Background: an optimization exercise with open tools, aiming at small area. Do not read the settings as production practice.
The series may have gaps, and a smaller design here may also do less where the tests do not look.
Function was not checked in any run shown here: the RTL went through the layout flow alone.

## flow/flow/run.sh

```bash
#!/bin/bash
# Standard ORFS flow (standard.sh), with the port buffers that
# buffer_ports inserts on every input and output made the smallest buffer.
set -o pipefail
export BUFFER_PORTS_ARGS="-buffer_cell sky130_fd_sc_hd__buf_1"
bash standard.sh > standard_flow.log 2>&1
```

## flow/standard.sh

```bash
#!/bin/bash
# synth_recipe.tcl (not shown) runs the flow's synth.tcl, then flattens the netlist and writes it again
# the make line also repeats each setting of config.mk as NAME=value (left out here)
make -C /OpenROAD-flow-scripts/flow DESIGN_CONFIG=/design/flow/config.mk WORK_HOME=/design/flow/orfs CLKGATE_MAP_FILE= SYNTH_SCRIPT=/design/flow/synth_recipe.tcl "${@:-finish}"
```

## flow/config.mk

```make
export PLATFORM = sky130hd
export DESIGN_NAME = FIR2
export DESIGN_NICKNAME = FIR2
export VERILOG_FILES = /design/flow/design.v
export SDC_FILE = /design/flow/constraint.sdc
export NUM_CORES = 4
export LEC_CHECK = 0
export CAP_MARGIN = 20
export CORE_MARGIN = 2
export CORE_UTILIZATION = 40
export CTS_BUF_LIST = sky130_fd_sc_hd__clkbuf_8
export CTS_CLUSTER_DIAMETER = 60
export CTS_CLUSTER_SIZE = 16
export GPL_TIMING_DRIVEN = 0
export SLEW_MARGIN = 20
export SYNTH_HIERARCHICAL = 1
```

## flow/constraint.sdc

```tcl
create_clock -name core_clock -period 15.0 [get_ports {clk}]
set_input_delay 3.0000 -clock core_clock [delete_from_list [all_inputs] [get_ports {clk}]]
set_output_delay 3.0000 -clock core_clock [all_outputs]
set_load 0.01 [all_outputs]
```

## flow/design.v

```verilog
module FIR2 (X, clk, Y, reset);
   input  [11:0] X;
   input  clk;
   output [13:0] Y;
   input  reset;
   reg [13:0] Y;
   reg [11:0] d1, d2, d3, d4, d5, d6, d7, d8, d9, d10, d11, d12, d13, d14, d15, d16, d17, d18, d19, d20, d21, d22, d23, d24, d25, d26, d27, d28, d29, d30, d31, d32, d33, d34, d35, d36, d37, d38, d39, d40, d41, d42, d43, d44, d45, d46, d47, d48, d49, d50, d51, d52, d53, d54, d55, d56, d57, d58;
   always @(posedge clk) begin
      d1 <= X;
      d2 <= d1;
      d3 <= d2;
      d4 <= d3;
      d5 <= d4;
      d6 <= d5;
      d7 <= d6;
      d8 <= d7;
      d9 <= d8;
      d10 <= d9;
      d11 <= d10;
      d12 <= d11;
      d13 <= d12;
      d14 <= d13;
      d15 <= d14;
      d16 <= d15;
      d17 <= d16;
      d18 <= d17;
      d19 <= d18;
      d20 <= d19;
      d21 <= d20;
      d22 <= d21;
      d23 <= d22;
      d24 <= d23;
      d25 <= d24;
      d26 <= d25;
      d27 <= d26;
      d28 <= d27;
      d29 <= d28;
      d30 <= d29;
      d31 <= d30;
      d32 <= d31;
      d33 <= d32;
      d34 <= d33;
      d35 <= d34;
      d36 <= d35;
      d37 <= d36;
      d38 <= d37;
      d39 <= d38;
      d40 <= d39;
      d41 <= d40;
      d42 <= d41;
      d43 <= d42;
      d44 <= d43;
      d45 <= d44;
      d46 <= d45;
      d47 <= d46;
      d48 <= d47;
      d49 <= d48;
      d50 <= d49;
      d51 <= d50;
      d52 <= d51;
      d53 <= d52;
      d54 <= d53;
      d55 <= d54;
      d56 <= d55;
      d57 <= d56;
      d58 <= d57;
   end
   reg [5:0] cnt;
   always @(posedge clk or posedge reset)
      if (reset) cnt <= 6'd0;
      else if (cnt != 6'd63) cnt <= cnt + 6'd1;
   wire v2 = (cnt[5] | (cnt[4] | (cnt[3] | (cnt[2] | cnt[1]))));
   wire [11:0] m2 = ~(d2 & {12{v2}});
   wire v4 = (cnt[5] | (cnt[4] | (cnt[3] | cnt[2])));
   wire [11:0] m4 = ~(d4 & {12{v4}});
   wire v6 = (cnt[5] | (cnt[4] | (cnt[3] | (cnt[2] & cnt[1]))));
   wire [11:0] m6 = ~(d6 & {12{v6}});
   wire v8 = (cnt[5] | (cnt[4] | cnt[3]));
   wire [11:0] m8 = ~(d8 & {12{v8}});
   wire v10 = (cnt[5] | (cnt[4] | (cnt[3] & (cnt[2] | cnt[1]))));
   wire [11:0] m10 = ~(d10 & {12{v10}});
   wire v12 = (cnt[5] | (cnt[4] | (cnt[3] & cnt[2])));
   wire [11:0] m12 = ~(d12 & {12{v12}});
   wire v14 = (cnt[5] | (cnt[4] | (cnt[3] & (cnt[2] & cnt[1]))));
   wire [11:0] m14 = ~(d14 & {12{v14}});
   wire v16 = (cnt[5] | cnt[4]);
   wire [11:0] m16 = ~(d16 & {12{v16}});
   wire v18 = (cnt[5] | (cnt[4] & (cnt[3] | (cnt[2] | cnt[1]))));
   wire [11:0] m18 = ~(d18 & {12{v18}});
   wire v20 = (cnt[5] | (cnt[4] & (cnt[3] | cnt[2])));
   wire [11:0] m20 = ~(d20 & {12{v20}});
   wire v22 = (cnt[5] | (cnt[4] & (cnt[3] | (cnt[2] & cnt[1]))));
   wire [11:0] m22 = ~(d22 & {12{v22}});
   wire v24 = (cnt[5] | (cnt[4] & cnt[3]));
   wire [11:0] m24 = ~(d24 & {12{v24}});
   wire v26 = (cnt[5] | (cnt[4] & (cnt[3] & (cnt[2] | cnt[1]))));
   wire [11:0] m26 = ~(d26 & {12{v26}});
   wire v28 = (cnt[5] | (cnt[4] & (cnt[3] & cnt[2])));
   wire [11:0] m28 = ~(d28 & {12{v28}});
   wire v29 = (cnt[5] | (cnt[4] & (cnt[3] & (cnt[2] & (cnt[1] | cnt[0])))));
   wire [11:0] m29 = ~(d29 & {12{v29}});
   wire v30 = (cnt[5] | (cnt[4] & (cnt[3] & (cnt[2] & cnt[1]))));
   wire [11:0] m30 = ~(d30 & {12{v30}});
   wire v32 = cnt[5];
   wire [11:0] m32 = ~(d32 & {12{v32}});
   wire v34 = (cnt[5] & (cnt[4] | (cnt[3] | (cnt[2] | cnt[1]))));
   wire [11:0] m34 = ~(d34 & {12{v34}});
   wire v36 = (cnt[5] & (cnt[4] | (cnt[3] | cnt[2])));
   wire [11:0] m36 = ~(d36 & {12{v36}});
   wire v38 = (cnt[5] & (cnt[4] | (cnt[3] | (cnt[2] & cnt[1]))));
   wire [11:0] m38 = ~(d38 & {12{v38}});
   wire v40 = (cnt[5] & (cnt[4] | cnt[3]));
   wire [11:0] m40 = ~(d40 & {12{v40}});
   wire v42 = (cnt[5] & (cnt[4] | (cnt[3] & (cnt[2] | cnt[1]))));
   wire [11:0] m42 = ~(d42 & {12{v42}});
   wire v44 = (cnt[5] & (cnt[4] | (cnt[3] & cnt[2])));
   wire [11:0] m44 = ~(d44 & {12{v44}});
   wire v46 = (cnt[5] & (cnt[4] | (cnt[3] & (cnt[2] & cnt[1]))));
   wire [11:0] m46 = ~(d46 & {12{v46}});
   wire v48 = (cnt[5] & cnt[4]);
   wire [11:0] m48 = ~(d48 & {12{v48}});
   wire v50 = (cnt[5] & (cnt[4] & (cnt[3] | (cnt[2] | cnt[1]))));
   wire [11:0] m50 = ~(d50 & {12{v50}});
   wire v52 = (cnt[5] & (cnt[4] & (cnt[3] | cnt[2])));
   wire [11:0] m52 = ~(d52 & {12{v52}});
   wire v54 = (cnt[5] & (cnt[4] & (cnt[3] | (cnt[2] & cnt[1]))));
   wire [11:0] m54 = ~(d54 & {12{v54}});
   wire v56 = (cnt[5] & (cnt[4] & cnt[3]));
   wire [11:0] m56 = ~(d56 & {12{v56}});
   wire v58 = (cnt[5] & (cnt[4] & (cnt[3] & (cnt[2] | cnt[1]))));
   wire [11:0] m58 = ~(d58 & {12{v58}});
   wire n1, n2, n3, n4, n5, n6, n7, n8, n9, n10, n11, n12, n13, n14, n15, n16, n17, n18, n19, n20, n21, n22, n23, n24, n25, n26, n27, n28, n29, n30, n31, n32, n33, n34, n35, n36, n37, n38, n39, n40, n41, n42, n43, n44, n45, n46, n47, n48, n49, n50, n51, n52, n53, n54, n55, n56, n57, n58, n59, n60, n61, n62, n63, n64, n65, n66, n67, n68, n69, n70, n71, n72, n73, n74, n75, n76, n77, n78, n79, n80, n81, n82, n83, n84, n85, n86, n87, n88, n89, n90, n91, n92, n93, n94, n95, n96, n97, n98, n99, n100, n101, n102, n103, n104, n105, n106, n107, n108, n109, n110, n111, n112, n113, n114, n115, n116, n117, n118, n119, n120, n121, n122, n123, n124, n125, n126, n127, n128, n129, n130, n131, n132, n133, n134, n135, n136, n137, n138, n139, n140, n141, n142, n143, n144, n145, n146, n147, n148, n149, n150, n151, n152, n153, n154, n155, n156, n157, n158, n159, n160, n161, n162, n163, n164, n165, n166, n167, n168, n169, n170, n171, n172, n173, n174, n175, n176, n177, n178, n179, n180, n181, n182, n183, n184, n185, n186, n187, n188, n189, n190, n191, n192, n193, n194, n195, n196, n197, n198, n199, n200, n201, n202, n203, n204, n205, n206, n207, n208, n209, n210, n211, n212, n213, n214, n215, n216, n217, n218, n219, n220, n221, n222, n223, n224, n225, n226, n227, n228, n229, n230, n231, n232, n233, n234, n235, n236, n237, n238, n239, n240, n241, n242, n243, n244, n245, n246, n247, n248, n249, n250, n251, n252, n253, n254, n255, n256, n257, n258, n259, n260, n261, n262, n263, n264, n265, n266, n267, n268, n269, n270, n271, n272, n273, n274, n275, n276, n277, n278, n279, n280, n281, n282, n283, n284, n285, n286, n287, n288, n289, n290, n291, n292, n293, n294, n295, n296, n297, n298, n299, n300, n301, n302, n303, n304, n305, n306, n307, n308, n309, n310, n311, n312, n313, n314, n315, n316, n317, n318, n319, n320, n321, n322, n323, n324, n325, n326, n327, n328, n329, n330, n331, n332, n333, n334, n335, n336, n337, n338, n339, n340, n341, n342, n343, n344, n345, n346, n347, n348, n349, n350, n351, n352, n353, n354, n355, n356, n357, n358, n359, n360, n361, n362, n363, n364, n365, n366, n367, n368, n369, n370, n371, n372, n373, n374, n375, n376, n377, n378, n379, n380, n381, n382, n383, n384, n385, n386, n387, n388, n389, n390, n391, n392, n393, n394, n395, n396, n397, n398, n399, n400, n401, n402, n403, n404, n405, n406, n407, n408, n409, n410, n411, n412, n413, n414, n415, n416, n417, n418, n419, n420, n421, n422, n423, n424, n425, n426, n427, n428, n429, n430, n431, n432, n433, n434, n435, n436, n437, n438, n439, n440, n441, n442, n443, n444, n445, n446, n447, n448, n449, n450, n451, n452, n453, n454, n455, n456, n457, n458, n459, n460, n461, n462, n463, n464, n465, n466, n467, n468, n469, n470, n471, n472, n473, n474, n475, n476, n477, n478, n479, n480, n481, n482, n483, n484, n485, n486, n487, n488, n489, n490, n491, n492, n493, n494, n495, n496, n497, n498, n499, n500, n501, n502, n503, n504, n505, n506, n507, n508, n509, n510, n511, n512, n513, n514, n515, n516, n517, n518, n519, n520, n521, n522, n523, n524, n525, n526, n527, n528, n529, n530, n531, n532, n533, n534, n535, n536, n537, n538, n539, n540, n541, n542, n543, n544, n545, n546, n547, n548, n549, n550, n551, n552, n553, n554, n555, n556, n557, n558, n559, n560, n561, n562, n563, n564, n565, n566, n567, n568, n569, n570, n571, n572, n573, n574, n575, n576, n577, n578, n579, n580, n581, n582, n583, n584, n585, n586, n587, n588, n589, n590, n591, n592, n593, n594, n595, n596, n597, n598, n599, n600, n601, n602, n603, n604, n605, n606, n607, n608, n609, n610, n611, n612, n613, n614, n615, n616, n617, n618, n619, n620, n621, n622, n623, n624, n625, n626, n627, n628, n629, n630, n631, n632, n633, n634, n635, n636, n637, n638, n639, n640, n641, n642, n643, n644, n645, n646, n647, n648, n649, n650, n651, n652, n653, n654, n655, n656, n657, n658, n659, n660, n661, n662, n663, n664, n665, n666, n667, n668, n669, n670, n671, n672, n673, n674, n675, n676, n677, n678, n679, n680, n681, n682, n683, n684, n685, n686, n687, n688, n689, n690, n691, n692, n693, n694, n695, n696, n697, n698, n699, n700, n701, n702, n703, n704, n705, n706, n707, n708, n709, n710, n711, n712, n713, n714, n715, n716, n717, n718, n719, n720, n721, n722, n723, n724, n725, n726, n727, n728, n729, n730, n731, n732, n733, n734, n735, n736, n737, n738, n739, n740, n741, n742, n743, n744, n745, n746, n747, n748, n749, n750, n751, n752, n753, n754, n755, n756, n757, n758, n759, n760, n761, n762, n763, n764, n765, n766, n767, n768, n769, n770, n771, n772, n773, n774, n775, n776, n777, n778, n779, n780, n781, n782, n783, n784, n785, n786, n787, n788, n789, n790, n791, n792, n793, n794, n795, n796, n797, n798, n799, n800, n801, n802, n803, n804, n805, n806, n807, n808, n809, n810, n811, n812, n813, n814, n815, n816, n817, n818, n819, n820, n821, n822, n823, n824, n825, n826, n827, n828, n829, n830, n831, n832, n833, n834, n835, n836, n837, n838, n839, n840, n841, n842, n843, n844, n845, n846, n847, n848, n849, n850, n851, n852, n853, n854, n855, n856, n857, n858, n859, n860, n861, n862, n863, n864, n865, n866, n867, n868, n869, n870, n871, n872, n873, n874, n875, n876, n877, n878, n879, n880, n881, n882, n883, n884, n885, n886, n887, n888, n889, n890, n891, n892, n893, n894, n895, n896, n897, n898, n899, n900, n901, n902, n903, n904, n905, n906, n907, n908, n909, n910, n911, n912, n913, n914, n915, n916, n917, n918, n919, n920, n921, n922, n923, n924, n925, n926, n927, n928, n929, n930, n931, n932, n933, n934, n935, n936, n937, n938, n939, n940, n941, n942, n943, n944, n945, n946, n947, n948, n949, n950, n951, n952, n953, n954, n955, n956, n957, n958, n959, n960, n961, n962, n963, n964, n965, n966, n967, n968, n969, n970, n971, n972, n973, n974, n975, n976, n977, n978, n979, n980, n981, n982, n983, n984, n985, n986, n987, n988, n989, n990, n991, n992, n993, n994, n995, n996, n997, n998, n999, n1000, n1001, n1002, n1003, n1004, n1005, n1006, n1007, n1008, n1009, n1010, n1011, n1012, n1013, n1014, n1015, n1016, n1017, n1018, n1019, n1020, n1021, n1022, n1023, n1024, n1025, n1026, n1027, n1028, n1029, n1030, n1031, n1032, n1033, n1034, n1035, n1036, n1037, n1038, n1039, n1040, n1041, n1042, n1043, n1044, n1045, n1046, n1047, n1048, n1049, n1050, n1051, n1052, n1053, n1054, n1055, n1056, n1057, n1058, n1059, n1060, n1061, n1062, n1063, n1064, n1065, n1066, n1067, n1068, n1069, n1070, n1071, n1072, n1073, n1074, n1075, n1076, n1077, n1078, n1079, n1080, n1081, n1082, n1083, n1084, n1085, n1086, n1087, n1088, n1089, n1090, n1091, n1092, n1093, n1094, n1095, n1096, n1097, n1098, n1099, n1100, n1101, n1102, n1103, n1104, n1105, n1106, n1107, n1108, n1109, n1110, n1111, n1112, n1113, n1114, n1115, n1116, n1117, n1118, n1119, n1120, n1121, n1122, n1123, n1124, n1125, n1126, n1127, n1128, n1129, n1130, n1131, n1132, n1133, n1134, n1135, n1136, n1137, n1138, n1139, n1140, n1141, n1142, n1143, n1144, n1145, n1146, n1147, n1148, n1149, n1150, n1151, n1152, n1153, n1154, n1155, n1156, n1157, n1158, n1159, n1160, n1161, n1162, n1163, n1164, n1165, n1166, n1167, n1168, n1169, n1170, n1171, n1172, n1173, n1174, n1175, n1176, n1177, n1178, n1179, n1180, n1181, n1182, n1183, n1184, n1185, n1186, n1187, n1188, n1189, n1190, n1191, n1192, n1193, n1194, n1195, n1196, n1197, n1198, n1199, n1200, n1201, n1202, n1203, n1204, n1205, n1206, n1207, n1208, n1209, n1210, n1211, n1212, n1213, n1214, n1215, n1216, n1217, n1218, n1219, n1220, n1221, n1222, n1223, n1224, n1225, n1226, n1227, n1228, n1229, n1230, n1231, n1232, n1233, n1234, n1235, n1236, n1237, n1238, n1239, n1240, n1241, n1242, n1243, n1244, n1245, n1246, n1247, n1248, n1249, n1250, n1251, n1252, n1253, n1254, n1255, n1256, n1257, n1258, n1259, n1260, n1261, n1262, n1263, n1264, n1265, n1266, n1267, n1268, n1269, n1270, n1271, n1272, n1273, n1274, n1275, n1276, n1277, n1278, n1279, n1280, n1281, n1282, n1283, n1284, n1285, n1286, n1287, n1288, n1289, n1290, n1291, n1292, n1293, n1294, n1295, n1296, n1297, n1298, n1299, n1300, n1301, n1302, n1303, n1304, n1305, n1306, n1307, n1308, n1309, n1310, n1311, n1312, n1313, n1314, n1315, n1316, n1317, n1318, n1319, n1320, n1321, n1322, n1323, n1324, n1325, n1326, n1327, n1328, n1329, n1330, n1331, n1332, n1333, n1334, n1335, n1336, n1337, n1338, n1339, n1340, n1341, n1342, n1343, n1344, n1345, n1346, n1347, n1348, n1349, n1350, n1351, n1352, n1353, n1354, n1355, n1356, n1357, n1358, n1359, n1360, n1361, n1362, n1363, n1364, n1365, n1366, n1367, n1368, n1369, n1370, n1371, n1372, n1373, n1374, n1375, n1376, n1377, n1378, n1379, n1380, n1381, n1382, n1383, n1384, n1385, n1386, n1387, n1388, n1389, n1390, n1391, n1392, n1393, n1394, n1395, n1396, n1397, n1398, n1399, n1400, n1401, n1402, n1403, n1404, n1405, n1406, n1407, n1408, n1409, n1410, n1411, n1412, n1413, n1414, n1415, n1416, n1417, n1418, n1419, n1420, n1421, n1422, n1423, n1424, n1425, n1426, n1427, n1428, n1429, n1430, n1431, n1432, n1433, n1434, n1435, n1436, n1437, n1438, n1439, n1440, n1441, n1442, n1443, n1444, n1445, n1446, n1447, n1448, n1449, n1450, n1451, n1452, n1453, n1454, n1455, n1456, n1457, n1458, n1459, n1460, n1461, n1462, n1463, n1464, n1465, n1466, n1467, n1468, n1469, n1470, n1471, n1472, n1473, n1474, n1475, n1476, n1477, n1478, n1479, n1480, n1481, n1482, n1483, n1484, n1485, n1486, n1487, n1488, n1489, n1490, n1491, n1492, n1493, n1494, n1495, n1496, n1497, n1498, n1499, n1500, n1501, n1502, n1503, n1504, n1505, n1506, n1507, n1508, n1509, n1510, n1511, n1512, n1513, n1514, n1515, n1516, n1517, n1518, n1519, n1520, n1521, n1522, n1523, n1524, n1525, n1526, n1527, n1528, n1529, n1530, n1531, n1532, n1533, n1534, n1535, n1536, n1537, n1538, n1539, n1540, n1541, n1542, n1543, n1544, n1545, n1546, n1547, n1548, n1549, n1550, n1551, n1552, n1553, n1554, n1555, n1556, n1557, n1558, n1559, n1560, n1561, n1562, n1563, n1564, n1565, n1566, n1567, n1568, n1569, n1570, n1571, n1572, n1573, n1574, n1575, n1576, n1577, n1578, n1579, n1580, n1581, n1582, n1583, n1584, n1585, n1586, n1587, n1588, n1589, n1590, n1591, n1592, n1593, n1594, n1595, n1596, n1597, n1598, n1599, n1600, n1601, n1602, n1603, n1604, n1605, n1606, n1607, n1608, n1609, n1610, n1611, n1612, n1613, n1614, n1615, n1616, n1617, n1618, n1619, n1620, n1621, n1622, n1623, n1624, n1625, n1626, n1627, n1628, n1629, n1630, n1631, n1632, n1633, n1634, n1635, n1636, n1637, n1638, n1639, n1640, n1641, n1642, n1643, n1644, n1645, n1646, n1647, n1648, n1649, n1650, n1651, n1652, n1653, n1654, n1655, n1656, n1657, n1658, n1659, n1660, n1661, n1662, n1663, n1664, n1665, n1666, n1667, n1668, n1669, n1670, n1671, n1672, n1673, n1674, n1675, n1676, n1677, n1678, n1679, n1680, n1681, n1682, n1683, n1684, n1685, n1686, n1687, n1688, n1689, n1690, n1691, n1692, n1693, n1694, n1695, n1696, n1697, n1698, n1699, n1700, n1701, n1702, n1703, n1704, n1705, n1706, n1707, n1708, n1709, n1710, n1711, n1712, n1713, n1714, n1715, n1716, n1717, n1718, n1719, n1720, n1721, n1722, n1723, n1724, n1725, n1726, n1727, n1728, n1729, n1730, n1731, n1732, n1733, n1734, n1735, n1736, n1737, n1738, n1739, n1740, n1741, n1742, n1743, n1744, n1745, n1746, n1747, n1748, n1749, n1750, n1751, n1752, n1753, n1754, n1755, n1756, n1757, n1758, n1759, n1760, n1761, n1762, n1763, n1764;
   assign n1 = ~m58[0];
   FIR2_ha un2 (.a(n1), .b(X[0]), .s(n2), .co(n3));
   assign n4 = ~m58[1];
   FIR2_fa un5 (.a(n4), .b(X[1]), .c(n3), .s(n5), .co(n6));
   assign n7 = ~m58[2];
   FIR2_fa un8 (.a(n7), .b(X[2]), .c(n6), .s(n8), .co(n9));
   assign n10 = ~m58[3];
   FIR2_fa un11 (.a(n10), .b(X[3]), .c(n9), .s(n11), .co(n12));
   assign n13 = ~m58[4];
   FIR2_fa un14 (.a(n13), .b(X[4]), .c(n12), .s(n14), .co(n15));
   assign n16 = ~m58[5];
   FIR2_fa un17 (.a(n16), .b(X[5]), .c(n15), .s(n17), .co(n18));
   assign n19 = ~m58[6];
   FIR2_fa un20 (.a(n19), .b(X[6]), .c(n18), .s(n20), .co(n21));
   assign n22 = ~m58[7];
   FIR2_fa un23 (.a(n22), .b(X[7]), .c(n21), .s(n23), .co(n24));
   assign n25 = ~m58[8];
   FIR2_fa un26 (.a(n25), .b(X[8]), .c(n24), .s(n26), .co(n27));
   assign n28 = ~m58[9];
   FIR2_fa un29 (.a(n28), .b(X[9]), .c(n27), .s(n29), .co(n30));
   assign n31 = ~m58[10];
   FIR2_fa un32 (.a(n31), .b(X[10]), .c(n30), .s(n32), .co(n33));
   assign n34 = ~X[11];
   FIR2_fa un35 (.a(m58[11]), .b(n34), .c(n33), .s(n35), .co(n36));
   FIR2_ha un37 (.a(m2[0]), .b(m56[0]), .s(n37), .co(n38));
   FIR2_fa un39 (.a(m2[1]), .b(m56[1]), .c(n38), .s(n39), .co(n40));
   FIR2_fa un41 (.a(m2[2]), .b(m56[2]), .c(n40), .s(n41), .co(n42));
   FIR2_fa un43 (.a(m2[3]), .b(m56[3]), .c(n42), .s(n43), .co(n44));
   FIR2_fa un45 (.a(m2[4]), .b(m56[4]), .c(n44), .s(n45), .co(n46));
   FIR2_fa un47 (.a(m2[5]), .b(m56[5]), .c(n46), .s(n47), .co(n48));
   FIR2_fa un49 (.a(m2[6]), .b(m56[6]), .c(n48), .s(n49), .co(n50));
   FIR2_fa un51 (.a(m2[7]), .b(m56[7]), .c(n50), .s(n51), .co(n52));
   FIR2_fa un53 (.a(m2[8]), .b(m56[8]), .c(n52), .s(n53), .co(n54));
   FIR2_fa un55 (.a(m2[9]), .b(m56[9]), .c(n54), .s(n55), .co(n56));
   FIR2_fa un57 (.a(m2[10]), .b(m56[10]), .c(n56), .s(n57), .co(n58));
   assign n59 = ~n58;
   FIR2_fa un60 (.a(m2[11]), .b(m56[11]), .c(n59), .s(n60), .co(n61));
   FIR2_ha un62 (.a(m4[0]), .b(m54[0]), .s(n62), .co(n63));
   FIR2_fa un64 (.a(m4[1]), .b(m54[1]), .c(n63), .s(n64), .co(n65));
   FIR2_fa un66 (.a(m4[2]), .b(m54[2]), .c(n65), .s(n66), .co(n67));
   FIR2_fa un68 (.a(m4[3]), .b(m54[3]), .c(n67), .s(n68), .co(n69));
   FIR2_fa un70 (.a(m4[4]), .b(m54[4]), .c(n69), .s(n70), .co(n71));
   FIR2_fa un72 (.a(m4[5]), .b(m54[5]), .c(n71), .s(n72), .co(n73));
   FIR2_fa un74 (.a(m4[6]), .b(m54[6]), .c(n73), .s(n74), .co(n75));
   FIR2_fa un76 (.a(m4[7]), .b(m54[7]), .c(n75), .s(n76), .co(n77));
   FIR2_fa un78 (.a(m4[8]), .b(m54[8]), .c(n77), .s(n78), .co(n79));
   FIR2_fa un80 (.a(m4[9]), .b(m54[9]), .c(n79), .s(n80), .co(n81));
   FIR2_fa un82 (.a(m4[10]), .b(m54[10]), .c(n81), .s(n82), .co(n83));
   assign n84 = ~n83;
   FIR2_fa un85 (.a(m4[11]), .b(m54[11]), .c(n84), .s(n85), .co(n86));
   FIR2_ha un87 (.a(m6[0]), .b(m52[0]), .s(n87), .co(n88));
   FIR2_fa un89 (.a(m6[1]), .b(m52[1]), .c(n88), .s(n89), .co(n90));
   FIR2_fa un91 (.a(m6[2]), .b(m52[2]), .c(n90), .s(n91), .co(n92));
   FIR2_fa un93 (.a(m6[3]), .b(m52[3]), .c(n92), .s(n93), .co(n94));
   FIR2_fa un95 (.a(m6[4]), .b(m52[4]), .c(n94), .s(n95), .co(n96));
   FIR2_fa un97 (.a(m6[5]), .b(m52[5]), .c(n96), .s(n97), .co(n98));
   FIR2_fa un99 (.a(m6[6]), .b(m52[6]), .c(n98), .s(n99), .co(n100));
   FIR2_fa un101 (.a(m6[7]), .b(m52[7]), .c(n100), .s(n101), .co(n102));
   FIR2_fa un103 (.a(m6[8]), .b(m52[8]), .c(n102), .s(n103), .co(n104));
   FIR2_fa un105 (.a(m6[9]), .b(m52[9]), .c(n104), .s(n105), .co(n106));
   FIR2_fa un107 (.a(m6[10]), .b(m52[10]), .c(n106), .s(n107), .co(n108));
   assign n109 = ~n108;
   FIR2_fa un110 (.a(m6[11]), .b(m52[11]), .c(n109), .s(n110), .co(n111));
   FIR2_ha un112 (.a(m8[0]), .b(m50[0]), .s(n112), .co(n113));
   FIR2_fa un114 (.a(m8[1]), .b(m50[1]), .c(n113), .s(n114), .co(n115));
   FIR2_fa un116 (.a(m8[2]), .b(m50[2]), .c(n115), .s(n116), .co(n117));
   FIR2_fa un118 (.a(m8[3]), .b(m50[3]), .c(n117), .s(n118), .co(n119));
   FIR2_fa un120 (.a(m8[4]), .b(m50[4]), .c(n119), .s(n120), .co(n121));
   FIR2_fa un122 (.a(m8[5]), .b(m50[5]), .c(n121), .s(n122), .co(n123));
   FIR2_fa un124 (.a(m8[6]), .b(m50[6]), .c(n123), .s(n124), .co(n125));
   FIR2_fa un126 (.a(m8[7]), .b(m50[7]), .c(n125), .s(n126), .co(n127));
   FIR2_fa un128 (.a(m8[8]), .b(m50[8]), .c(n127), .s(n128), .co(n129));
   FIR2_fa un130 (.a(m8[9]), .b(m50[9]), .c(n129), .s(n130), .co(n131));
   FIR2_fa un132 (.a(m8[10]), .b(m50[10]), .c(n131), .s(n132), .co(n133));
   assign n134 = ~n133;
   FIR2_fa un135 (.a(m8[11]), .b(m50[11]), .c(n134), .s(n135), .co(n136));
   FIR2_ha un137 (.a(m10[0]), .b(m48[0]), .s(n137), .co(n138));
   FIR2_fa un139 (.a(m10[1]), .b(m48[1]), .c(n138), .s(n139), .co(n140));
   FIR2_fa un141 (.a(m10[2]), .b(m48[2]), .c(n140), .s(n141), .co(n142));
   FIR2_fa un143 (.a(m10[3]), .b(m48[3]), .c(n142), .s(n143), .co(n144));
   FIR2_fa un145 (.a(m10[4]), .b(m48[4]), .c(n144), .s(n145), .co(n146));
   FIR2_fa un147 (.a(m10[5]), .b(m48[5]), .c(n146), .s(n147), .co(n148));
   FIR2_fa un149 (.a(m10[6]), .b(m48[6]), .c(n148), .s(n149), .co(n150));
   FIR2_fa un151 (.a(m10[7]), .b(m48[7]), .c(n150), .s(n151), .co(n152));
   FIR2_fa un153 (.a(m10[8]), .b(m48[8]), .c(n152), .s(n153), .co(n154));
   FIR2_fa un155 (.a(m10[9]), .b(m48[9]), .c(n154), .s(n155), .co(n156));
   FIR2_fa un157 (.a(m10[10]), .b(m48[10]), .c(n156), .s(n157), .co(n158));
   assign n159 = ~n158;
   FIR2_fa un160 (.a(m10[11]), .b(m48[11]), .c(n159), .s(n160), .co(n161));
   FIR2_ha un162 (.a(m12[0]), .b(m46[0]), .s(n162), .co(n163));
   FIR2_fa un164 (.a(m12[1]), .b(m46[1]), .c(n163), .s(n164), .co(n165));
   FIR2_fa un166 (.a(m12[2]), .b(m46[2]), .c(n165), .s(n166), .co(n167));
   FIR2_fa un168 (.a(m12[3]), .b(m46[3]), .c(n167), .s(n168), .co(n169));
   FIR2_fa un170 (.a(m12[4]), .b(m46[4]), .c(n169), .s(n170), .co(n171));
   FIR2_fa un172 (.a(m12[5]), .b(m46[5]), .c(n171), .s(n172), .co(n173));
   FIR2_fa un174 (.a(m12[6]), .b(m46[6]), .c(n173), .s(n174), .co(n175));
   FIR2_fa un176 (.a(m12[7]), .b(m46[7]), .c(n175), .s(n176), .co(n177));
   FIR2_fa un178 (.a(m12[8]), .b(m46[8]), .c(n177), .s(n178), .co(n179));
   FIR2_fa un180 (.a(m12[9]), .b(m46[9]), .c(n179), .s(n180), .co(n181));
   FIR2_fa un182 (.a(m12[10]), .b(m46[10]), .c(n181), .s(n182), .co(n183));
   assign n184 = ~n183;
   FIR2_fa un185 (.a(m12[11]), .b(m46[11]), .c(n184), .s(n185), .co(n186));
   FIR2_ha un187 (.a(m14[0]), .b(m44[0]), .s(n187), .co(n188));
   FIR2_fa un189 (.a(m14[1]), .b(m44[1]), .c(n188), .s(n189), .co(n190));
   FIR2_fa un191 (.a(m14[2]), .b(m44[2]), .c(n190), .s(n191), .co(n192));
   FIR2_fa un193 (.a(m14[3]), .b(m44[3]), .c(n192), .s(n193), .co(n194));
   FIR2_fa un195 (.a(m14[4]), .b(m44[4]), .c(n194), .s(n195), .co(n196));
   FIR2_fa un197 (.a(m14[5]), .b(m44[5]), .c(n196), .s(n197), .co(n198));
   FIR2_fa un199 (.a(m14[6]), .b(m44[6]), .c(n198), .s(n199), .co(n200));
   FIR2_fa un201 (.a(m14[7]), .b(m44[7]), .c(n200), .s(n201), .co(n202));
   FIR2_fa un203 (.a(m14[8]), .b(m44[8]), .c(n202), .s(n203), .co(n204));
   FIR2_fa un205 (.a(m14[9]), .b(m44[9]), .c(n204), .s(n205), .co(n206));
   FIR2_fa un207 (.a(m14[10]), .b(m44[10]), .c(n206), .s(n207), .co(n208));
   assign n209 = ~n208;
   FIR2_fa un210 (.a(m14[11]), .b(m44[11]), .c(n209), .s(n210), .co(n211));
   FIR2_ha un212 (.a(m16[0]), .b(m42[0]), .s(n212), .co(n213));
   FIR2_fa un214 (.a(m16[1]), .b(m42[1]), .c(n213), .s(n214), .co(n215));
   FIR2_fa un216 (.a(m16[2]), .b(m42[2]), .c(n215), .s(n216), .co(n217));
   FIR2_fa un218 (.a(m16[3]), .b(m42[3]), .c(n217), .s(n218), .co(n219));
   FIR2_fa un220 (.a(m16[4]), .b(m42[4]), .c(n219), .s(n220), .co(n221));
   FIR2_fa un222 (.a(m16[5]), .b(m42[5]), .c(n221), .s(n222), .co(n223));
   FIR2_fa un224 (.a(m16[6]), .b(m42[6]), .c(n223), .s(n224), .co(n225));
   FIR2_fa un226 (.a(m16[7]), .b(m42[7]), .c(n225), .s(n226), .co(n227));
   FIR2_fa un228 (.a(m16[8]), .b(m42[8]), .c(n227), .s(n228), .co(n229));
   FIR2_fa un230 (.a(m16[9]), .b(m42[9]), .c(n229), .s(n230), .co(n231));
   FIR2_fa un232 (.a(m16[10]), .b(m42[10]), .c(n231), .s(n232), .co(n233));
   assign n234 = ~n233;
   FIR2_fa un235 (.a(m16[11]), .b(m42[11]), .c(n234), .s(n235), .co(n236));
   FIR2_ha un237 (.a(m18[0]), .b(m40[0]), .s(n237), .co(n238));
   FIR2_fa un239 (.a(m18[1]), .b(m40[1]), .c(n238), .s(n239), .co(n240));
   FIR2_fa un241 (.a(m18[2]), .b(m40[2]), .c(n240), .s(n241), .co(n242));
   FIR2_fa un243 (.a(m18[3]), .b(m40[3]), .c(n242), .s(n243), .co(n244));
   FIR2_fa un245 (.a(m18[4]), .b(m40[4]), .c(n244), .s(n245), .co(n246));
   FIR2_fa un247 (.a(m18[5]), .b(m40[5]), .c(n246), .s(n247), .co(n248));
   FIR2_fa un249 (.a(m18[6]), .b(m40[6]), .c(n248), .s(n249), .co(n250));
   FIR2_fa un251 (.a(m18[7]), .b(m40[7]), .c(n250), .s(n251), .co(n252));
   FIR2_fa un253 (.a(m18[8]), .b(m40[8]), .c(n252), .s(n253), .co(n254));
   FIR2_fa un255 (.a(m18[9]), .b(m40[9]), .c(n254), .s(n255), .co(n256));
   FIR2_fa un257 (.a(m18[10]), .b(m40[10]), .c(n256), .s(n257), .co(n258));
   assign n259 = ~n258;
   FIR2_fa un260 (.a(m18[11]), .b(m40[11]), .c(n259), .s(n260), .co(n261));
   FIR2_ha un262 (.a(m20[0]), .b(m38[0]), .s(n262), .co(n263));
   FIR2_fa un264 (.a(m20[1]), .b(m38[1]), .c(n263), .s(n264), .co(n265));
   FIR2_fa un266 (.a(m20[2]), .b(m38[2]), .c(n265), .s(n266), .co(n267));
   FIR2_fa un268 (.a(m20[3]), .b(m38[3]), .c(n267), .s(n268), .co(n269));
   FIR2_fa un270 (.a(m20[4]), .b(m38[4]), .c(n269), .s(n270), .co(n271));
   FIR2_fa un272 (.a(m20[5]), .b(m38[5]), .c(n271), .s(n272), .co(n273));
   FIR2_fa un274 (.a(m20[6]), .b(m38[6]), .c(n273), .s(n274), .co(n275));
   FIR2_fa un276 (.a(m20[7]), .b(m38[7]), .c(n275), .s(n276), .co(n277));
   FIR2_fa un278 (.a(m20[8]), .b(m38[8]), .c(n277), .s(n278), .co(n279));
   FIR2_fa un280 (.a(m20[9]), .b(m38[9]), .c(n279), .s(n280), .co(n281));
   FIR2_fa un282 (.a(m20[10]), .b(m38[10]), .c(n281), .s(n282), .co(n283));
   assign n284 = ~n283;
   FIR2_fa un285 (.a(m20[11]), .b(m38[11]), .c(n284), .s(n285), .co(n286));
   FIR2_ha un287 (.a(m22[0]), .b(m36[0]), .s(n287), .co(n288));
   FIR2_fa un289 (.a(m22[1]), .b(m36[1]), .c(n288), .s(n289), .co(n290));
   FIR2_fa un291 (.a(m22[2]), .b(m36[2]), .c(n290), .s(n291), .co(n292));
   FIR2_fa un293 (.a(m22[3]), .b(m36[3]), .c(n292), .s(n293), .co(n294));
   FIR2_fa un295 (.a(m22[4]), .b(m36[4]), .c(n294), .s(n295), .co(n296));
   FIR2_fa un297 (.a(m22[5]), .b(m36[5]), .c(n296), .s(n297), .co(n298));
   FIR2_fa un299 (.a(m22[6]), .b(m36[6]), .c(n298), .s(n299), .co(n300));
   FIR2_fa un301 (.a(m22[7]), .b(m36[7]), .c(n300), .s(n301), .co(n302));
   FIR2_fa un303 (.a(m22[8]), .b(m36[8]), .c(n302), .s(n303), .co(n304));
   FIR2_fa un305 (.a(m22[9]), .b(m36[9]), .c(n304), .s(n305), .co(n306));
   FIR2_fa un307 (.a(m22[10]), .b(m36[10]), .c(n306), .s(n307), .co(n308));
   assign n309 = ~n308;
   FIR2_fa un310 (.a(m22[11]), .b(m36[11]), .c(n309), .s(n310), .co(n311));
   FIR2_ha un312 (.a(m24[0]), .b(m34[0]), .s(n312), .co(n313));
   FIR2_fa un314 (.a(m24[1]), .b(m34[1]), .c(n313), .s(n314), .co(n315));
   FIR2_fa un316 (.a(m24[2]), .b(m34[2]), .c(n315), .s(n316), .co(n317));
   FIR2_fa un318 (.a(m24[3]), .b(m34[3]), .c(n317), .s(n318), .co(n319));
   FIR2_fa un320 (.a(m24[4]), .b(m34[4]), .c(n319), .s(n320), .co(n321));
   FIR2_fa un322 (.a(m24[5]), .b(m34[5]), .c(n321), .s(n322), .co(n323));
   FIR2_fa un324 (.a(m24[6]), .b(m34[6]), .c(n323), .s(n324), .co(n325));
   FIR2_fa un326 (.a(m24[7]), .b(m34[7]), .c(n325), .s(n326), .co(n327));
   FIR2_fa un328 (.a(m24[8]), .b(m34[8]), .c(n327), .s(n328), .co(n329));
   FIR2_fa un330 (.a(m24[9]), .b(m34[9]), .c(n329), .s(n330), .co(n331));
   FIR2_fa un332 (.a(m24[10]), .b(m34[10]), .c(n331), .s(n332), .co(n333));
   assign n334 = ~n333;
   FIR2_fa un335 (.a(m24[11]), .b(m34[11]), .c(n334), .s(n335), .co(n336));
   FIR2_ha un337 (.a(m26[0]), .b(m32[0]), .s(n337), .co(n338));
   FIR2_fa un339 (.a(m26[1]), .b(m32[1]), .c(n338), .s(n339), .co(n340));
   FIR2_fa un341 (.a(m26[2]), .b(m32[2]), .c(n340), .s(n341), .co(n342));
   FIR2_fa un343 (.a(m26[3]), .b(m32[3]), .c(n342), .s(n343), .co(n344));
   FIR2_fa un345 (.a(m26[4]), .b(m32[4]), .c(n344), .s(n345), .co(n346));
   FIR2_fa un347 (.a(m26[5]), .b(m32[5]), .c(n346), .s(n347), .co(n348));
   FIR2_fa un349 (.a(m26[6]), .b(m32[6]), .c(n348), .s(n349), .co(n350));
   FIR2_fa un351 (.a(m26[7]), .b(m32[7]), .c(n350), .s(n351), .co(n352));
   FIR2_fa un353 (.a(m26[8]), .b(m32[8]), .c(n352), .s(n353), .co(n354));
   FIR2_fa un355 (.a(m26[9]), .b(m32[9]), .c(n354), .s(n355), .co(n356));
   FIR2_fa un357 (.a(m26[10]), .b(m32[10]), .c(n356), .s(n357), .co(n358));
   assign n359 = ~n358;
   FIR2_fa un360 (.a(m26[11]), .b(m32[11]), .c(n359), .s(n360), .co(n361));
   FIR2_ha un362 (.a(m28[0]), .b(m30[0]), .s(n362), .co(n363));
   FIR2_fa un364 (.a(m28[1]), .b(m30[1]), .c(n363), .s(n364), .co(n365));
   FIR2_fa un366 (.a(m28[2]), .b(m30[2]), .c(n365), .s(n366), .co(n367));
   FIR2_fa un368 (.a(m28[3]), .b(m30[3]), .c(n367), .s(n368), .co(n369));
   FIR2_fa un370 (.a(m28[4]), .b(m30[4]), .c(n369), .s(n370), .co(n371));
   FIR2_fa un372 (.a(m28[5]), .b(m30[5]), .c(n371), .s(n372), .co(n373));
   FIR2_fa un374 (.a(m28[6]), .b(m30[6]), .c(n373), .s(n374), .co(n375));
   FIR2_fa un376 (.a(m28[7]), .b(m30[7]), .c(n375), .s(n376), .co(n377));
   FIR2_fa un378 (.a(m28[8]), .b(m30[8]), .c(n377), .s(n378), .co(n379));
   FIR2_fa un380 (.a(m28[9]), .b(m30[9]), .c(n379), .s(n380), .co(n381));
   FIR2_fa un382 (.a(m28[10]), .b(m30[10]), .c(n381), .s(n382), .co(n383));
   assign n384 = ~n383;
   FIR2_fa un385 (.a(m28[11]), .b(m30[11]), .c(n384), .s(n385), .co(n386));
   FIR2_ha un387 (.a(n287), .b(n212), .s(n387), .co(n388));
   FIR2_fa un389 (.a(n289), .b(n214), .c(n388), .s(n389), .co(n390));
   FIR2_fa un391 (.a(n291), .b(n216), .c(n390), .s(n391), .co(n392));
   FIR2_fa un393 (.a(n293), .b(n218), .c(n392), .s(n393), .co(n394));
   FIR2_fa un395 (.a(n295), .b(n220), .c(n394), .s(n395), .co(n396));
   FIR2_fa un397 (.a(n297), .b(n222), .c(n396), .s(n397), .co(n398));
   FIR2_fa un399 (.a(n299), .b(n224), .c(n398), .s(n399), .co(n400));
   FIR2_fa un401 (.a(n301), .b(n226), .c(n400), .s(n401), .co(n402));
   FIR2_fa un403 (.a(n303), .b(n228), .c(n402), .s(n403), .co(n404));
   FIR2_fa un405 (.a(n305), .b(n230), .c(n404), .s(n405), .co(n406));
   FIR2_fa un407 (.a(n307), .b(n232), .c(n406), .s(n407), .co(n408));
   assign n409 = ~n408;
   FIR2_fa un410 (.a(n310), .b(n235), .c(n409), .s(n410), .co(n411));
   FIR2_fa un412 (.a(n311), .b(n236), .c(n411), .s(n412), .co(n413));
   FIR2_ha un414 (.a(n262), .b(n337), .s(n414), .co(n415));
   FIR2_fa un416 (.a(n264), .b(n339), .c(n415), .s(n416), .co(n417));
   FIR2_fa un418 (.a(n266), .b(n341), .c(n417), .s(n418), .co(n419));
   FIR2_fa un420 (.a(n268), .b(n343), .c(n419), .s(n420), .co(n421));
   FIR2_fa un422 (.a(n270), .b(n345), .c(n421), .s(n422), .co(n423));
   FIR2_fa un424 (.a(n272), .b(n347), .c(n423), .s(n424), .co(n425));
   FIR2_fa un426 (.a(n274), .b(n349), .c(n425), .s(n426), .co(n427));
   FIR2_fa un428 (.a(n276), .b(n351), .c(n427), .s(n428), .co(n429));
   FIR2_fa un430 (.a(n278), .b(n353), .c(n429), .s(n430), .co(n431));
   FIR2_fa un432 (.a(n280), .b(n355), .c(n431), .s(n432), .co(n433));
   FIR2_fa un434 (.a(n282), .b(n357), .c(n433), .s(n434), .co(n435));
   assign n436 = ~n435;
   FIR2_fa un437 (.a(n285), .b(n360), .c(n436), .s(n437), .co(n438));
   FIR2_fa un439 (.a(n286), .b(n361), .c(n438), .s(n439), .co(n440));
   FIR2_ha un441 (.a(n362), .b(n114), .s(n441), .co(n442));
   FIR2_fa un443 (.a(n364), .b(n116), .c(n442), .s(n443), .co(n444));
   FIR2_fa un445 (.a(n366), .b(n118), .c(n444), .s(n445), .co(n446));
   FIR2_fa un447 (.a(n368), .b(n446), .c(n120), .s(n447), .co(n448));
   FIR2_fa un449 (.a(n370), .b(n122), .c(n448), .s(n449), .co(n450));
   FIR2_fa un451 (.a(n372), .b(n124), .c(n450), .s(n451), .co(n452));
   FIR2_fa un453 (.a(n374), .b(n126), .c(n452), .s(n453), .co(n454));
   FIR2_fa un455 (.a(n376), .b(n128), .c(n454), .s(n455), .co(n456));
   FIR2_fa un457 (.a(n378), .b(n130), .c(n456), .s(n457), .co(n458));
   FIR2_fa un459 (.a(n380), .b(n132), .c(n458), .s(n459), .co(n460));
   assign n461 = ~n135;
   FIR2_fa un462 (.a(n382), .b(n460), .c(n461), .s(n462), .co(n463));
   assign n464 = ~n463;
   FIR2_fa un465 (.a(n136), .b(n385), .c(n464), .s(n465), .co(n466));
   FIR2_ha un467 (.a(n386), .b(n466), .s(n467), .co(n468));
   assign n469 = ~n164;
   FIR2_ha un470 (.a(n187), .b(n469), .s(n470), .co(n471));
   assign n472 = ~n166;
   FIR2_fa un473 (.a(n189), .b(n472), .c(n471), .s(n473), .co(n474));
   assign n475 = ~n168;
   FIR2_fa un476 (.a(n191), .b(n475), .c(n474), .s(n476), .co(n477));
   assign n478 = ~n170;
   FIR2_fa un479 (.a(n193), .b(n477), .c(n478), .s(n479), .co(n480));
   assign n481 = ~n172;
   FIR2_fa un482 (.a(n195), .b(n481), .c(n480), .s(n482), .co(n483));
   assign n484 = ~n174;
   FIR2_fa un485 (.a(n197), .b(n484), .c(n483), .s(n485), .co(n486));
   assign n487 = ~n176;
   FIR2_fa un488 (.a(n199), .b(n487), .c(n486), .s(n488), .co(n489));
   assign n490 = ~n178;
   FIR2_fa un491 (.a(n201), .b(n490), .c(n489), .s(n491), .co(n492));
   assign n493 = ~n180;
   FIR2_fa un494 (.a(n203), .b(n493), .c(n492), .s(n494), .co(n495));
   assign n496 = ~n182;
   FIR2_fa un497 (.a(n205), .b(n496), .c(n495), .s(n497), .co(n498));
   FIR2_fa un499 (.a(n207), .b(n185), .c(n498), .s(n499), .co(n500));
   assign n501 = ~n210;
   FIR2_fa un502 (.a(n186), .b(n501), .c(n500), .s(n502), .co(n503));
   assign n504 = ~n211;
   FIR2_ha un505 (.a(n504), .b(n503), .s(n505), .co(n506));
   assign n507 = ~n162;
   FIR2_ha un508 (.a(n507), .b(n2), .s(n508), .co(n509));
   FIR2_fa un510 (.a(n470), .b(n5), .c(n509), .s(n510), .co(n511));
   FIR2_fa un512 (.a(n473), .b(n8), .c(n511), .s(n512), .co(n513));
   FIR2_fa un514 (.a(n476), .b(n11), .c(n513), .s(n514), .co(n515));
   FIR2_fa un516 (.a(n479), .b(n14), .c(n515), .s(n516), .co(n517));
   FIR2_fa un518 (.a(n482), .b(n17), .c(n517), .s(n518), .co(n519));
   FIR2_fa un520 (.a(n485), .b(n20), .c(n519), .s(n520), .co(n521));
   FIR2_fa un522 (.a(n488), .b(n23), .c(n521), .s(n522), .co(n523));
   FIR2_fa un524 (.a(n491), .b(n26), .c(n523), .s(n524), .co(n525));
   FIR2_fa un526 (.a(n494), .b(n29), .c(n525), .s(n526), .co(n527));
   FIR2_fa un528 (.a(n497), .b(n32), .c(n527), .s(n528), .co(n529));
   FIR2_fa un530 (.a(n499), .b(n35), .c(n529), .s(n530), .co(n531));
   FIR2_fa un532 (.a(n36), .b(n502), .c(n531), .s(n532), .co(n533));
   FIR2_ha un534 (.a(n505), .b(n533), .s(n534), .co(n535));
   FIR2_ha un536 (.a(n506), .b(n535), .s(n536), .co(n537));
   FIR2_ha un538 (.a(n212), .b(n445), .s(n538), .co(n539));
   FIR2_fa un540 (.a(n214), .b(n539), .c(n447), .s(n540), .co(n541));
   FIR2_fa un542 (.a(n216), .b(n449), .c(n541), .s(n542), .co(n543));
   FIR2_fa un544 (.a(n218), .b(n451), .c(n543), .s(n544), .co(n545));
   FIR2_fa un546 (.a(n220), .b(n453), .c(n545), .s(n546), .co(n547));
   FIR2_fa un548 (.a(n222), .b(n455), .c(n547), .s(n548), .co(n549));
   FIR2_fa un550 (.a(n224), .b(n457), .c(n549), .s(n550), .co(n551));
   FIR2_fa un552 (.a(n226), .b(n459), .c(n551), .s(n552), .co(n553));
   FIR2_fa un554 (.a(n228), .b(n553), .c(n462), .s(n554), .co(n555));
   assign n556 = ~n465;
   FIR2_fa un557 (.a(n230), .b(n555), .c(n556), .s(n557), .co(n558));
   assign n559 = ~n467;
   FIR2_fa un560 (.a(n232), .b(n558), .c(n559), .s(n560), .co(n561));
   assign n562 = ~n561;
   FIR2_fa un563 (.a(n235), .b(n468), .c(n562), .s(n563), .co(n564));
   FIR2_ha un565 (.a(n236), .b(n564), .s(n565), .co(n566));
   FIR2_ha un567 (.a(n62), .b(n162), .s(n567), .co(n568));
   FIR2_fa un569 (.a(n64), .b(n164), .c(n568), .s(n569), .co(n570));
   FIR2_fa un571 (.a(n66), .b(n166), .c(n570), .s(n571), .co(n572));
   FIR2_fa un573 (.a(n68), .b(n168), .c(n572), .s(n573), .co(n574));
   FIR2_fa un575 (.a(n70), .b(n170), .c(n574), .s(n575), .co(n576));
   FIR2_fa un577 (.a(n72), .b(n172), .c(n576), .s(n577), .co(n578));
   FIR2_fa un579 (.a(n74), .b(n174), .c(n578), .s(n579), .co(n580));
   FIR2_fa un581 (.a(n76), .b(n176), .c(n580), .s(n581), .co(n582));
   FIR2_fa un583 (.a(n78), .b(n178), .c(n582), .s(n583), .co(n584));
   FIR2_fa un585 (.a(n80), .b(n180), .c(n584), .s(n585), .co(n586));
   FIR2_fa un587 (.a(n82), .b(n182), .c(n586), .s(n587), .co(n588));
   assign n589 = ~n588;
   FIR2_fa un590 (.a(n85), .b(n185), .c(n589), .s(n590), .co(n591));
   FIR2_fa un592 (.a(n86), .b(n186), .c(n591), .s(n592), .co(n593));
   assign n594 = ~n312;
   FIR2_ha un595 (.a(n137), .b(n594), .s(n595), .co(n596));
   assign n597 = ~n314;
   FIR2_fa un598 (.a(n139), .b(n597), .c(n596), .s(n598), .co(n599));
   assign n600 = ~n316;
   FIR2_fa un601 (.a(n141), .b(n600), .c(n599), .s(n601), .co(n602));
   assign n603 = ~n318;
   FIR2_fa un604 (.a(n143), .b(n603), .c(n602), .s(n604), .co(n605));
   assign n606 = ~n320;
   FIR2_fa un607 (.a(n145), .b(n606), .c(n605), .s(n607), .co(n608));
   assign n609 = ~n322;
   FIR2_fa un610 (.a(n147), .b(n609), .c(n608), .s(n610), .co(n611));
   assign n612 = ~n324;
   FIR2_fa un613 (.a(n149), .b(n612), .c(n611), .s(n613), .co(n614));
   assign n615 = ~n326;
   FIR2_fa un616 (.a(n151), .b(n615), .c(n614), .s(n616), .co(n617));
   assign n618 = ~n328;
   FIR2_fa un619 (.a(n153), .b(n618), .c(n617), .s(n619), .co(n620));
   assign n621 = ~n330;
   FIR2_fa un622 (.a(n155), .b(n621), .c(n620), .s(n622), .co(n623));
   assign n624 = ~n332;
   FIR2_fa un625 (.a(n157), .b(n624), .c(n623), .s(n625), .co(n626));
   assign n627 = ~n160;
   FIR2_fa un628 (.a(n335), .b(n626), .c(n627), .s(n628), .co(n629));
   assign n630 = ~n161;
   FIR2_fa un631 (.a(n336), .b(n630), .c(n629), .s(n631), .co(n632));
   assign n633 = ~n287;
   FIR2_ha un634 (.a(n633), .b(n540), .s(n634), .co(n635));
   assign n636 = ~n289;
   FIR2_fa un637 (.a(n636), .b(n542), .c(n635), .s(n637), .co(n638));
   assign n639 = ~n291;
   FIR2_fa un640 (.a(n639), .b(n544), .c(n638), .s(n640), .co(n641));
   assign n642 = ~n293;
   FIR2_fa un643 (.a(n642), .b(n546), .c(n641), .s(n643), .co(n644));
   assign n645 = ~n295;
   FIR2_fa un646 (.a(n645), .b(n548), .c(n644), .s(n646), .co(n647));
   assign n648 = ~n297;
   FIR2_fa un649 (.a(n648), .b(n550), .c(n647), .s(n649), .co(n650));
   assign n651 = ~n299;
   FIR2_fa un652 (.a(n651), .b(n552), .c(n650), .s(n652), .co(n653));
   assign n654 = ~n301;
   FIR2_fa un655 (.a(n654), .b(n653), .c(n554), .s(n655), .co(n656));
   assign n657 = ~n303;
   FIR2_fa un658 (.a(n657), .b(n656), .c(n557), .s(n658), .co(n659));
   assign n660 = ~n305;
   FIR2_fa un661 (.a(n660), .b(n659), .c(n560), .s(n661), .co(n662));
   assign n663 = ~n662;
   FIR2_fa un664 (.a(n307), .b(n563), .c(n663), .s(n664), .co(n665));
   assign n666 = ~n310;
   FIR2_fa un667 (.a(n666), .b(n565), .c(n665), .s(n667), .co(n668));
   assign n669 = ~n311;
   FIR2_fa un670 (.a(n669), .b(n566), .c(n668), .s(n670), .co(n671));
   FIR2_ha un672 (.a(n337), .b(n512), .s(n672), .co(n673));
   FIR2_fa un674 (.a(n339), .b(n673), .c(n514), .s(n674), .co(n675));
   FIR2_fa un676 (.a(n341), .b(n516), .c(n675), .s(n676), .co(n677));
   FIR2_fa un678 (.a(n343), .b(n518), .c(n677), .s(n678), .co(n679));
   FIR2_fa un680 (.a(n345), .b(n520), .c(n679), .s(n680), .co(n681));
   FIR2_fa un682 (.a(n347), .b(n522), .c(n681), .s(n682), .co(n683));
   FIR2_fa un684 (.a(n349), .b(n524), .c(n683), .s(n684), .co(n685));
   FIR2_fa un686 (.a(n351), .b(n526), .c(n685), .s(n686), .co(n687));
   FIR2_fa un688 (.a(n353), .b(n528), .c(n687), .s(n688), .co(n689));
   FIR2_fa un690 (.a(n355), .b(n689), .c(n530), .s(n690), .co(n691));
   FIR2_fa un692 (.a(n357), .b(n532), .c(n691), .s(n692), .co(n693));
   assign n694 = ~n360;
   FIR2_fa un695 (.a(n694), .b(n534), .c(n693), .s(n695), .co(n696));
   assign n697 = ~n361;
   FIR2_fa un698 (.a(n697), .b(n536), .c(n696), .s(n698), .co(n699));
   FIR2_ha un700 (.a(n537), .b(n699), .s(n700), .co(n701));
   FIR2_ha un702 (.a(n137), .b(n676), .s(n702), .co(n703));
   FIR2_fa un704 (.a(n139), .b(n703), .c(n678), .s(n704), .co(n705));
   FIR2_fa un706 (.a(n141), .b(n680), .c(n705), .s(n706), .co(n707));
   FIR2_fa un708 (.a(n143), .b(n682), .c(n707), .s(n708), .co(n709));
   FIR2_fa un710 (.a(n145), .b(n684), .c(n709), .s(n710), .co(n711));
   FIR2_fa un712 (.a(n147), .b(n711), .c(n686), .s(n712), .co(n713));
   FIR2_fa un714 (.a(n149), .b(n688), .c(n713), .s(n714), .co(n715));
   FIR2_fa un716 (.a(n151), .b(n715), .c(n690), .s(n716), .co(n717));
   FIR2_fa un718 (.a(n153), .b(n692), .c(n717), .s(n718), .co(n719));
   FIR2_fa un720 (.a(n155), .b(n695), .c(n719), .s(n720), .co(n721));
   FIR2_fa un722 (.a(n157), .b(n698), .c(n721), .s(n722), .co(n723));
   assign n724 = ~n160;
   FIR2_fa un725 (.a(n724), .b(n700), .c(n723), .s(n725), .co(n726));
   assign n727 = ~n161;
   FIR2_fa un728 (.a(n727), .b(n701), .c(n726), .s(n728), .co(n729));
   assign n730 = ~n87;
   FIR2_ha un731 (.a(n730), .b(n569), .s(n731), .co(n732));
   assign n733 = ~n89;
   FIR2_fa un734 (.a(n733), .b(n571), .c(n732), .s(n734), .co(n735));
   assign n736 = ~n91;
   FIR2_fa un737 (.a(n736), .b(n573), .c(n735), .s(n737), .co(n738));
   assign n739 = ~n93;
   FIR2_fa un740 (.a(n739), .b(n738), .c(n575), .s(n740), .co(n741));
   assign n742 = ~n95;
   FIR2_fa un743 (.a(n742), .b(n577), .c(n741), .s(n743), .co(n744));
   assign n745 = ~n97;
   FIR2_fa un746 (.a(n745), .b(n579), .c(n744), .s(n746), .co(n747));
   assign n748 = ~n99;
   FIR2_fa un749 (.a(n748), .b(n581), .c(n747), .s(n749), .co(n750));
   assign n751 = ~n101;
   FIR2_fa un752 (.a(n751), .b(n583), .c(n750), .s(n752), .co(n753));
   assign n754 = ~n103;
   FIR2_fa un755 (.a(n754), .b(n585), .c(n753), .s(n755), .co(n756));
   assign n757 = ~n105;
   FIR2_fa un758 (.a(n757), .b(n587), .c(n756), .s(n758), .co(n759));
   assign n760 = ~n759;
   FIR2_fa un761 (.a(n107), .b(n590), .c(n760), .s(n761), .co(n762));
   assign n763 = ~n110;
   FIR2_fa un764 (.a(n763), .b(n592), .c(n762), .s(n764), .co(n765));
   assign n766 = ~n111;
   FIR2_fa un767 (.a(n766), .b(n593), .c(n765), .s(n767), .co(n768));
   assign n769 = ~n312;
   FIR2_ha un770 (.a(n769), .b(n420), .s(n770), .co(n771));
   assign n772 = ~n314;
   FIR2_fa un773 (.a(n772), .b(n771), .c(n422), .s(n773), .co(n774));
   assign n775 = ~n316;
   FIR2_fa un776 (.a(n775), .b(n424), .c(n774), .s(n776), .co(n777));
   assign n778 = ~n318;
   FIR2_fa un779 (.a(n778), .b(n426), .c(n777), .s(n779), .co(n780));
   assign n781 = ~n320;
   FIR2_fa un782 (.a(n781), .b(n428), .c(n780), .s(n782), .co(n783));
   assign n784 = ~n322;
   FIR2_fa un785 (.a(n784), .b(n430), .c(n783), .s(n785), .co(n786));
   assign n787 = ~n324;
   FIR2_fa un788 (.a(n787), .b(n432), .c(n786), .s(n788), .co(n789));
   assign n790 = ~n326;
   FIR2_fa un791 (.a(n790), .b(n434), .c(n789), .s(n791), .co(n792));
   assign n793 = ~n792;
   FIR2_fa un794 (.a(n328), .b(n437), .c(n793), .s(n794), .co(n795));
   FIR2_fa un796 (.a(n330), .b(n439), .c(n795), .s(n796), .co(n797));
   FIR2_fa un798 (.a(n332), .b(n440), .c(n797), .s(n798), .co(n799));
   assign n800 = ~n799;
   FIR2_ha un801 (.a(n335), .b(n800), .s(n801), .co(n802));
   FIR2_ha un803 (.a(n336), .b(n802), .s(n803), .co(n804));
   assign n805 = ~n112;
   FIR2_ha un806 (.a(n805), .b(n595), .s(n806), .co(n807));
   assign n808 = ~n441;
   FIR2_fa un809 (.a(n808), .b(n598), .c(n807), .s(n809), .co(n810));
   assign n811 = ~n443;
   FIR2_fa un812 (.a(n811), .b(n601), .c(n810), .s(n812), .co(n813));
   assign n814 = ~n538;
   FIR2_fa un815 (.a(n813), .b(n604), .c(n814), .s(n815), .co(n816));
   assign n817 = ~n634;
   FIR2_fa un818 (.a(n607), .b(n816), .c(n817), .s(n818), .co(n819));
   assign n820 = ~n637;
   FIR2_fa un821 (.a(n610), .b(n820), .c(n819), .s(n821), .co(n822));
   assign n823 = ~n640;
   FIR2_fa un824 (.a(n613), .b(n823), .c(n822), .s(n824), .co(n825));
   assign n826 = ~n643;
   FIR2_fa un827 (.a(n616), .b(n826), .c(n825), .s(n827), .co(n828));
   assign n829 = ~n646;
   FIR2_fa un830 (.a(n619), .b(n829), .c(n828), .s(n830), .co(n831));
   assign n832 = ~n649;
   FIR2_fa un833 (.a(n622), .b(n832), .c(n831), .s(n833), .co(n834));
   assign n835 = ~n652;
   FIR2_fa un836 (.a(n625), .b(n834), .c(n835), .s(n836), .co(n837));
   assign n838 = ~n655;
   FIR2_fa un839 (.a(n628), .b(n837), .c(n838), .s(n839), .co(n840));
   assign n841 = ~n658;
   FIR2_fa un842 (.a(n631), .b(n840), .c(n841), .s(n842), .co(n843));
   assign n844 = ~n661;
   FIR2_fa un845 (.a(n632), .b(n843), .c(n844), .s(n845), .co(n846));
   FIR2_ha un847 (.a(n664), .b(n846), .s(n847), .co(n848));
   FIR2_ha un849 (.a(n667), .b(n848), .s(n849), .co(n850));
   FIR2_ha un851 (.a(n670), .b(n850), .s(n851), .co(n852));
   FIR2_ha un853 (.a(n671), .b(n852), .s(n853), .co(n854));
   FIR2_fa un855 (.a(n62), .b(n287), .c(n112), .s(n855), .co(n856));
   FIR2_fa un857 (.a(n855), .b(n41), .c(n508), .s(n857), .co(n858));
   FIR2_fa un859 (.a(n64), .b(n289), .c(n856), .s(n859), .co(n860));
   FIR2_fa un861 (.a(n441), .b(n859), .c(n43), .s(n861), .co(n862));
   FIR2_fa un863 (.a(n861), .b(n858), .c(n510), .s(n863), .co(n864));
   FIR2_fa un865 (.a(n37), .b(n567), .c(n66), .s(n865), .co(n866));
   FIR2_fa un867 (.a(n291), .b(n860), .c(n443), .s(n867), .co(n868));
   FIR2_fa un869 (.a(n865), .b(n862), .c(n45), .s(n869), .co(n870));
   FIR2_fa un871 (.a(n867), .b(n869), .c(n864), .s(n871), .co(n872));
   FIR2_fa un873 (.a(n672), .b(n871), .c(n702), .s(n873), .co(n874));
   FIR2_fa un875 (.a(n39), .b(n68), .c(n293), .s(n875), .co(n876));
   FIR2_fa un877 (.a(n866), .b(n731), .c(n445), .s(n877), .co(n878));
   FIR2_fa un879 (.a(n868), .b(n875), .c(n47), .s(n879), .co(n880));
   FIR2_fa un881 (.a(n870), .b(n877), .c(n879), .s(n881), .co(n882));
   FIR2_fa un883 (.a(n872), .b(n881), .c(n674), .s(n883), .co(n884));
   FIR2_fa un885 (.a(n883), .b(n874), .c(n704), .s(n885), .co(n886));
   FIR2_fa un887 (.a(n112), .b(n237), .c(n41), .s(n887), .co(n888));
   FIR2_fa un889 (.a(n887), .b(n876), .c(n70), .s(n889), .co(n890));
   FIR2_fa un891 (.a(n295), .b(n734), .c(n878), .s(n891), .co(n892));
   FIR2_fa un893 (.a(n447), .b(n889), .c(n880), .s(n893), .co(n894));
   FIR2_fa un895 (.a(n49), .b(n891), .c(n893), .s(n895), .co(n896));
   FIR2_fa un897 (.a(n882), .b(n895), .c(n884), .s(n897), .co(n898));
   FIR2_fa un899 (.a(n702), .b(n897), .c(n706), .s(n899), .co(n900));
   FIR2_fa un901 (.a(n114), .b(n239), .c(n387), .s(n901), .co(n902));
   FIR2_fa un903 (.a(n901), .b(n43), .c(n888), .s(n903), .co(n904));
   FIR2_fa un905 (.a(n903), .b(n72), .c(n297), .s(n905), .co(n906));
   FIR2_fa un907 (.a(n890), .b(n737), .c(n449), .s(n907), .co(n908));
   FIR2_fa un909 (.a(n892), .b(n905), .c(n51), .s(n909), .co(n910));
   FIR2_fa un911 (.a(n894), .b(n907), .c(n896), .s(n911), .co(n912));
   FIR2_fa un913 (.a(n909), .b(n911), .c(n898), .s(n913), .co(n914));
   FIR2_fa un915 (.a(n704), .b(n913), .c(n900), .s(n915), .co(n916));
   FIR2_fa un917 (.a(n116), .b(n241), .c(n389), .s(n917), .co(n918));
   FIR2_fa un919 (.a(n902), .b(n806), .c(n917), .s(n919), .co(n920));
   FIR2_fa un921 (.a(n904), .b(n45), .c(n919), .s(n921), .co(n922));
   FIR2_fa un923 (.a(n921), .b(n906), .c(n74), .s(n923), .co(n924));
   FIR2_fa un925 (.a(n299), .b(n740), .c(n908), .s(n925), .co(n926));
   FIR2_fa un927 (.a(n451), .b(n923), .c(n910), .s(n927), .co(n928));
   FIR2_fa un929 (.a(n53), .b(n925), .c(n912), .s(n929), .co(n930));
   FIR2_fa un931 (.a(n927), .b(n929), .c(n914), .s(n931), .co(n932));
   FIR2_fa un933 (.a(n706), .b(n931), .c(n916), .s(n933), .co(n934));
   FIR2_fa un935 (.a(n387), .b(n118), .c(n243), .s(n935), .co(n936));
   FIR2_fa un937 (.a(n391), .b(n918), .c(n809), .s(n937), .co(n938));
   FIR2_fa un939 (.a(n935), .b(n920), .c(n937), .s(n939), .co(n940));
   FIR2_fa un941 (.a(n47), .b(n922), .c(n939), .s(n941), .co(n942));
   FIR2_fa un943 (.a(n76), .b(n301), .c(n924), .s(n943), .co(n944));
   FIR2_fa un945 (.a(n941), .b(n743), .c(n453), .s(n945), .co(n946));
   FIR2_fa un947 (.a(n926), .b(n943), .c(n55), .s(n947), .co(n948));
   FIR2_fa un949 (.a(n928), .b(n945), .c(n930), .s(n949), .co(n950));
   FIR2_fa un951 (.a(n947), .b(n949), .c(n932), .s(n951), .co(n952));
   FIR2_fa un953 (.a(n708), .b(n951), .c(n934), .s(n953), .co(n954));
   FIR2_fa un955 (.a(n312), .b(n414), .c(n389), .s(n955), .co(n956));
   FIR2_fa un957 (.a(n470), .b(n955), .c(n936), .s(n957), .co(n958));
   FIR2_fa un959 (.a(n120), .b(n245), .c(n393), .s(n959), .co(n960));
   FIR2_fa un961 (.a(n812), .b(n938), .c(n957), .s(n961), .co(n962));
   FIR2_fa un963 (.a(n959), .b(n940), .c(n49), .s(n963), .co(n964));
   FIR2_fa un965 (.a(n961), .b(n942), .c(n963), .s(n965), .co(n966));
   FIR2_fa un967 (.a(n78), .b(n303), .c(n944), .s(n967), .co(n968));
   FIR2_fa un969 (.a(n746), .b(n965), .c(n946), .s(n969), .co(n970));
   FIR2_fa un971 (.a(n455), .b(n967), .c(n948), .s(n971), .co(n972));
   FIR2_fa un973 (.a(n57), .b(n969), .c(n950), .s(n973), .co(n974));
   FIR2_fa un975 (.a(n971), .b(n973), .c(n952), .s(n975), .co(n976));
   FIR2_fa un977 (.a(n710), .b(n975), .c(n954), .s(n977), .co(n978));
   FIR2_fa un979 (.a(n237), .b(n314), .c(n416), .s(n979), .co(n980));
   FIR2_fa un981 (.a(n391), .b(n956), .c(n473), .s(n981), .co(n982));
   FIR2_fa un983 (.a(n979), .b(n981), .c(n122), .s(n983), .co(n984));
   FIR2_fa un985 (.a(n247), .b(n958), .c(n960), .s(n985), .co(n986));
   FIR2_fa un987 (.a(n395), .b(n962), .c(n983), .s(n987), .co(n988));
   FIR2_fa un989 (.a(n985), .b(n815), .c(n51), .s(n989), .co(n990));
   FIR2_fa un991 (.a(n964), .b(n987), .c(n989), .s(n991), .co(n992));
   FIR2_fa un993 (.a(n966), .b(n80), .c(n305), .s(n993), .co(n994));
   FIR2_fa un995 (.a(n968), .b(n749), .c(n991), .s(n995), .co(n996));
   FIR2_fa un997 (.a(n457), .b(n970), .c(n993), .s(n997), .co(n998));
   FIR2_fa un999 (.a(n995), .b(n972), .c(n997), .s(n999), .co(n1000));
   FIR2_fa un1001 (.a(n974), .b(n410), .c(n999), .s(n1001), .co(n1002));
   FIR2_fa un1003 (.a(n794), .b(n976), .c(n1001), .s(n1003), .co(n1004));
   FIR2_fa un1005 (.a(n712), .b(n1003), .c(n978), .s(n1005), .co(n1006));
   FIR2_fa un1007 (.a(n239), .b(n316), .c(n418), .s(n1007), .co(n1008));
   FIR2_fa un1009 (.a(n980), .b(n393), .c(n476), .s(n1009), .co(n1010));
   FIR2_fa un1011 (.a(n982), .b(n1007), .c(n1009), .s(n1011), .co(n1012));
   FIR2_fa un1013 (.a(n984), .b(n124), .c(n249), .s(n1013), .co(n1014));
   FIR2_fa un1015 (.a(n397), .b(n986), .c(n1011), .s(n1015), .co(n1016));
   FIR2_fa un1017 (.a(n988), .b(n1013), .c(n990), .s(n1017), .co(n1018));
   FIR2_fa un1019 (.a(n53), .b(n1015), .c(n818), .s(n1019), .co(n1020));
   FIR2_fa un1021 (.a(n1017), .b(n992), .c(n994), .s(n1021), .co(n1022));
   FIR2_fa un1023 (.a(n82), .b(n307), .c(n1019), .s(n1023), .co(n1024));
   FIR2_fa un1025 (.a(n996), .b(n752), .c(n1021), .s(n1025), .co(n1026));
   FIR2_fa un1027 (.a(n998), .b(n459), .c(n1023), .s(n1027), .co(n1028));
   FIR2_fa un1029 (.a(n1000), .b(n1025), .c(n1027), .s(n1029), .co(n1030));
   FIR2_fa un1031 (.a(n412), .b(n1002), .c(n1029), .s(n1031), .co(n1032));
   FIR2_fa un1033 (.a(n796), .b(n1004), .c(n1031), .s(n1033), .co(n1034));
   FIR2_fa un1035 (.a(n714), .b(n1033), .c(n1006), .s(n1035), .co(n1036));
   FIR2_fa un1037 (.a(n241), .b(n318), .c(n1008), .s(n1037), .co(n1038));
   FIR2_fa un1039 (.a(n395), .b(n479), .c(n1010), .s(n1039), .co(n1040));
   FIR2_fa un1041 (.a(n770), .b(n1037), .c(n1012), .s(n1041), .co(n1042));
   FIR2_fa un1043 (.a(n1039), .b(n126), .c(n251), .s(n1043), .co(n1044));
   FIR2_fa un1045 (.a(n1014), .b(n399), .c(n1041), .s(n1045), .co(n1046));
   FIR2_fa un1047 (.a(n1016), .b(n1043), .c(n55), .s(n1047), .co(n1048));
   FIR2_fa un1049 (.a(n1018), .b(n1045), .c(n1020), .s(n1049), .co(n1050));
   FIR2_fa un1051 (.a(n821), .b(n1047), .c(n1022), .s(n1051), .co(n1052));
   FIR2_fa un1053 (.a(n1049), .b(n1024), .c(n755), .s(n1053), .co(n1054));
   FIR2_fa un1055 (.a(n1026), .b(n1051), .c(n462), .s(n1055), .co(n1056));
   FIR2_fa un1057 (.a(n1028), .b(n1053), .c(n413), .s(n1057), .co(n1058));
   FIR2_fa un1059 (.a(n1055), .b(n1030), .c(n1057), .s(n1059), .co(n1060));
   FIR2_fa un1061 (.a(n1032), .b(n798), .c(n1059), .s(n1061), .co(n1062));
   FIR2_fa un1063 (.a(n1034), .b(n1061), .c(n716), .s(n1063), .co(n1064));
   FIR2_fa un1065 (.a(n1063), .b(n1036), .c(n720), .s(n1065), .co(n1066));
   FIR2_fa un1067 (.a(n337), .b(n243), .c(n320), .s(n1067), .co(n1068));
   FIR2_fa un1069 (.a(n1038), .b(n1067), .c(n397), .s(n1069), .co(n1070));
   FIR2_fa un1071 (.a(n1040), .b(n482), .c(n773), .s(n1071), .co(n1072));
   FIR2_fa un1073 (.a(n1069), .b(n1042), .c(n1071), .s(n1073), .co(n1074));
   FIR2_fa un1075 (.a(n1044), .b(n128), .c(n253), .s(n1075), .co(n1076));
   FIR2_fa un1077 (.a(n401), .b(n1046), .c(n1073), .s(n1077), .co(n1078));
   FIR2_fa un1079 (.a(n1075), .b(n1048), .c(n57), .s(n1079), .co(n1080));
   FIR2_fa un1081 (.a(n1077), .b(n824), .c(n1050), .s(n1081), .co(n1082));
   FIR2_fa un1083 (.a(n285), .b(n1079), .c(n1052), .s(n1083), .co(n1084));
   FIR2_fa un1085 (.a(n1081), .b(n1054), .c(n758), .s(n1085), .co(n1086));
   FIR2_fa un1087 (.a(n1083), .b(n1056), .c(n1085), .s(n1087), .co(n1088));
   FIR2_fa un1089 (.a(n1058), .b(n1087), .c(n1060), .s(n1089), .co(n1090));
   FIR2_fa un1091 (.a(n1062), .b(n1089), .c(n718), .s(n1091), .co(n1092));
   FIR2_fa un1093 (.a(n1064), .b(n1091), .c(n722), .s(n1093), .co(n1094));
   FIR2_fa un1095 (.a(n339), .b(n245), .c(n322), .s(n1095), .co(n1096));
   FIR2_fa un1097 (.a(n1068), .b(n1095), .c(n1070), .s(n1097), .co(n1098));
   FIR2_fa un1099 (.a(n399), .b(n485), .c(n776), .s(n1099), .co(n1100));
   FIR2_fa un1101 (.a(n1072), .b(n1097), .c(n1099), .s(n1101), .co(n1102));
   FIR2_fa un1103 (.a(n1074), .b(n130), .c(n255), .s(n1103), .co(n1104));
   FIR2_fa un1105 (.a(n1076), .b(n403), .c(n1101), .s(n1105), .co(n1106));
   FIR2_fa un1107 (.a(n1078), .b(n1103), .c(n286), .s(n1107), .co(n1108));
   FIR2_fa un1109 (.a(n1080), .b(n1105), .c(n1082), .s(n1109), .co(n1110));
   FIR2_fa un1111 (.a(n827), .b(n1107), .c(n1084), .s(n1111), .co(n1112));
   FIR2_fa un1113 (.a(n1109), .b(n1086), .c(n1111), .s(n1113), .co(n1114));
   FIR2_fa un1115 (.a(n1088), .b(n1113), .c(n1090), .s(n1115), .co(n1116));
   FIR2_fa un1117 (.a(n1115), .b(n720), .c(n1092), .s(n1117), .co(n1118));
   FIR2_fa un1119 (.a(n1117), .b(n725), .c(n1094), .s(n1119), .co(n1120));
   FIR2_fa un1121 (.a(n341), .b(n247), .c(n1096), .s(n1121), .co(n1122));
   FIR2_fa un1123 (.a(n324), .b(n1121), .c(n401), .s(n1123), .co(n1124));
   FIR2_fa un1125 (.a(n1098), .b(n488), .c(n1100), .s(n1125), .co(n1126));
   FIR2_fa un1127 (.a(n779), .b(n1123), .c(n1125), .s(n1127), .co(n1128));
   FIR2_fa un1129 (.a(n1102), .b(n1104), .c(n132), .s(n1129), .co(n1130));
   FIR2_fa un1131 (.a(n257), .b(n405), .c(n1127), .s(n1131), .co(n1132));
   FIR2_fa un1133 (.a(n1106), .b(n1129), .c(n1108), .s(n1133), .co(n1134));
   FIR2_fa un1135 (.a(n1131), .b(n830), .c(n1110), .s(n1135), .co(n1136));
   FIR2_fa un1137 (.a(n1133), .b(n1112), .c(n1135), .s(n1137), .co(n1138));
   FIR2_fa un1139 (.a(n1114), .b(n1137), .c(n1116), .s(n1139), .co(n1140));
   FIR2_fa un1141 (.a(n1139), .b(n722), .c(n1118), .s(n1141), .co(n1142));
   FIR2_fa un1143 (.a(n1141), .b(n728), .c(n1120), .s(n1143), .co(n1144));
   FIR2_fa un1145 (.a(n343), .b(n249), .c(n326), .s(n1145), .co(n1146));
   FIR2_fa un1147 (.a(n1122), .b(n1145), .c(n1124), .s(n1147), .co(n1148));
   FIR2_fa un1149 (.a(n403), .b(n491), .c(n782), .s(n1149), .co(n1150));
   FIR2_fa un1151 (.a(n1126), .b(n1147), .c(n1128), .s(n1151), .co(n1152));
   FIR2_fa un1153 (.a(n1149), .b(n1130), .c(n285), .s(n1153), .co(n1154));
   FIR2_fa un1155 (.a(n385), .b(n407), .c(n1151), .s(n1155), .co(n1156));
   FIR2_fa un1157 (.a(n1132), .b(n1153), .c(n1134), .s(n1157), .co(n1158));
   FIR2_fa un1159 (.a(n1155), .b(n761), .c(n1136), .s(n1159), .co(n1160));
   FIR2_fa un1161 (.a(n833), .b(n1157), .c(n1138), .s(n1161), .co(n1162));
   FIR2_fa un1163 (.a(n1159), .b(n1161), .c(n1140), .s(n1163), .co(n1164));
   FIR2_fa un1165 (.a(n1163), .b(n725), .c(n1142), .s(n1165), .co(n1166));
   FIR2_fa un1167 (.a(n729), .b(n1165), .c(n1144), .s(n1167), .co(n1168));
   FIR2_fa un1169 (.a(n345), .b(n251), .c(n1146), .s(n1169), .co(n1170));
   FIR2_fa un1171 (.a(n328), .b(n1169), .c(n405), .s(n1171), .co(n1172));
   FIR2_fa un1173 (.a(n1148), .b(n494), .c(n1150), .s(n1173), .co(n1174));
   FIR2_fa un1175 (.a(n785), .b(n286), .c(n386), .s(n1175), .co(n1176));
   FIR2_fa un1177 (.a(n210), .b(n1171), .c(n1152), .s(n1177), .co(n1178));
   FIR2_fa un1179 (.a(n1173), .b(n1175), .c(n1154), .s(n1179), .co(n1180));
   FIR2_fa un1181 (.a(n1156), .b(n1177), .c(n1179), .s(n1181), .co(n1182));
   FIR2_fa un1183 (.a(n1158), .b(n764), .c(n1181), .s(n1183), .co(n1184));
   FIR2_fa un1185 (.a(n1160), .b(n836), .c(n1183), .s(n1185), .co(n1186));
   FIR2_fa un1187 (.a(n1162), .b(n1185), .c(n1164), .s(n1187), .co(n1188));
   FIR2_fa un1189 (.a(n1187), .b(n728), .c(n1166), .s(n1189), .co(n1190));
   FIR2_fa un1191 (.a(n347), .b(n253), .c(n330), .s(n1191), .co(n1192));
   FIR2_fa un1193 (.a(n1170), .b(n1191), .c(n211), .s(n1193), .co(n1194));
   FIR2_fa un1195 (.a(n1172), .b(n407), .c(n497), .s(n1195), .co(n1196));
   FIR2_fa un1197 (.a(n788), .b(n1174), .c(n1176), .s(n1197), .co(n1198));
   FIR2_fa un1199 (.a(n1193), .b(n1195), .c(n1178), .s(n1199), .co(n1200));
   FIR2_fa un1201 (.a(n1180), .b(n1197), .c(n1199), .s(n1201), .co(n1202));
   FIR2_fa un1203 (.a(n1182), .b(n1201), .c(n767), .s(n1203), .co(n1204));
   FIR2_fa un1205 (.a(n1184), .b(n839), .c(n1186), .s(n1205), .co(n1206));
   FIR2_fa un1207 (.a(n1203), .b(n1205), .c(n1188), .s(n1207), .co(n1208));
   FIR2_fa un1209 (.a(n1207), .b(n729), .c(n1190), .s(n1209), .co(n1210));
   FIR2_fa un1211 (.a(n349), .b(n255), .c(n1192), .s(n1211), .co(n1212));
   FIR2_fa un1213 (.a(n332), .b(n1211), .c(n1194), .s(n1213), .co(n1214));
   FIR2_fa un1215 (.a(n1196), .b(n499), .c(n791), .s(n1215), .co(n1216));
   FIR2_fa un1217 (.a(n1198), .b(n1213), .c(n1200), .s(n1217), .co(n1218));
   FIR2_fa un1219 (.a(n1215), .b(n1202), .c(n1217), .s(n1219), .co(n1220));
   FIR2_fa un1221 (.a(n768), .b(n1219), .c(n1204), .s(n1221), .co(n1222));
   FIR2_fa un1223 (.a(n842), .b(n1206), .c(n1221), .s(n1223), .co(n1224));
   FIR2_fa un1225 (.a(n1223), .b(n1208), .c(n1210), .s(n1225), .co(n1226));
   FIR2_fa un1227 (.a(n351), .b(n257), .c(n1212), .s(n1227), .co(n1228));
   FIR2_fa un1229 (.a(n1227), .b(n1214), .c(n502), .s(n1229), .co(n1230));
   FIR2_fa un1231 (.a(n1216), .b(n1229), .c(n1218), .s(n1231), .co(n1232));
   FIR2_fa un1233 (.a(n1220), .b(n1231), .c(n1222), .s(n1233), .co(n1234));
   FIR2_fa un1235 (.a(n845), .b(n1224), .c(n1233), .s(n1235), .co(n1236));
   FIR2_fa un1237 (.a(n353), .b(n1228), .c(n1230), .s(n1237), .co(n1238));
   FIR2_fa un1239 (.a(n505), .b(n1237), .c(n1232), .s(n1239), .co(n1240));
   FIR2_fa un1241 (.a(n1239), .b(n1234), .c(n847), .s(n1241), .co(n1242));
   FIR2_fa un1243 (.a(n355), .b(n437), .c(n506), .s(n1243), .co(n1244));
   FIR2_fa un1245 (.a(n1238), .b(n1243), .c(n1240), .s(n1245), .co(n1246));
   FIR2_fa un1247 (.a(n1245), .b(n849), .c(n1242), .s(n1247), .co(n1248));
   FIR2_fa un1249 (.a(n357), .b(n385), .c(n439), .s(n1249), .co(n1250));
   FIR2_fa un1251 (.a(n1249), .b(n1244), .c(n801), .s(n1251), .co(n1252));
   FIR2_fa un1253 (.a(n1246), .b(n1251), .c(n851), .s(n1253), .co(n1254));
   FIR2_fa un1255 (.a(n386), .b(n440), .c(n1250), .s(n1255), .co(n1256));
   FIR2_fa un1257 (.a(n1255), .b(n803), .c(n1252), .s(n1257), .co(n1258));
   FIR2_fa un1259 (.a(n1257), .b(n853), .c(n1254), .s(n1259), .co(n1260));
   FIR2_fa un1261 (.a(n385), .b(n1256), .c(n804), .s(n1261), .co(n1262));
   FIR2_fa un1263 (.a(n1258), .b(n1261), .c(n854), .s(n1263), .co(n1264));
   FIR2_fa un1265 (.a(m29[11]), .b(n386), .c(n1262), .s(n1265), .co(n1266));
   FIR2_fa un1267 (.a(n387), .b(n414), .c(n806), .s(n1267), .co(n1268));
   FIR2_fa un1269 (.a(n389), .b(n416), .c(n809), .s(n1269), .co(n1270));
   FIR2_fa un1271 (.a(n391), .b(n418), .c(n812), .s(n1271), .co(n1272));
   FIR2_fa un1273 (.a(n262), .b(n393), .c(n770), .s(n1273), .co(n1274));
   FIR2_fa un1275 (.a(n1272), .b(n1273), .c(n815), .s(n1275), .co(n1276));
   FIR2_fa un1277 (.a(n264), .b(n395), .c(n1274), .s(n1277), .co(n1278));
   FIR2_fa un1279 (.a(n773), .b(n1277), .c(n1276), .s(n1279), .co(n1280));
   FIR2_fa un1281 (.a(n266), .b(n397), .c(n776), .s(n1281), .co(n1282));
   FIR2_fa un1283 (.a(n1278), .b(n1281), .c(n1280), .s(n1283), .co(n1284));
   FIR2_fa un1285 (.a(n262), .b(n362), .c(n567), .s(n1285), .co(n1286));
   FIR2_fa un1287 (.a(n1285), .b(n268), .c(n399), .s(n1287), .co(n1288));
   FIR2_fa un1289 (.a(n1282), .b(n779), .c(n1287), .s(n1289), .co(n1290));
   FIR2_fa un1291 (.a(n1289), .b(n1284), .c(n824), .s(n1291), .co(n1292));
   FIR2_fa un1293 (.a(n187), .b(n264), .c(n364), .s(n1293), .co(n1294));
   FIR2_fa un1295 (.a(n1293), .b(n1286), .c(n731), .s(n1295), .co(n1296));
   FIR2_fa un1297 (.a(n270), .b(n1295), .c(n401), .s(n1297), .co(n1298));
   FIR2_fa un1299 (.a(n1288), .b(n782), .c(n1297), .s(n1299), .co(n1300));
   FIR2_fa un1301 (.a(n1290), .b(n1299), .c(n1292), .s(n1301), .co(n1302));
   FIR2_fa un1303 (.a(n189), .b(n266), .c(n366), .s(n1303), .co(n1304));
   FIR2_fa un1305 (.a(n1294), .b(n1303), .c(n734), .s(n1305), .co(n1306));
   FIR2_fa un1307 (.a(n1296), .b(n272), .c(n1305), .s(n1307), .co(n1308));
   FIR2_fa un1309 (.a(n1307), .b(n1298), .c(n403), .s(n1309), .co(n1310));
   FIR2_fa un1311 (.a(n1300), .b(n785), .c(n1309), .s(n1311), .co(n1312));
   FIR2_fa un1313 (.a(n1311), .b(n830), .c(n1302), .s(n1313), .co(n1314));
   FIR2_fa un1315 (.a(n162), .b(n191), .c(n268), .s(n1315), .co(n1316));
   FIR2_fa un1317 (.a(n368), .b(n1304), .c(n1315), .s(n1317), .co(n1318));
   FIR2_fa un1319 (.a(n737), .b(n1306), .c(n1317), .s(n1319), .co(n1320));
   FIR2_fa un1321 (.a(n274), .b(n1308), .c(n1319), .s(n1321), .co(n1322));
   FIR2_fa un1323 (.a(n1321), .b(n405), .c(n1310), .s(n1323), .co(n1324));
   FIR2_fa un1325 (.a(n788), .b(n1323), .c(n1312), .s(n1325), .co(n1326));
   FIR2_fa un1327 (.a(n1325), .b(n1314), .c(n833), .s(n1327), .co(n1328));
   FIR2_fa un1329 (.a(n193), .b(n1316), .c(n270), .s(n1329), .co(n1330));
   FIR2_fa un1331 (.a(n370), .b(n1318), .c(n1329), .s(n1331), .co(n1332));
   FIR2_fa un1333 (.a(n1320), .b(n740), .c(n1331), .s(n1333), .co(n1334));
   FIR2_fa un1335 (.a(n276), .b(n1322), .c(n1333), .s(n1335), .co(n1336));
   FIR2_fa un1337 (.a(n1335), .b(n407), .c(n1324), .s(n1337), .co(n1338));
   FIR2_fa un1339 (.a(n791), .b(n1326), .c(n1337), .s(n1339), .co(n1340));
   FIR2_fa un1341 (.a(n1339), .b(n1328), .c(n836), .s(n1341), .co(n1342));
   FIR2_fa un1343 (.a(n195), .b(n272), .c(n372), .s(n1343), .co(n1344));
   FIR2_fa un1345 (.a(n1330), .b(n1343), .c(n1332), .s(n1345), .co(n1346));
   FIR2_fa un1347 (.a(n743), .b(n1345), .c(n1334), .s(n1347), .co(n1348));
   FIR2_fa un1349 (.a(n278), .b(n1347), .c(n1336), .s(n1349), .co(n1350));
   FIR2_fa un1351 (.a(n1349), .b(n60), .c(n1338), .s(n1351), .co(n1352));
   FIR2_fa un1353 (.a(n1340), .b(n1351), .c(n1342), .s(n1353), .co(n1354));
   FIR2_fa un1355 (.a(n414), .b(n197), .c(n1344), .s(n1355), .co(n1356));
   FIR2_fa un1357 (.a(n274), .b(n374), .c(n1355), .s(n1357), .co(n1358));
   FIR2_fa un1359 (.a(n1346), .b(n1357), .c(n746), .s(n1359), .co(n1360));
   FIR2_fa un1361 (.a(n1348), .b(n280), .c(n1350), .s(n1361), .co(n1362));
   FIR2_fa un1363 (.a(n1359), .b(n61), .c(n1361), .s(n1363), .co(n1364));
   FIR2_fa un1365 (.a(n1363), .b(n1352), .c(n1354), .s(n1365), .co(n1366));
   FIR2_fa un1367 (.a(n362), .b(n416), .c(n199), .s(n1367), .co(n1368));
   FIR2_fa un1369 (.a(n276), .b(n376), .c(n1356), .s(n1369), .co(n1370));
   FIR2_fa un1371 (.a(n1367), .b(n1358), .c(n1369), .s(n1371), .co(n1372));
   FIR2_fa un1373 (.a(n749), .b(n1371), .c(n1360), .s(n1373), .co(n1374));
   FIR2_fa un1375 (.a(n282), .b(n1373), .c(n1362), .s(n1375), .co(n1376));
   FIR2_fa un1377 (.a(n85), .b(n310), .c(n1375), .s(n1377), .co(n1378));
   FIR2_fa un1379 (.a(n1364), .b(n1377), .c(n1366), .s(n1379), .co(n1380));
   FIR2_fa un1381 (.a(n364), .b(n418), .c(n201), .s(n1381), .co(n1382));
   FIR2_fa un1383 (.a(n1368), .b(n1370), .c(n278), .s(n1383), .co(n1384));
   FIR2_fa un1385 (.a(n378), .b(n1381), .c(n1372), .s(n1385), .co(n1386));
   FIR2_fa un1387 (.a(n1383), .b(n1385), .c(n752), .s(n1387), .co(n1388));
   FIR2_fa un1389 (.a(n1374), .b(n86), .c(n311), .s(n1389), .co(n1390));
   FIR2_fa un1391 (.a(n1376), .b(n1387), .c(n1389), .s(n1391), .co(n1392));
   FIR2_fa un1393 (.a(n1378), .b(n1391), .c(n465), .s(n1393), .co(n1394));
   FIR2_fa un1395 (.a(n1393), .b(n801), .c(n1380), .s(n1395), .co(n1396));
   FIR2_fa un1397 (.a(n362), .b(n366), .c(n420), .s(n1397), .co(n1398));
   FIR2_fa un1399 (.a(n1397), .b(n1382), .c(n203), .s(n1399), .co(n1400));
   FIR2_fa un1401 (.a(n280), .b(n380), .c(n1384), .s(n1401), .co(n1402));
   FIR2_fa un1403 (.a(n1399), .b(n1386), .c(n1401), .s(n1403), .co(n1404));
   FIR2_fa un1405 (.a(n60), .b(n755), .c(n1403), .s(n1405), .co(n1406));
   FIR2_fa un1407 (.a(n1388), .b(n1390), .c(n1405), .s(n1407), .co(n1408));
   FIR2_fa un1409 (.a(n1392), .b(n761), .c(n1407), .s(n1409), .co(n1410));
   FIR2_fa un1411 (.a(n1394), .b(n467), .c(n1409), .s(n1411), .co(n1412));
   FIR2_fa un1413 (.a(n1411), .b(n803), .c(n1396), .s(n1413), .co(n1414));
   FIR2_fa un1415 (.a(m29[0]), .b(n364), .c(n368), .s(n1415), .co(n1416));
   FIR2_fa un1417 (.a(n1415), .b(n1398), .c(n422), .s(n1417), .co(n1418));
   FIR2_fa un1419 (.a(n1417), .b(n205), .c(n1400), .s(n1419), .co(n1420));
   FIR2_fa un1421 (.a(n282), .b(n382), .c(n1402), .s(n1421), .co(n1422));
   FIR2_fa un1423 (.a(n1419), .b(n61), .c(n1404), .s(n1423), .co(n1424));
   FIR2_fa un1425 (.a(n1421), .b(n1406), .c(n1423), .s(n1425), .co(n1426));
   FIR2_fa un1427 (.a(n758), .b(n1408), .c(n1425), .s(n1427), .co(n1428));
   FIR2_fa un1429 (.a(n468), .b(n764), .c(n1410), .s(n1429), .co(n1430));
   FIR2_fa un1431 (.a(n1427), .b(n1412), .c(n1429), .s(n1431), .co(n1432));
   FIR2_fa un1433 (.a(n804), .b(n1431), .c(n1414), .s(n1433), .co(n1434));
   FIR2_fa un1435 (.a(m29[1]), .b(n366), .c(n1416), .s(n1435), .co(n1436));
   FIR2_fa un1437 (.a(n370), .b(n1435), .c(n424), .s(n1437), .co(n1438));
   FIR2_fa un1439 (.a(n1418), .b(n1437), .c(n207), .s(n1439), .co(n1440));
   FIR2_fa un1441 (.a(n1420), .b(n1422), .c(n135), .s(n1441), .co(n1442));
   FIR2_fa un1443 (.a(n260), .b(n1439), .c(n1424), .s(n1443), .co(n1444));
   FIR2_fa un1445 (.a(n1441), .b(n1426), .c(n1443), .s(n1445), .co(n1446));
   FIR2_fa un1447 (.a(n1428), .b(n1445), .c(n767), .s(n1447), .co(n1448));
   FIR2_fa un1449 (.a(n1430), .b(n1447), .c(n1432), .s(n1449), .co(n1450));
   FIR2_fa un1451 (.a(n1449), .b(n1434), .c(n853), .s(n1451), .co(n1452));
   FIR2_fa un1453 (.a(m29[2]), .b(n368), .c(n372), .s(n1453), .co(n1454));
   FIR2_fa un1455 (.a(n1436), .b(n1453), .c(n1438), .s(n1455), .co(n1456));
   FIR2_fa un1457 (.a(n426), .b(n1455), .c(n136), .s(n1457), .co(n1458));
   FIR2_fa un1459 (.a(n261), .b(n1440), .c(n1457), .s(n1459), .co(n1460));
   FIR2_fa un1461 (.a(n1442), .b(n410), .c(n1444), .s(n1461), .co(n1462));
   FIR2_fa un1463 (.a(n1459), .b(n1446), .c(n1461), .s(n1463), .co(n1464));
   FIR2_fa un1465 (.a(n768), .b(n1463), .c(n1448), .s(n1465), .co(n1466));
   FIR2_fa un1467 (.a(n1465), .b(n1450), .c(n854), .s(n1467), .co(n1468));
   FIR2_fa un1469 (.a(m29[3]), .b(n370), .c(n1454), .s(n1469), .co(n1470));
   FIR2_fa un1471 (.a(n374), .b(n1469), .c(n428), .s(n1471), .co(n1472));
   FIR2_fa un1473 (.a(n1456), .b(n1471), .c(n1458), .s(n1473), .co(n1474));
   FIR2_fa un1475 (.a(n1460), .b(n1473), .c(n412), .s(n1475), .co(n1476));
   FIR2_fa un1477 (.a(n1462), .b(n1475), .c(n1464), .s(n1477), .co(n1478));
   FIR2_fa un1479 (.a(n1477), .b(n1466), .c(n1468), .s(n1479), .co(n1480));
   FIR2_fa un1481 (.a(m29[4]), .b(n372), .c(n376), .s(n1481), .co(n1482));
   FIR2_fa un1483 (.a(n1470), .b(n1481), .c(n1472), .s(n1483), .co(n1484));
   FIR2_fa un1485 (.a(n430), .b(n1483), .c(n410), .s(n1485), .co(n1486));
   FIR2_fa un1487 (.a(n1474), .b(n413), .c(n1485), .s(n1487), .co(n1488));
   FIR2_fa un1489 (.a(n1476), .b(n1487), .c(n1478), .s(n1489), .co(n1490));
   FIR2_fa un1491 (.a(m29[5]), .b(n374), .c(n1482), .s(n1491), .co(n1492));
   FIR2_fa un1493 (.a(n378), .b(n1491), .c(n432), .s(n1493), .co(n1494));
   FIR2_fa un1495 (.a(n1484), .b(n335), .c(n1493), .s(n1495), .co(n1496));
   FIR2_fa un1497 (.a(n1495), .b(n412), .c(n1486), .s(n1497), .co(n1498));
   FIR2_fa un1499 (.a(n794), .b(n1488), .c(n1497), .s(n1499), .co(n1500));
   FIR2_fa un1501 (.a(m29[6]), .b(n376), .c(n380), .s(n1501), .co(n1502));
   FIR2_fa un1503 (.a(n1492), .b(n1501), .c(n336), .s(n1503), .co(n1504));
   FIR2_fa un1505 (.a(n260), .b(n1494), .c(n434), .s(n1505), .co(n1506));
   FIR2_fa un1507 (.a(n1503), .b(n1496), .c(n1505), .s(n1507), .co(n1508));
   FIR2_fa un1509 (.a(n413), .b(n1507), .c(n1498), .s(n1509), .co(n1510));
   FIR2_fa un1511 (.a(n796), .b(n1500), .c(n1509), .s(n1511), .co(n1512));
   FIR2_fa un1513 (.a(m29[7]), .b(n378), .c(n1502), .s(n1513), .co(n1514));
   FIR2_fa un1515 (.a(n382), .b(n261), .c(n1513), .s(n1515), .co(n1516));
   FIR2_fa un1517 (.a(n1504), .b(n1506), .c(n1515), .s(n1517), .co(n1518));
   FIR2_fa un1519 (.a(n1508), .b(n1517), .c(n1510), .s(n1519), .co(n1520));
   FIR2_fa un1521 (.a(n798), .b(n1512), .c(n1519), .s(n1521), .co(n1522));
   FIR2_fa un1523 (.a(m29[8]), .b(n380), .c(n1514), .s(n1523), .co(n1524));
   FIR2_fa un1525 (.a(n1516), .b(n1523), .c(n1518), .s(n1525), .co(n1526));
   FIR2_fa un1527 (.a(n1525), .b(n1520), .c(n1522), .s(n1527), .co(n1528));
   FIR2_fa un1529 (.a(m29[9]), .b(n382), .c(n360), .s(n1529), .co(n1530));
   FIR2_fa un1531 (.a(n1524), .b(n1529), .c(n1526), .s(n1531), .co(n1532));
   FIR2_fa un1533 (.a(m29[10]), .b(n361), .c(n1530), .s(n1533), .co(n1534));
   assign n1535 = ~n1267;
   assign n1536 = ~n1268;
   assign n1537 = ~n1269;
   assign n1538 = ~n1270;
   assign n1539 = ~n1271;
   assign n1540 = ~n1275;
   assign n1541 = ~n818;
   assign n1542 = ~n1279;
   assign n1543 = ~n821;
   assign n1544 = ~n1283;
   assign n1545 = ~n1291;
   assign n1546 = ~n827;
   assign n1547 = ~n1301;
   assign n1548 = ~n1313;
   assign n1549 = ~n1327;
   assign n1550 = ~n1341;
   assign n1551 = ~n839;
   assign n1552 = ~n1353;
   assign n1553 = ~n842;
   assign n1554 = ~n1365;
   assign n1555 = ~n845;
   assign n1556 = ~n1379;
   assign n1557 = ~n847;
   assign n1558 = ~n1395;
   assign n1559 = ~n849;
   assign n1560 = ~n1413;
   assign n1561 = ~n851;
   assign n1562 = ~n1433;
   assign n1563 = ~n1451;
   assign n1564 = ~n1452;
   assign n1565 = ~n1467;
   assign n1566 = ~n1479;
   assign n1567 = ~n1480;
   assign n1568 = ~n1489;
   assign n1569 = ~n1490;
   assign n1570 = ~n1499;
   assign n1571 = ~n1511;
   assign n1572 = ~n1521;
   assign n1573 = ~n1527;
   assign n1574 = ~n1528;
   assign n1575 = ~n1531;
   assign n1576 = ~n1532;
   assign n1577 = ~n1533;
   assign n1578 = ~n1534;
   FIR2_fa un1579 (.a(n37), .b(n508), .c(n1535), .s(n1579), .co(n1580));
   FIR2_fa un1581 (.a(n39), .b(n1536), .c(n510), .s(n1581), .co(n1582));
   FIR2_fa un1583 (.a(n1537), .b(n1580), .c(n1581), .s(n1583), .co(n1584));
   FIR2_fa un1585 (.a(n1538), .b(n857), .c(n1582), .s(n1585), .co(n1586));
   FIR2_fa un1587 (.a(n1539), .b(n672), .c(n1585), .s(n1587), .co(n1588));
   FIR2_fa un1589 (.a(n863), .b(n1586), .c(n1588), .s(n1589), .co(n1590));
   FIR2_fa un1591 (.a(n674), .b(n1540), .c(n1589), .s(n1591), .co(n1592));
   FIR2_fa un1593 (.a(n1590), .b(n1542), .c(n1541), .s(n1593), .co(n1594));
   FIR2_fa un1595 (.a(n1592), .b(n1593), .c(n873), .s(n1595), .co(n1596));
   FIR2_fa un1597 (.a(n1544), .b(n1594), .c(n1543), .s(n1597), .co(n1598));
   FIR2_fa un1599 (.a(n1597), .b(n1596), .c(n885), .s(n1599), .co(n1600));
   FIR2_fa un1601 (.a(n1598), .b(n886), .c(n1545), .s(n1601), .co(n1602));
   FIR2_fa un1603 (.a(n899), .b(n1600), .c(n1601), .s(n1603), .co(n1604));
   FIR2_fa un1605 (.a(n1546), .b(n708), .c(n1547), .s(n1605), .co(n1606));
   FIR2_fa un1607 (.a(n1602), .b(n915), .c(n1604), .s(n1607), .co(n1608));
   assign n1609 = ~(n710 ^ n1606);
   assign n1610 = n710 | n1606;
   FIR2_fa un1611 (.a(n1548), .b(n933), .c(n1608), .s(n1611), .co(n1612));
   FIR2_fa un1613 (.a(n712), .b(n1610), .c(n1549), .s(n1613), .co(n1614));
   FIR2_fa un1615 (.a(n953), .b(n1612), .c(n1613), .s(n1615), .co(n1616));
   assign n1617 = ~(n714 ^ n1614);
   assign n1618 = n714 | n1614;
   FIR2_fa un1619 (.a(n1550), .b(n977), .c(n1616), .s(n1619), .co(n1620));
   FIR2_fa un1621 (.a(n1551), .b(n716), .c(n1618), .s(n1621), .co(n1622));
   FIR2_fa un1623 (.a(n1552), .b(n1005), .c(n1620), .s(n1623), .co(n1624));
   FIR2_fa un1625 (.a(n1553), .b(n718), .c(n1622), .s(n1625), .co(n1626));
   FIR2_fa un1627 (.a(n1554), .b(n1035), .c(n1624), .s(n1627), .co(n1628));
   FIR2_fa un1629 (.a(n1555), .b(n1626), .c(n1556), .s(n1629), .co(n1630));
   FIR2_fa un1631 (.a(n1065), .b(n1628), .c(n1629), .s(n1631), .co(n1632));
   assign n1633 = ~(n1557 ^ n1066);
   assign n1634 = n1557 | n1066;
   FIR2_fa un1635 (.a(n1558), .b(n1630), .c(n1093), .s(n1635), .co(n1636));
   FIR2_fa un1637 (.a(n1633), .b(n1632), .c(n1635), .s(n1637), .co(n1638));
   FIR2_fa un1639 (.a(n1559), .b(n1634), .c(n1560), .s(n1639), .co(n1640));
   FIR2_fa un1641 (.a(n1119), .b(n1636), .c(n1639), .s(n1641), .co(n1642));
   assign n1643 = ~(n1561 ^ n1562);
   assign n1644 = n1561 | n1562;
   FIR2_fa un1645 (.a(n1640), .b(n1143), .c(n1642), .s(n1645), .co(n1646));
   FIR2_fa un1647 (.a(n1644), .b(n1563), .c(n1167), .s(n1647), .co(n1648));
   FIR2_fa un1649 (.a(n1189), .b(n1564), .c(n1565), .s(n1649), .co(n1650));
   FIR2_fa un1651 (.a(n1168), .b(n1649), .c(n1648), .s(n1651), .co(n1652));
   FIR2_fa un1653 (.a(n1209), .b(n1566), .c(n1650), .s(n1653), .co(n1654));
   FIR2_fa un1655 (.a(n1568), .b(n1567), .c(n1225), .s(n1655), .co(n1656));
   FIR2_fa un1657 (.a(n1570), .b(n1569), .c(n1235), .s(n1657), .co(n1658));
   FIR2_fa un1659 (.a(n1657), .b(n1226), .c(n1656), .s(n1659), .co(n1660));
   FIR2_fa un1661 (.a(n1571), .b(n1236), .c(n1241), .s(n1661), .co(n1662));
   FIR2_fa un1663 (.a(n1658), .b(n1661), .c(n1660), .s(n1663), .co(n1664));
   FIR2_fa un1665 (.a(n1572), .b(n1247), .c(n1662), .s(n1665), .co(n1666));
   FIR2_fa un1667 (.a(n1573), .b(n1248), .c(n1253), .s(n1667), .co(n1668));
   assign n1669 = ~(n1575 ^ n1574);
   assign n1670 = n1575 | n1574;
   FIR2_fa un1671 (.a(n1669), .b(n1259), .c(n1668), .s(n1671), .co(n1672));
   FIR2_fa un1673 (.a(n1577), .b(n1576), .c(n1670), .s(n1673), .co(n1674));
   FIR2_fa un1675 (.a(n1673), .b(n1260), .c(n1263), .s(n1675), .co(n1676));
   FIR2_fa un1677 (.a(n1578), .b(n1265), .c(n1674), .s(n1677), .co(n1678));
   FIR2_fa un1679 (.a(n1677), .b(n1264), .c(n1676), .s(n1679), .co(n1680));
   FIR2_fa un1681 (.a(n1266), .b(n1678), .c(n1680), .s(n1681), .co(n1682));
   assign n1683 = n1584 & n1587;
   assign n1684 = n1683 & n1591;
   assign n1685 = n1684 & n1595;
   assign n1686 = n1685 & n1599;
   assign n1687 = n1686 & n1603;
   assign n1688 = (n1605 & n1687) | (n1605 & n1607) | (n1687 & n1607);
   assign n1689 = (n1609 & n1688) | (n1609 & n1611) | (n1688 & n1611);
   assign n1690 = n1689 & n1615;
   assign n1691 = (n1617 & n1690) | (n1617 & n1619) | (n1690 & n1619);
   assign n1692 = (n1621 & n1691) | (n1621 & n1623) | (n1691 & n1623);
   assign n1693 = (n1625 & n1692) | (n1625 & n1627) | (n1692 & n1627);
   assign n1694 = n1693 & n1631;
   assign n1695 = n1694 & n1637;
   assign n1696 = (n1638 & n1641) | (n1638 & n1695) | (n1641 & n1695);
   assign n1697 = n1643 & n1645;
   assign n1698 = n1643 ^ n1645;
   assign n1699 = n1646 & n1647;
   assign n1700 = n1646 ^ n1647;
   assign n1701 = n1652 & n1653;
   assign n1702 = n1652 ^ n1653;
   assign n1703 = n1654 & n1655;
   assign n1704 = n1654 ^ n1655;
   assign n1705 = n1664 & n1665;
   assign n1706 = n1664 ^ n1665;
   assign n1707 = n1666 & n1667;
   assign n1708 = n1666 ^ n1667;
   assign n1709 = n1672 & n1675;
   assign n1710 = n1672 ^ n1675;
   assign n1711 = 1'b1 & n1682;
   assign n1712 = 1'b1 ^ n1682;
   assign n1713 = n1697 | (n1698 & n1696);
   assign n1714 = (n1651 & n1699);
   assign n1715 = n1651 & n1700;
   assign n1716 = n1703 | (n1704 & n1701);
   assign n1717 = n1704 & n1702;
   assign n1718 = n1663 & n1659;
   assign n1719 = n1707 | (n1708 & n1705);
   assign n1720 = n1708 & n1706;
   assign n1721 = n1710 & n1671;
   assign n1722 = n1681 & n1679;
   assign n1723 = n1699 | (n1700 & n1713);
   assign n1724 = n1714 | (n1715 & n1713);
   assign n1725 = (n1659 & n1716);
   assign n1726 = n1659 & n1717;
   assign n1727 = (n1718 & n1716);
   assign n1728 = n1718 & n1717;
   assign n1729 = (n1671 & n1719);
   assign n1730 = n1671 & n1720;
   assign n1731 = n1709 | (n1721 & n1719);
   assign n1732 = n1721 & n1720;
   assign n1733 = n1712 & n1722;
   assign n1734 = n1701 | (n1702 & n1724);
   assign n1735 = n1716 | (n1717 & n1724);
   assign n1736 = n1725 | (n1726 & n1724);
   assign n1737 = n1727 | (n1728 & n1724);
   assign n1738 = (n1679 & n1731);
   assign n1739 = n1679 & n1732;
   assign n1740 = (n1722 & n1731);
   assign n1741 = n1722 & n1732;
   assign n1742 = n1711 | (n1733 & n1731);
   assign n1743 = n1733 & n1732;
   assign n1744 = n1705 | (n1706 & n1737);
   assign n1745 = n1719 | (n1720 & n1737);
   assign n1746 = n1729 | (n1730 & n1737);
   assign n1747 = n1731 | (n1732 & n1737);
   assign n1748 = n1738 | (n1739 & n1737);
   assign n1749 = n1740 | (n1741 & n1737);
   assign n1750 = n1742 | (n1743 & n1737);
   assign n1751 = n1698 ^ n1696;
   assign n1752 = n1700 ^ n1713;
   assign n1753 = n1651 ^ n1723;
   assign n1754 = n1702 ^ n1724;
   assign n1755 = n1704 ^ n1734;
   assign n1756 = n1659 ^ n1735;
   assign n1757 = n1663 ^ n1736;
   assign n1758 = n1706 ^ n1737;
   assign n1759 = n1708 ^ n1744;
   assign n1760 = n1671 ^ n1745;
   assign n1761 = n1710 ^ n1746;
   assign n1762 = n1679 ^ n1747;
   assign n1763 = n1681 ^ n1748;
   assign n1764 = n1712 ^ n1749;
   wire [13:0] S = {n1764, n1763, n1762, n1761, n1760, n1759, n1758, n1757, n1756, n1755, n1754, n1753, n1752, n1751};
   always @(posedge clk or posedge reset)
      if (reset) Y <= 14'd0;
      else Y <= S;
endmodule
module FIR2_fa (a, b, c, s, co);
   input a, b, c;
   output s, co;
   assign s = a ^ b ^ c;
   assign co = (a & b) | (a & c) | (b & c);
endmodule
module FIR2_ha (a, b, s, co);
   input a, b;
   output s, co;
   assign s = a ^ b;
   assign co = a & b;
endmodule
```

Figure 1. M1 wires (run 1).
Scale bar: 100 um. Supply wires on this layer in grey. Cells faint in the background.
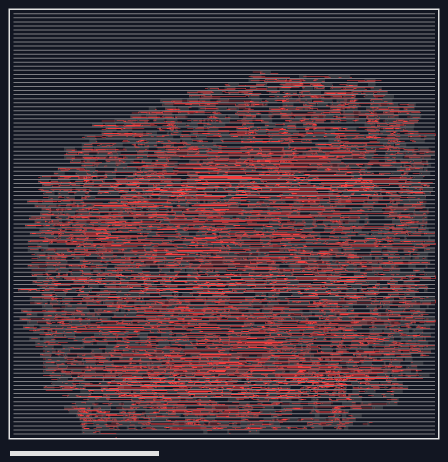
wire length on this layer	37.5 mm
nets with wire on the layer	2802
met1 Usage GRT: 30.1%
vias: 15700
Post-Route WL: 84.5 mm

Figure 2. Metal 2 (run 1).
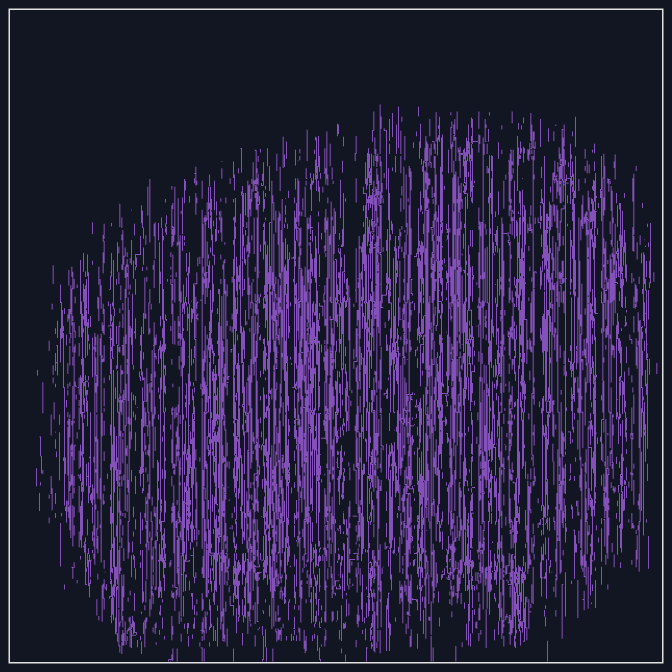
wire length on this layer	40.2 mm
main direction	vertical

==> impl_metrics.csv, run 1 <==
group,metric,value,unit
run_status,status,"finished clean",
setup_path,crit_top_cell,"fa_1",
setup_path,r2r_end,"Y[13]$_DFF_PP0_",
setup_path,r2r_setup_slack,340,ps
min_path,worstHoldStart,"d13[7]$_DFF_P_",
yosys,syn-num-nets,2944,
timing,fin_crit,14660,ps
timing,holdWs,282,ps
yosys,yosysSeqAreaShare,44.7,%
setup_path,cp.arrival,15210,ps
timing,worstMarginPinSlew,1090,ps
finish,layout_common_cells,"719 x fa_1, 696 x dfxtp_1, 367 x nand2_1",
yosys,netlist_area,32300,um2
timing,relSlewSlack,27.0,%
min_path,holdPathStages,0,
global_route,grt_start_max_net_pins,21,
clock_network,clk_pin_slew_worst_paths,90,ps
finish,post-route-cell-area,34800,um2
floorplan,die_y,288,um
setup_path,end_kind,"register",
min_path,whs_endpoint,"d14[7]$_DFF_P_",
timing,fin_crit_sh,97.7,%
yosys,synth_top_area_share,44.6,%
place,pre_cts_slack,-551,ps
clock_network,hold_buffers,0,
finish,layout-drive-gt1-share,5.03,%
drt,dr.first_iter.drc_count,955,
clock_network,cts_num_sinks,716,
setup_path,critPathLaunchType,"primary input",
place,post-dp-hpwl,74.4,mm
yosys,synthMuxAreaShare,0.0659,%
clock_network,cts-root-buf,"clkbuf_8",
setup_path,worstSetupPathType,"in2reg",
finish,fin_util,43.4,%
yosys,yosys.area_share.simple,5.15,%
timing,setup_viol,0,
finish,area_growth,7.84,%
Figure 3. M3 wires (run 1).
Scale bar: 100 um.
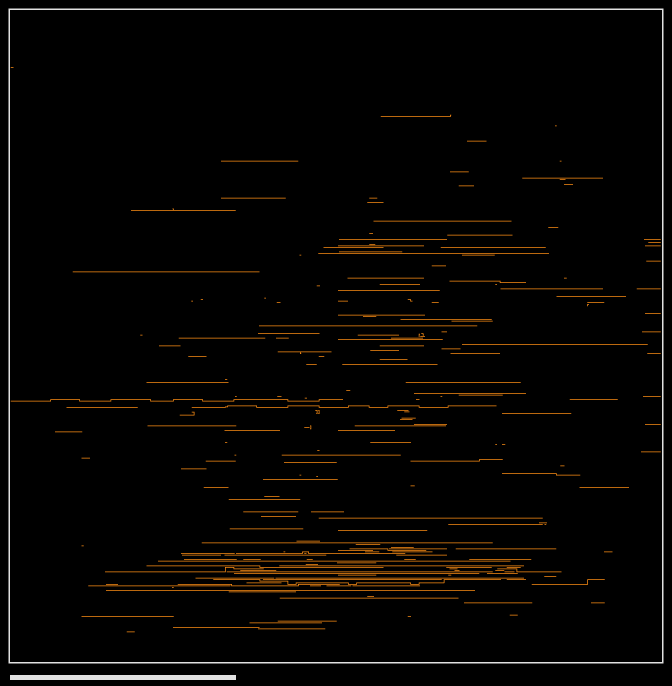
wire length on this layer	5350 um
nets with wire on the layer	152

[run 1: repair_timing]
action	in CTS	in global routing
setup buffers	0	4
resized for setup	8	23
pin swaps	0	0
setup endpoints to repair	3	7
[run 1: kinds of logic after synthesis]
kind of cell / Yosys count
and+or+nand+nor: 420
muxes: 2
adders and majority gates: 774
buffers and inverters: 195
AOI/OAI and AO/OA: 41
DFF: 716
xor gates and xnor gates: 8
[run 1: Yosys stat by module (local to each module, per instance)]
module / flip-flops and latches / copies in the design / cell area [um2] / cells inside
FIR2: 716 / 1 / 17500 / 1399
FIR2_fa: 0 / 716 / 20.0 / 1
FIR2_ha: 0 / 41 / 12.5 / 1
[run 1: through the flow]
step / setup TNS, ps / instances
6_report: 0 / 3326
5_1_grt: -2.73 / 3326
4_1_cts: 0 / 3321
3_5_place_dp: -2160 / 3246
3_3_place_gp: -1240 / 3243
2_1_floorplan: 0 / 2156
[run 1: worst max-delay path: cells and delay by family]
family                     cells  cell delay, ps
adders and majority gates     27           11200
and+or+nand+nor                2             570
AOI/OAI and AO/OA              1             320
buffers and inverters          1             120
[run 1: how the worst max path moves through the flow]
stage,startpoint,endpoint,cells after the start
finish,X[0],Y[13]$_DFF_PP0_,31
global route,cnt[5]$_DFFE_PP0P_,Y[13]$_DFF_PP0_,34
CTS,cnt[4]$_DFFE_PP0P_,Y[12]$_DFF_PP0_,36
detailed placement,X[0],Y[12]$_DFF_PP0_,31
global placement,X[0],Y[12]$_DFF_PP0_,31
floorplan,X[0],Y[12]$_DFF_PP0_,30
[run 1: synthesized netlist by cell type, types with 2 or more instances]
cell,count
fa_1,720
dfxtp_1,696
nand2_1,368
inv_1,158
ha_1,54
clkbuf_1,23
dfrtp_1,20
nor2_1,17
o21ai_0,13
and2_1,11
buf_2,11
a21oi_1,9
nand3_1,7
xnor2_1,5
nor3_1,4
xor2_1,3
a211oi_1,2
clkinv_1,2
nand2b_1,2
nand4_1,2
nor4_1,2
o2111ai_1,2
o211ai_1,2
o31ai_1,2
[run 1: per-layer routing]
layer  global-route usage, %  vias to the layer above  share of wire (%)
li1                        -                     6644                  -
met1                    30.1                     8632                 44
met2                    34.3                      382                 48
met3                    4.50                       84                6.3
met4                    4.22                        0                1.8
met5                       0                        -                  0
[run 1: final cells by class]
cell class / instances / share of cell area [%]
buffer: 35 / 0.467
timing repair buffer: 34 / 0.442
clock inverter: 17 / 0.496
tap: 1060 / 3.81
inverter: 160 / 1.75
antenna: 1 / 0.00718
clock buffer: 58 / 2.29
multi-input combinational: 1245 / 49.3
sequential: 716 / 41.4
Figure 4. The metal 4 layer (run 1).
Supply wires on this layer in grey.
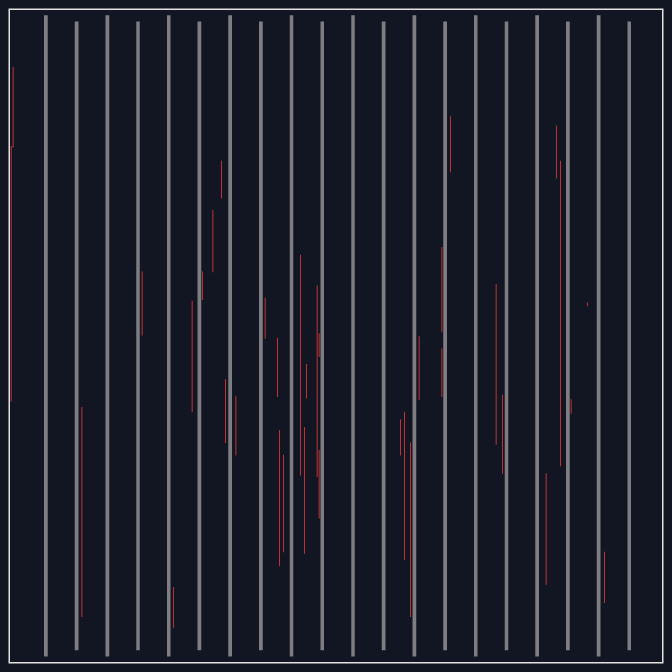

## Run 2: large edit since run 1, in outline
flow/design.v: 1156 -> 1160 lines; modules unchanged: 2
  FIR2: edited, 1144 -> 1148 lines
Figure 5. The metal 4 layer (run 2).
Supply wires on this layer in grey.
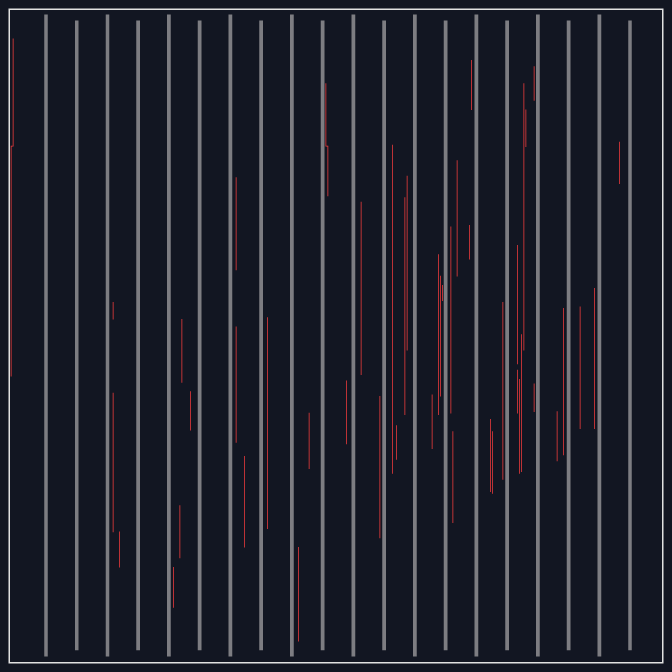
longest straight run	145 um
share of all routed wire	2.5%
nets with wire on the layer	31

Figure 6. Metal 2 (run 2).
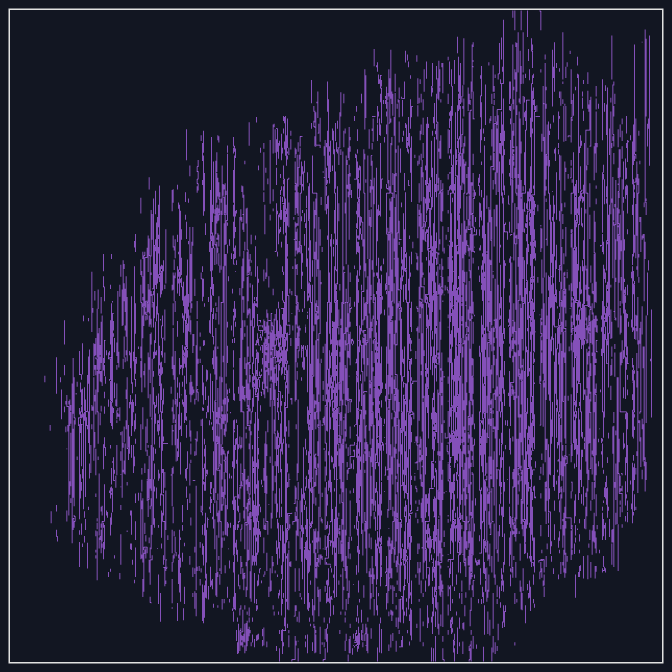
wire length on this layer	42.2 mm
share of all routed wire	48%
longest straight run	129 um
Post-Route WL: 87.6 mm
M2 GR Usage: 36.0%
vias: 15900

==> run 2 against run 1 <==
  * Sequential share of layout area shrank 0.79 points
  * Core utilization grew 0.93 points
  * Area after synthesis shrank 0.25%
  * Synthesized cell count is essentially flat
  * Die area shrank 0.25%
  * Highest routed layer unchanged
==> impl_metrics.csv, run 2 <==
group,metric,value,unit
run_status,status,"finished clean",
drt,maxUsedRoutingLayer,"met4",
timing,relSlewSlack,37.9,%
yosys,syn-num-nets,2946,
finish,fin_util,44.3,%
timing,fin_crit,14700,ps
setup_path,critPathLaunchType,"primary input",
finish,layout.nets,3070,
floorplan,die_y,288,um
place,gp_congestion,0.982,
yosys,synth_most_common_cell,"fa_1",
clock_network,clk_pin_slew_worst_paths,110,ps
clock_network,cts-root-buf,"clkbuf_8",
drt,dr.first_iter.drc_count,1215,
setup_path,crit_top_cell,"fa_2",
floorplan,rows,104,
yosys,synthTopCellsByCount,"701 x fa_1, 696 x dfxtp_1, 364 x nand2_1",
global_route,grt_remaining_overflow,0,
drt,wl_met3,5.04,mm
setup_path,worstSetupPathType,"in2reg",
global_route,grt_pass1_vias,17900,
finish,layout-drive-gt1-share,13.3,%
timing,rsz0062_at_grt,"yes",
yosys,synth_top_area_share,43.6,%
finish,area_growth,10.2,%
finish,layout_common_cells,"696 x dfxtp_1, 577 x fa_1, 361 x nand2_1",
clock_network,hold_buffers,0,
drt,dr_wl_met2,42.2,mm
yosys,synthMuxAreaShare,0.0660,%
setup_path,cp.arrival,15300,ps
yosys,yosys.area_share.adder,46.6,%
yosys,ys_ff_latch,716,
finish,post-route-cell-area,35500,um2
timing,fin_crit_sh,98.0,%
yosys,yosys.area_share.simple,5.10,%
yosys,yosysSeqAreaShare,44.8,%
yosys,syn_inst,2154,
setup_path,critPathRequiredTime,15600,ps
timing,setup_ws,301,ps
place,post-dp-hpwl,76.4,mm
timing,worstMarginPinSlew,930,ps
setup_path,end_kind,"register",
global_route,grt_antenna_before_repair,1,
drt,drt-met1-wl,38.1,mm
global_route,grt_start_max_net_pins,21,
place,pre_cts_slack,-798,ps
clock_network,cts_num_sinks,716,
timing,setup_viol,0,
yosys,netlist_area,32200,um2
drt,dr.pass1.iters,7,
Figure 7. M1 wires (run 2).
Scale bar: 100 um. Supply wires on this layer in grey. Cells faint in the background.
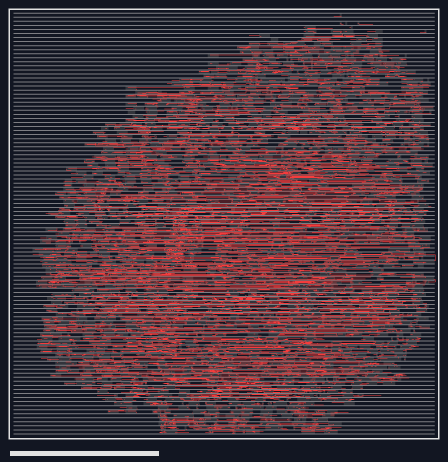
longest straight run	90.2 um
share of all routed wire	44%
main direction	horizontal
nets with wire on the layer	2825
wire length on this layer	38.1 mm
met1 Usage GRT: 30.7%

run 2: changes by cell type after synthesis, moves of 4 or more:
cell and change:
ha_1 +23, fa_1 -19, clkbuf_1 -15, buf_2 +14
inv_1 -5, nand2_1 -4, nor2_1 +4
run 2: per-module statistics from Yosys (local to each module, per instance):
| module | cell area [um2] | times used | flops+latches | cells |
|---|---|---|---|---|
| FIR2_ha | 12.5 | 56 | 0 | 1 |
| FIR2_fa | 20.0 | 698 | 0 | 1 |
| FIR2 | 17500 | 1 | 716 | 1400 |
run 2: through the flow:
stage | std cells | TNS, ps | hold WS, ps
2_1_floorplan | 2154 | -5.61 | 310
6_report | 3358 | 0 | 293
3_3_place_gp | 3241 | -3570 | 310
5_1_grt | 3358 | -15.8 | 298
4_1_cts | 3323 | 0 | 301
3_5_place_dp | 3241 | -4300 | 312
run 2: cell families (layout without fill, tap and decap cells):
kind of cell    Yosys count  after routing
mux                       2              2
fa+ha+maj               780            780
buf+inv                 190            333
compound gates           37             37
flops                   716            716
other cells               0              1
simple gates            419            419
xor+xnor                 10             10
run 2: final cells by class:
class,instances,area [um2]
Antenna cell,1,2.50
Buffer,35,254
Clock buffer,60,826
Clock inverter,19,198
Fill cell,7216,44600
Inverter,155,592
Multi-Input combinational cell,1248,17500
Sequential cell,716,14400
Tap cell,1060,1330
Timing Repair Buffer,64,379
run 2: final timing paths:
path                                      end                from  slack [ps]  depth (start not counted)
max                           Y[12]$_DFF_PP0_                X[0]         300                         35
min                           d48[11]$_DFF_P_     d47[11]$_DFF_P_         290                          0
max reg2reg                   Y[12]$_DFF_PP0_  cnt[3]$_DFFE_PP0P_         390                         40
min reg2reg                   d48[11]$_DFF_P_     d47[11]$_DFF_P_         290                          0
max in group asynchronous  cnt[3]$_DFFE_PP0P_               reset       11940                          2
min in group asynchronous  cnt[1]$_DFFE_PP0P_               reset        2440                          2
run 2: per-layer routing:
metal  vias up  global-route usage, %
li1       6716                      -
met5         -                      0
met4         0                   5.08
met3       105                   3.23
met1      8629                   30.7
met2       455                   36.0
run 2: timing repair:
item                                    CTS  global route
pin swaps                                 4            36
gates resized for setup                  78            62
endpoints found under the setup margin    7             7
setup buffers                             3            34
gates cloned                              0             0
run 2: worst max-delay path, delay by kind of cell:
family	cells	cell delay (ps)
adder cells (fa/ha/maj)	29	11280
AO/OA/AOI/OAI	2	410
AND/OR/NAND/NOR	2	340
XOR/XNOR	1	150
buffers and inverters	1	90

-- separate check: timing with driven ports --
How much do the figures lean on ideal ports? The routed layouts below were timed once more, with nothing changed but the port constraints.
Step 1 (the two cells are an assumption about what drives the block):
set clk [get_ports {clk}]
set_driving_cell -lib_cell sky130_fd_sc_hd__clkbuf_16 $clk
set_driving_cell -lib_cell sky130_fd_sc_hd__buf_2 [delete_from_list [all_inputs] $clk]
Step 2, shift: input delay + t, output delay - t, t = (earliest + latest rising clock arrival at the registers) / 2. This alone moves slack from input paths to output paths.
Three values: ideal ports, drivers, drivers and shift; two values: the first two.
| run | t (ns) | slack for setup (ns) | hold slack, ns | latest minus earliest clock arrival (ns) | slew at the worst register clock pin (ns) |
|---|---|---|---|---|---|
| run 1 | 0.741 | 0.341 / 0.342 / -0.365 | 0.282 / 0.282 / 0.282 | 0.070 / 0.070 | 0.11 / 0.11 |
| run 2 | 0.758 | 0.301 / 0.339 / -0.420 | 0.293 / 0.293 / 0.293 | 0.067 / 0.067 | 0.11 / 0.11 |
With both steps, setup timing fails in run 1 and run 2, where it was met with ideal ports. The setup slack of run 2, which loses most, moves by +0.038 ns with the drivers and by -0.721 ns with both steps.
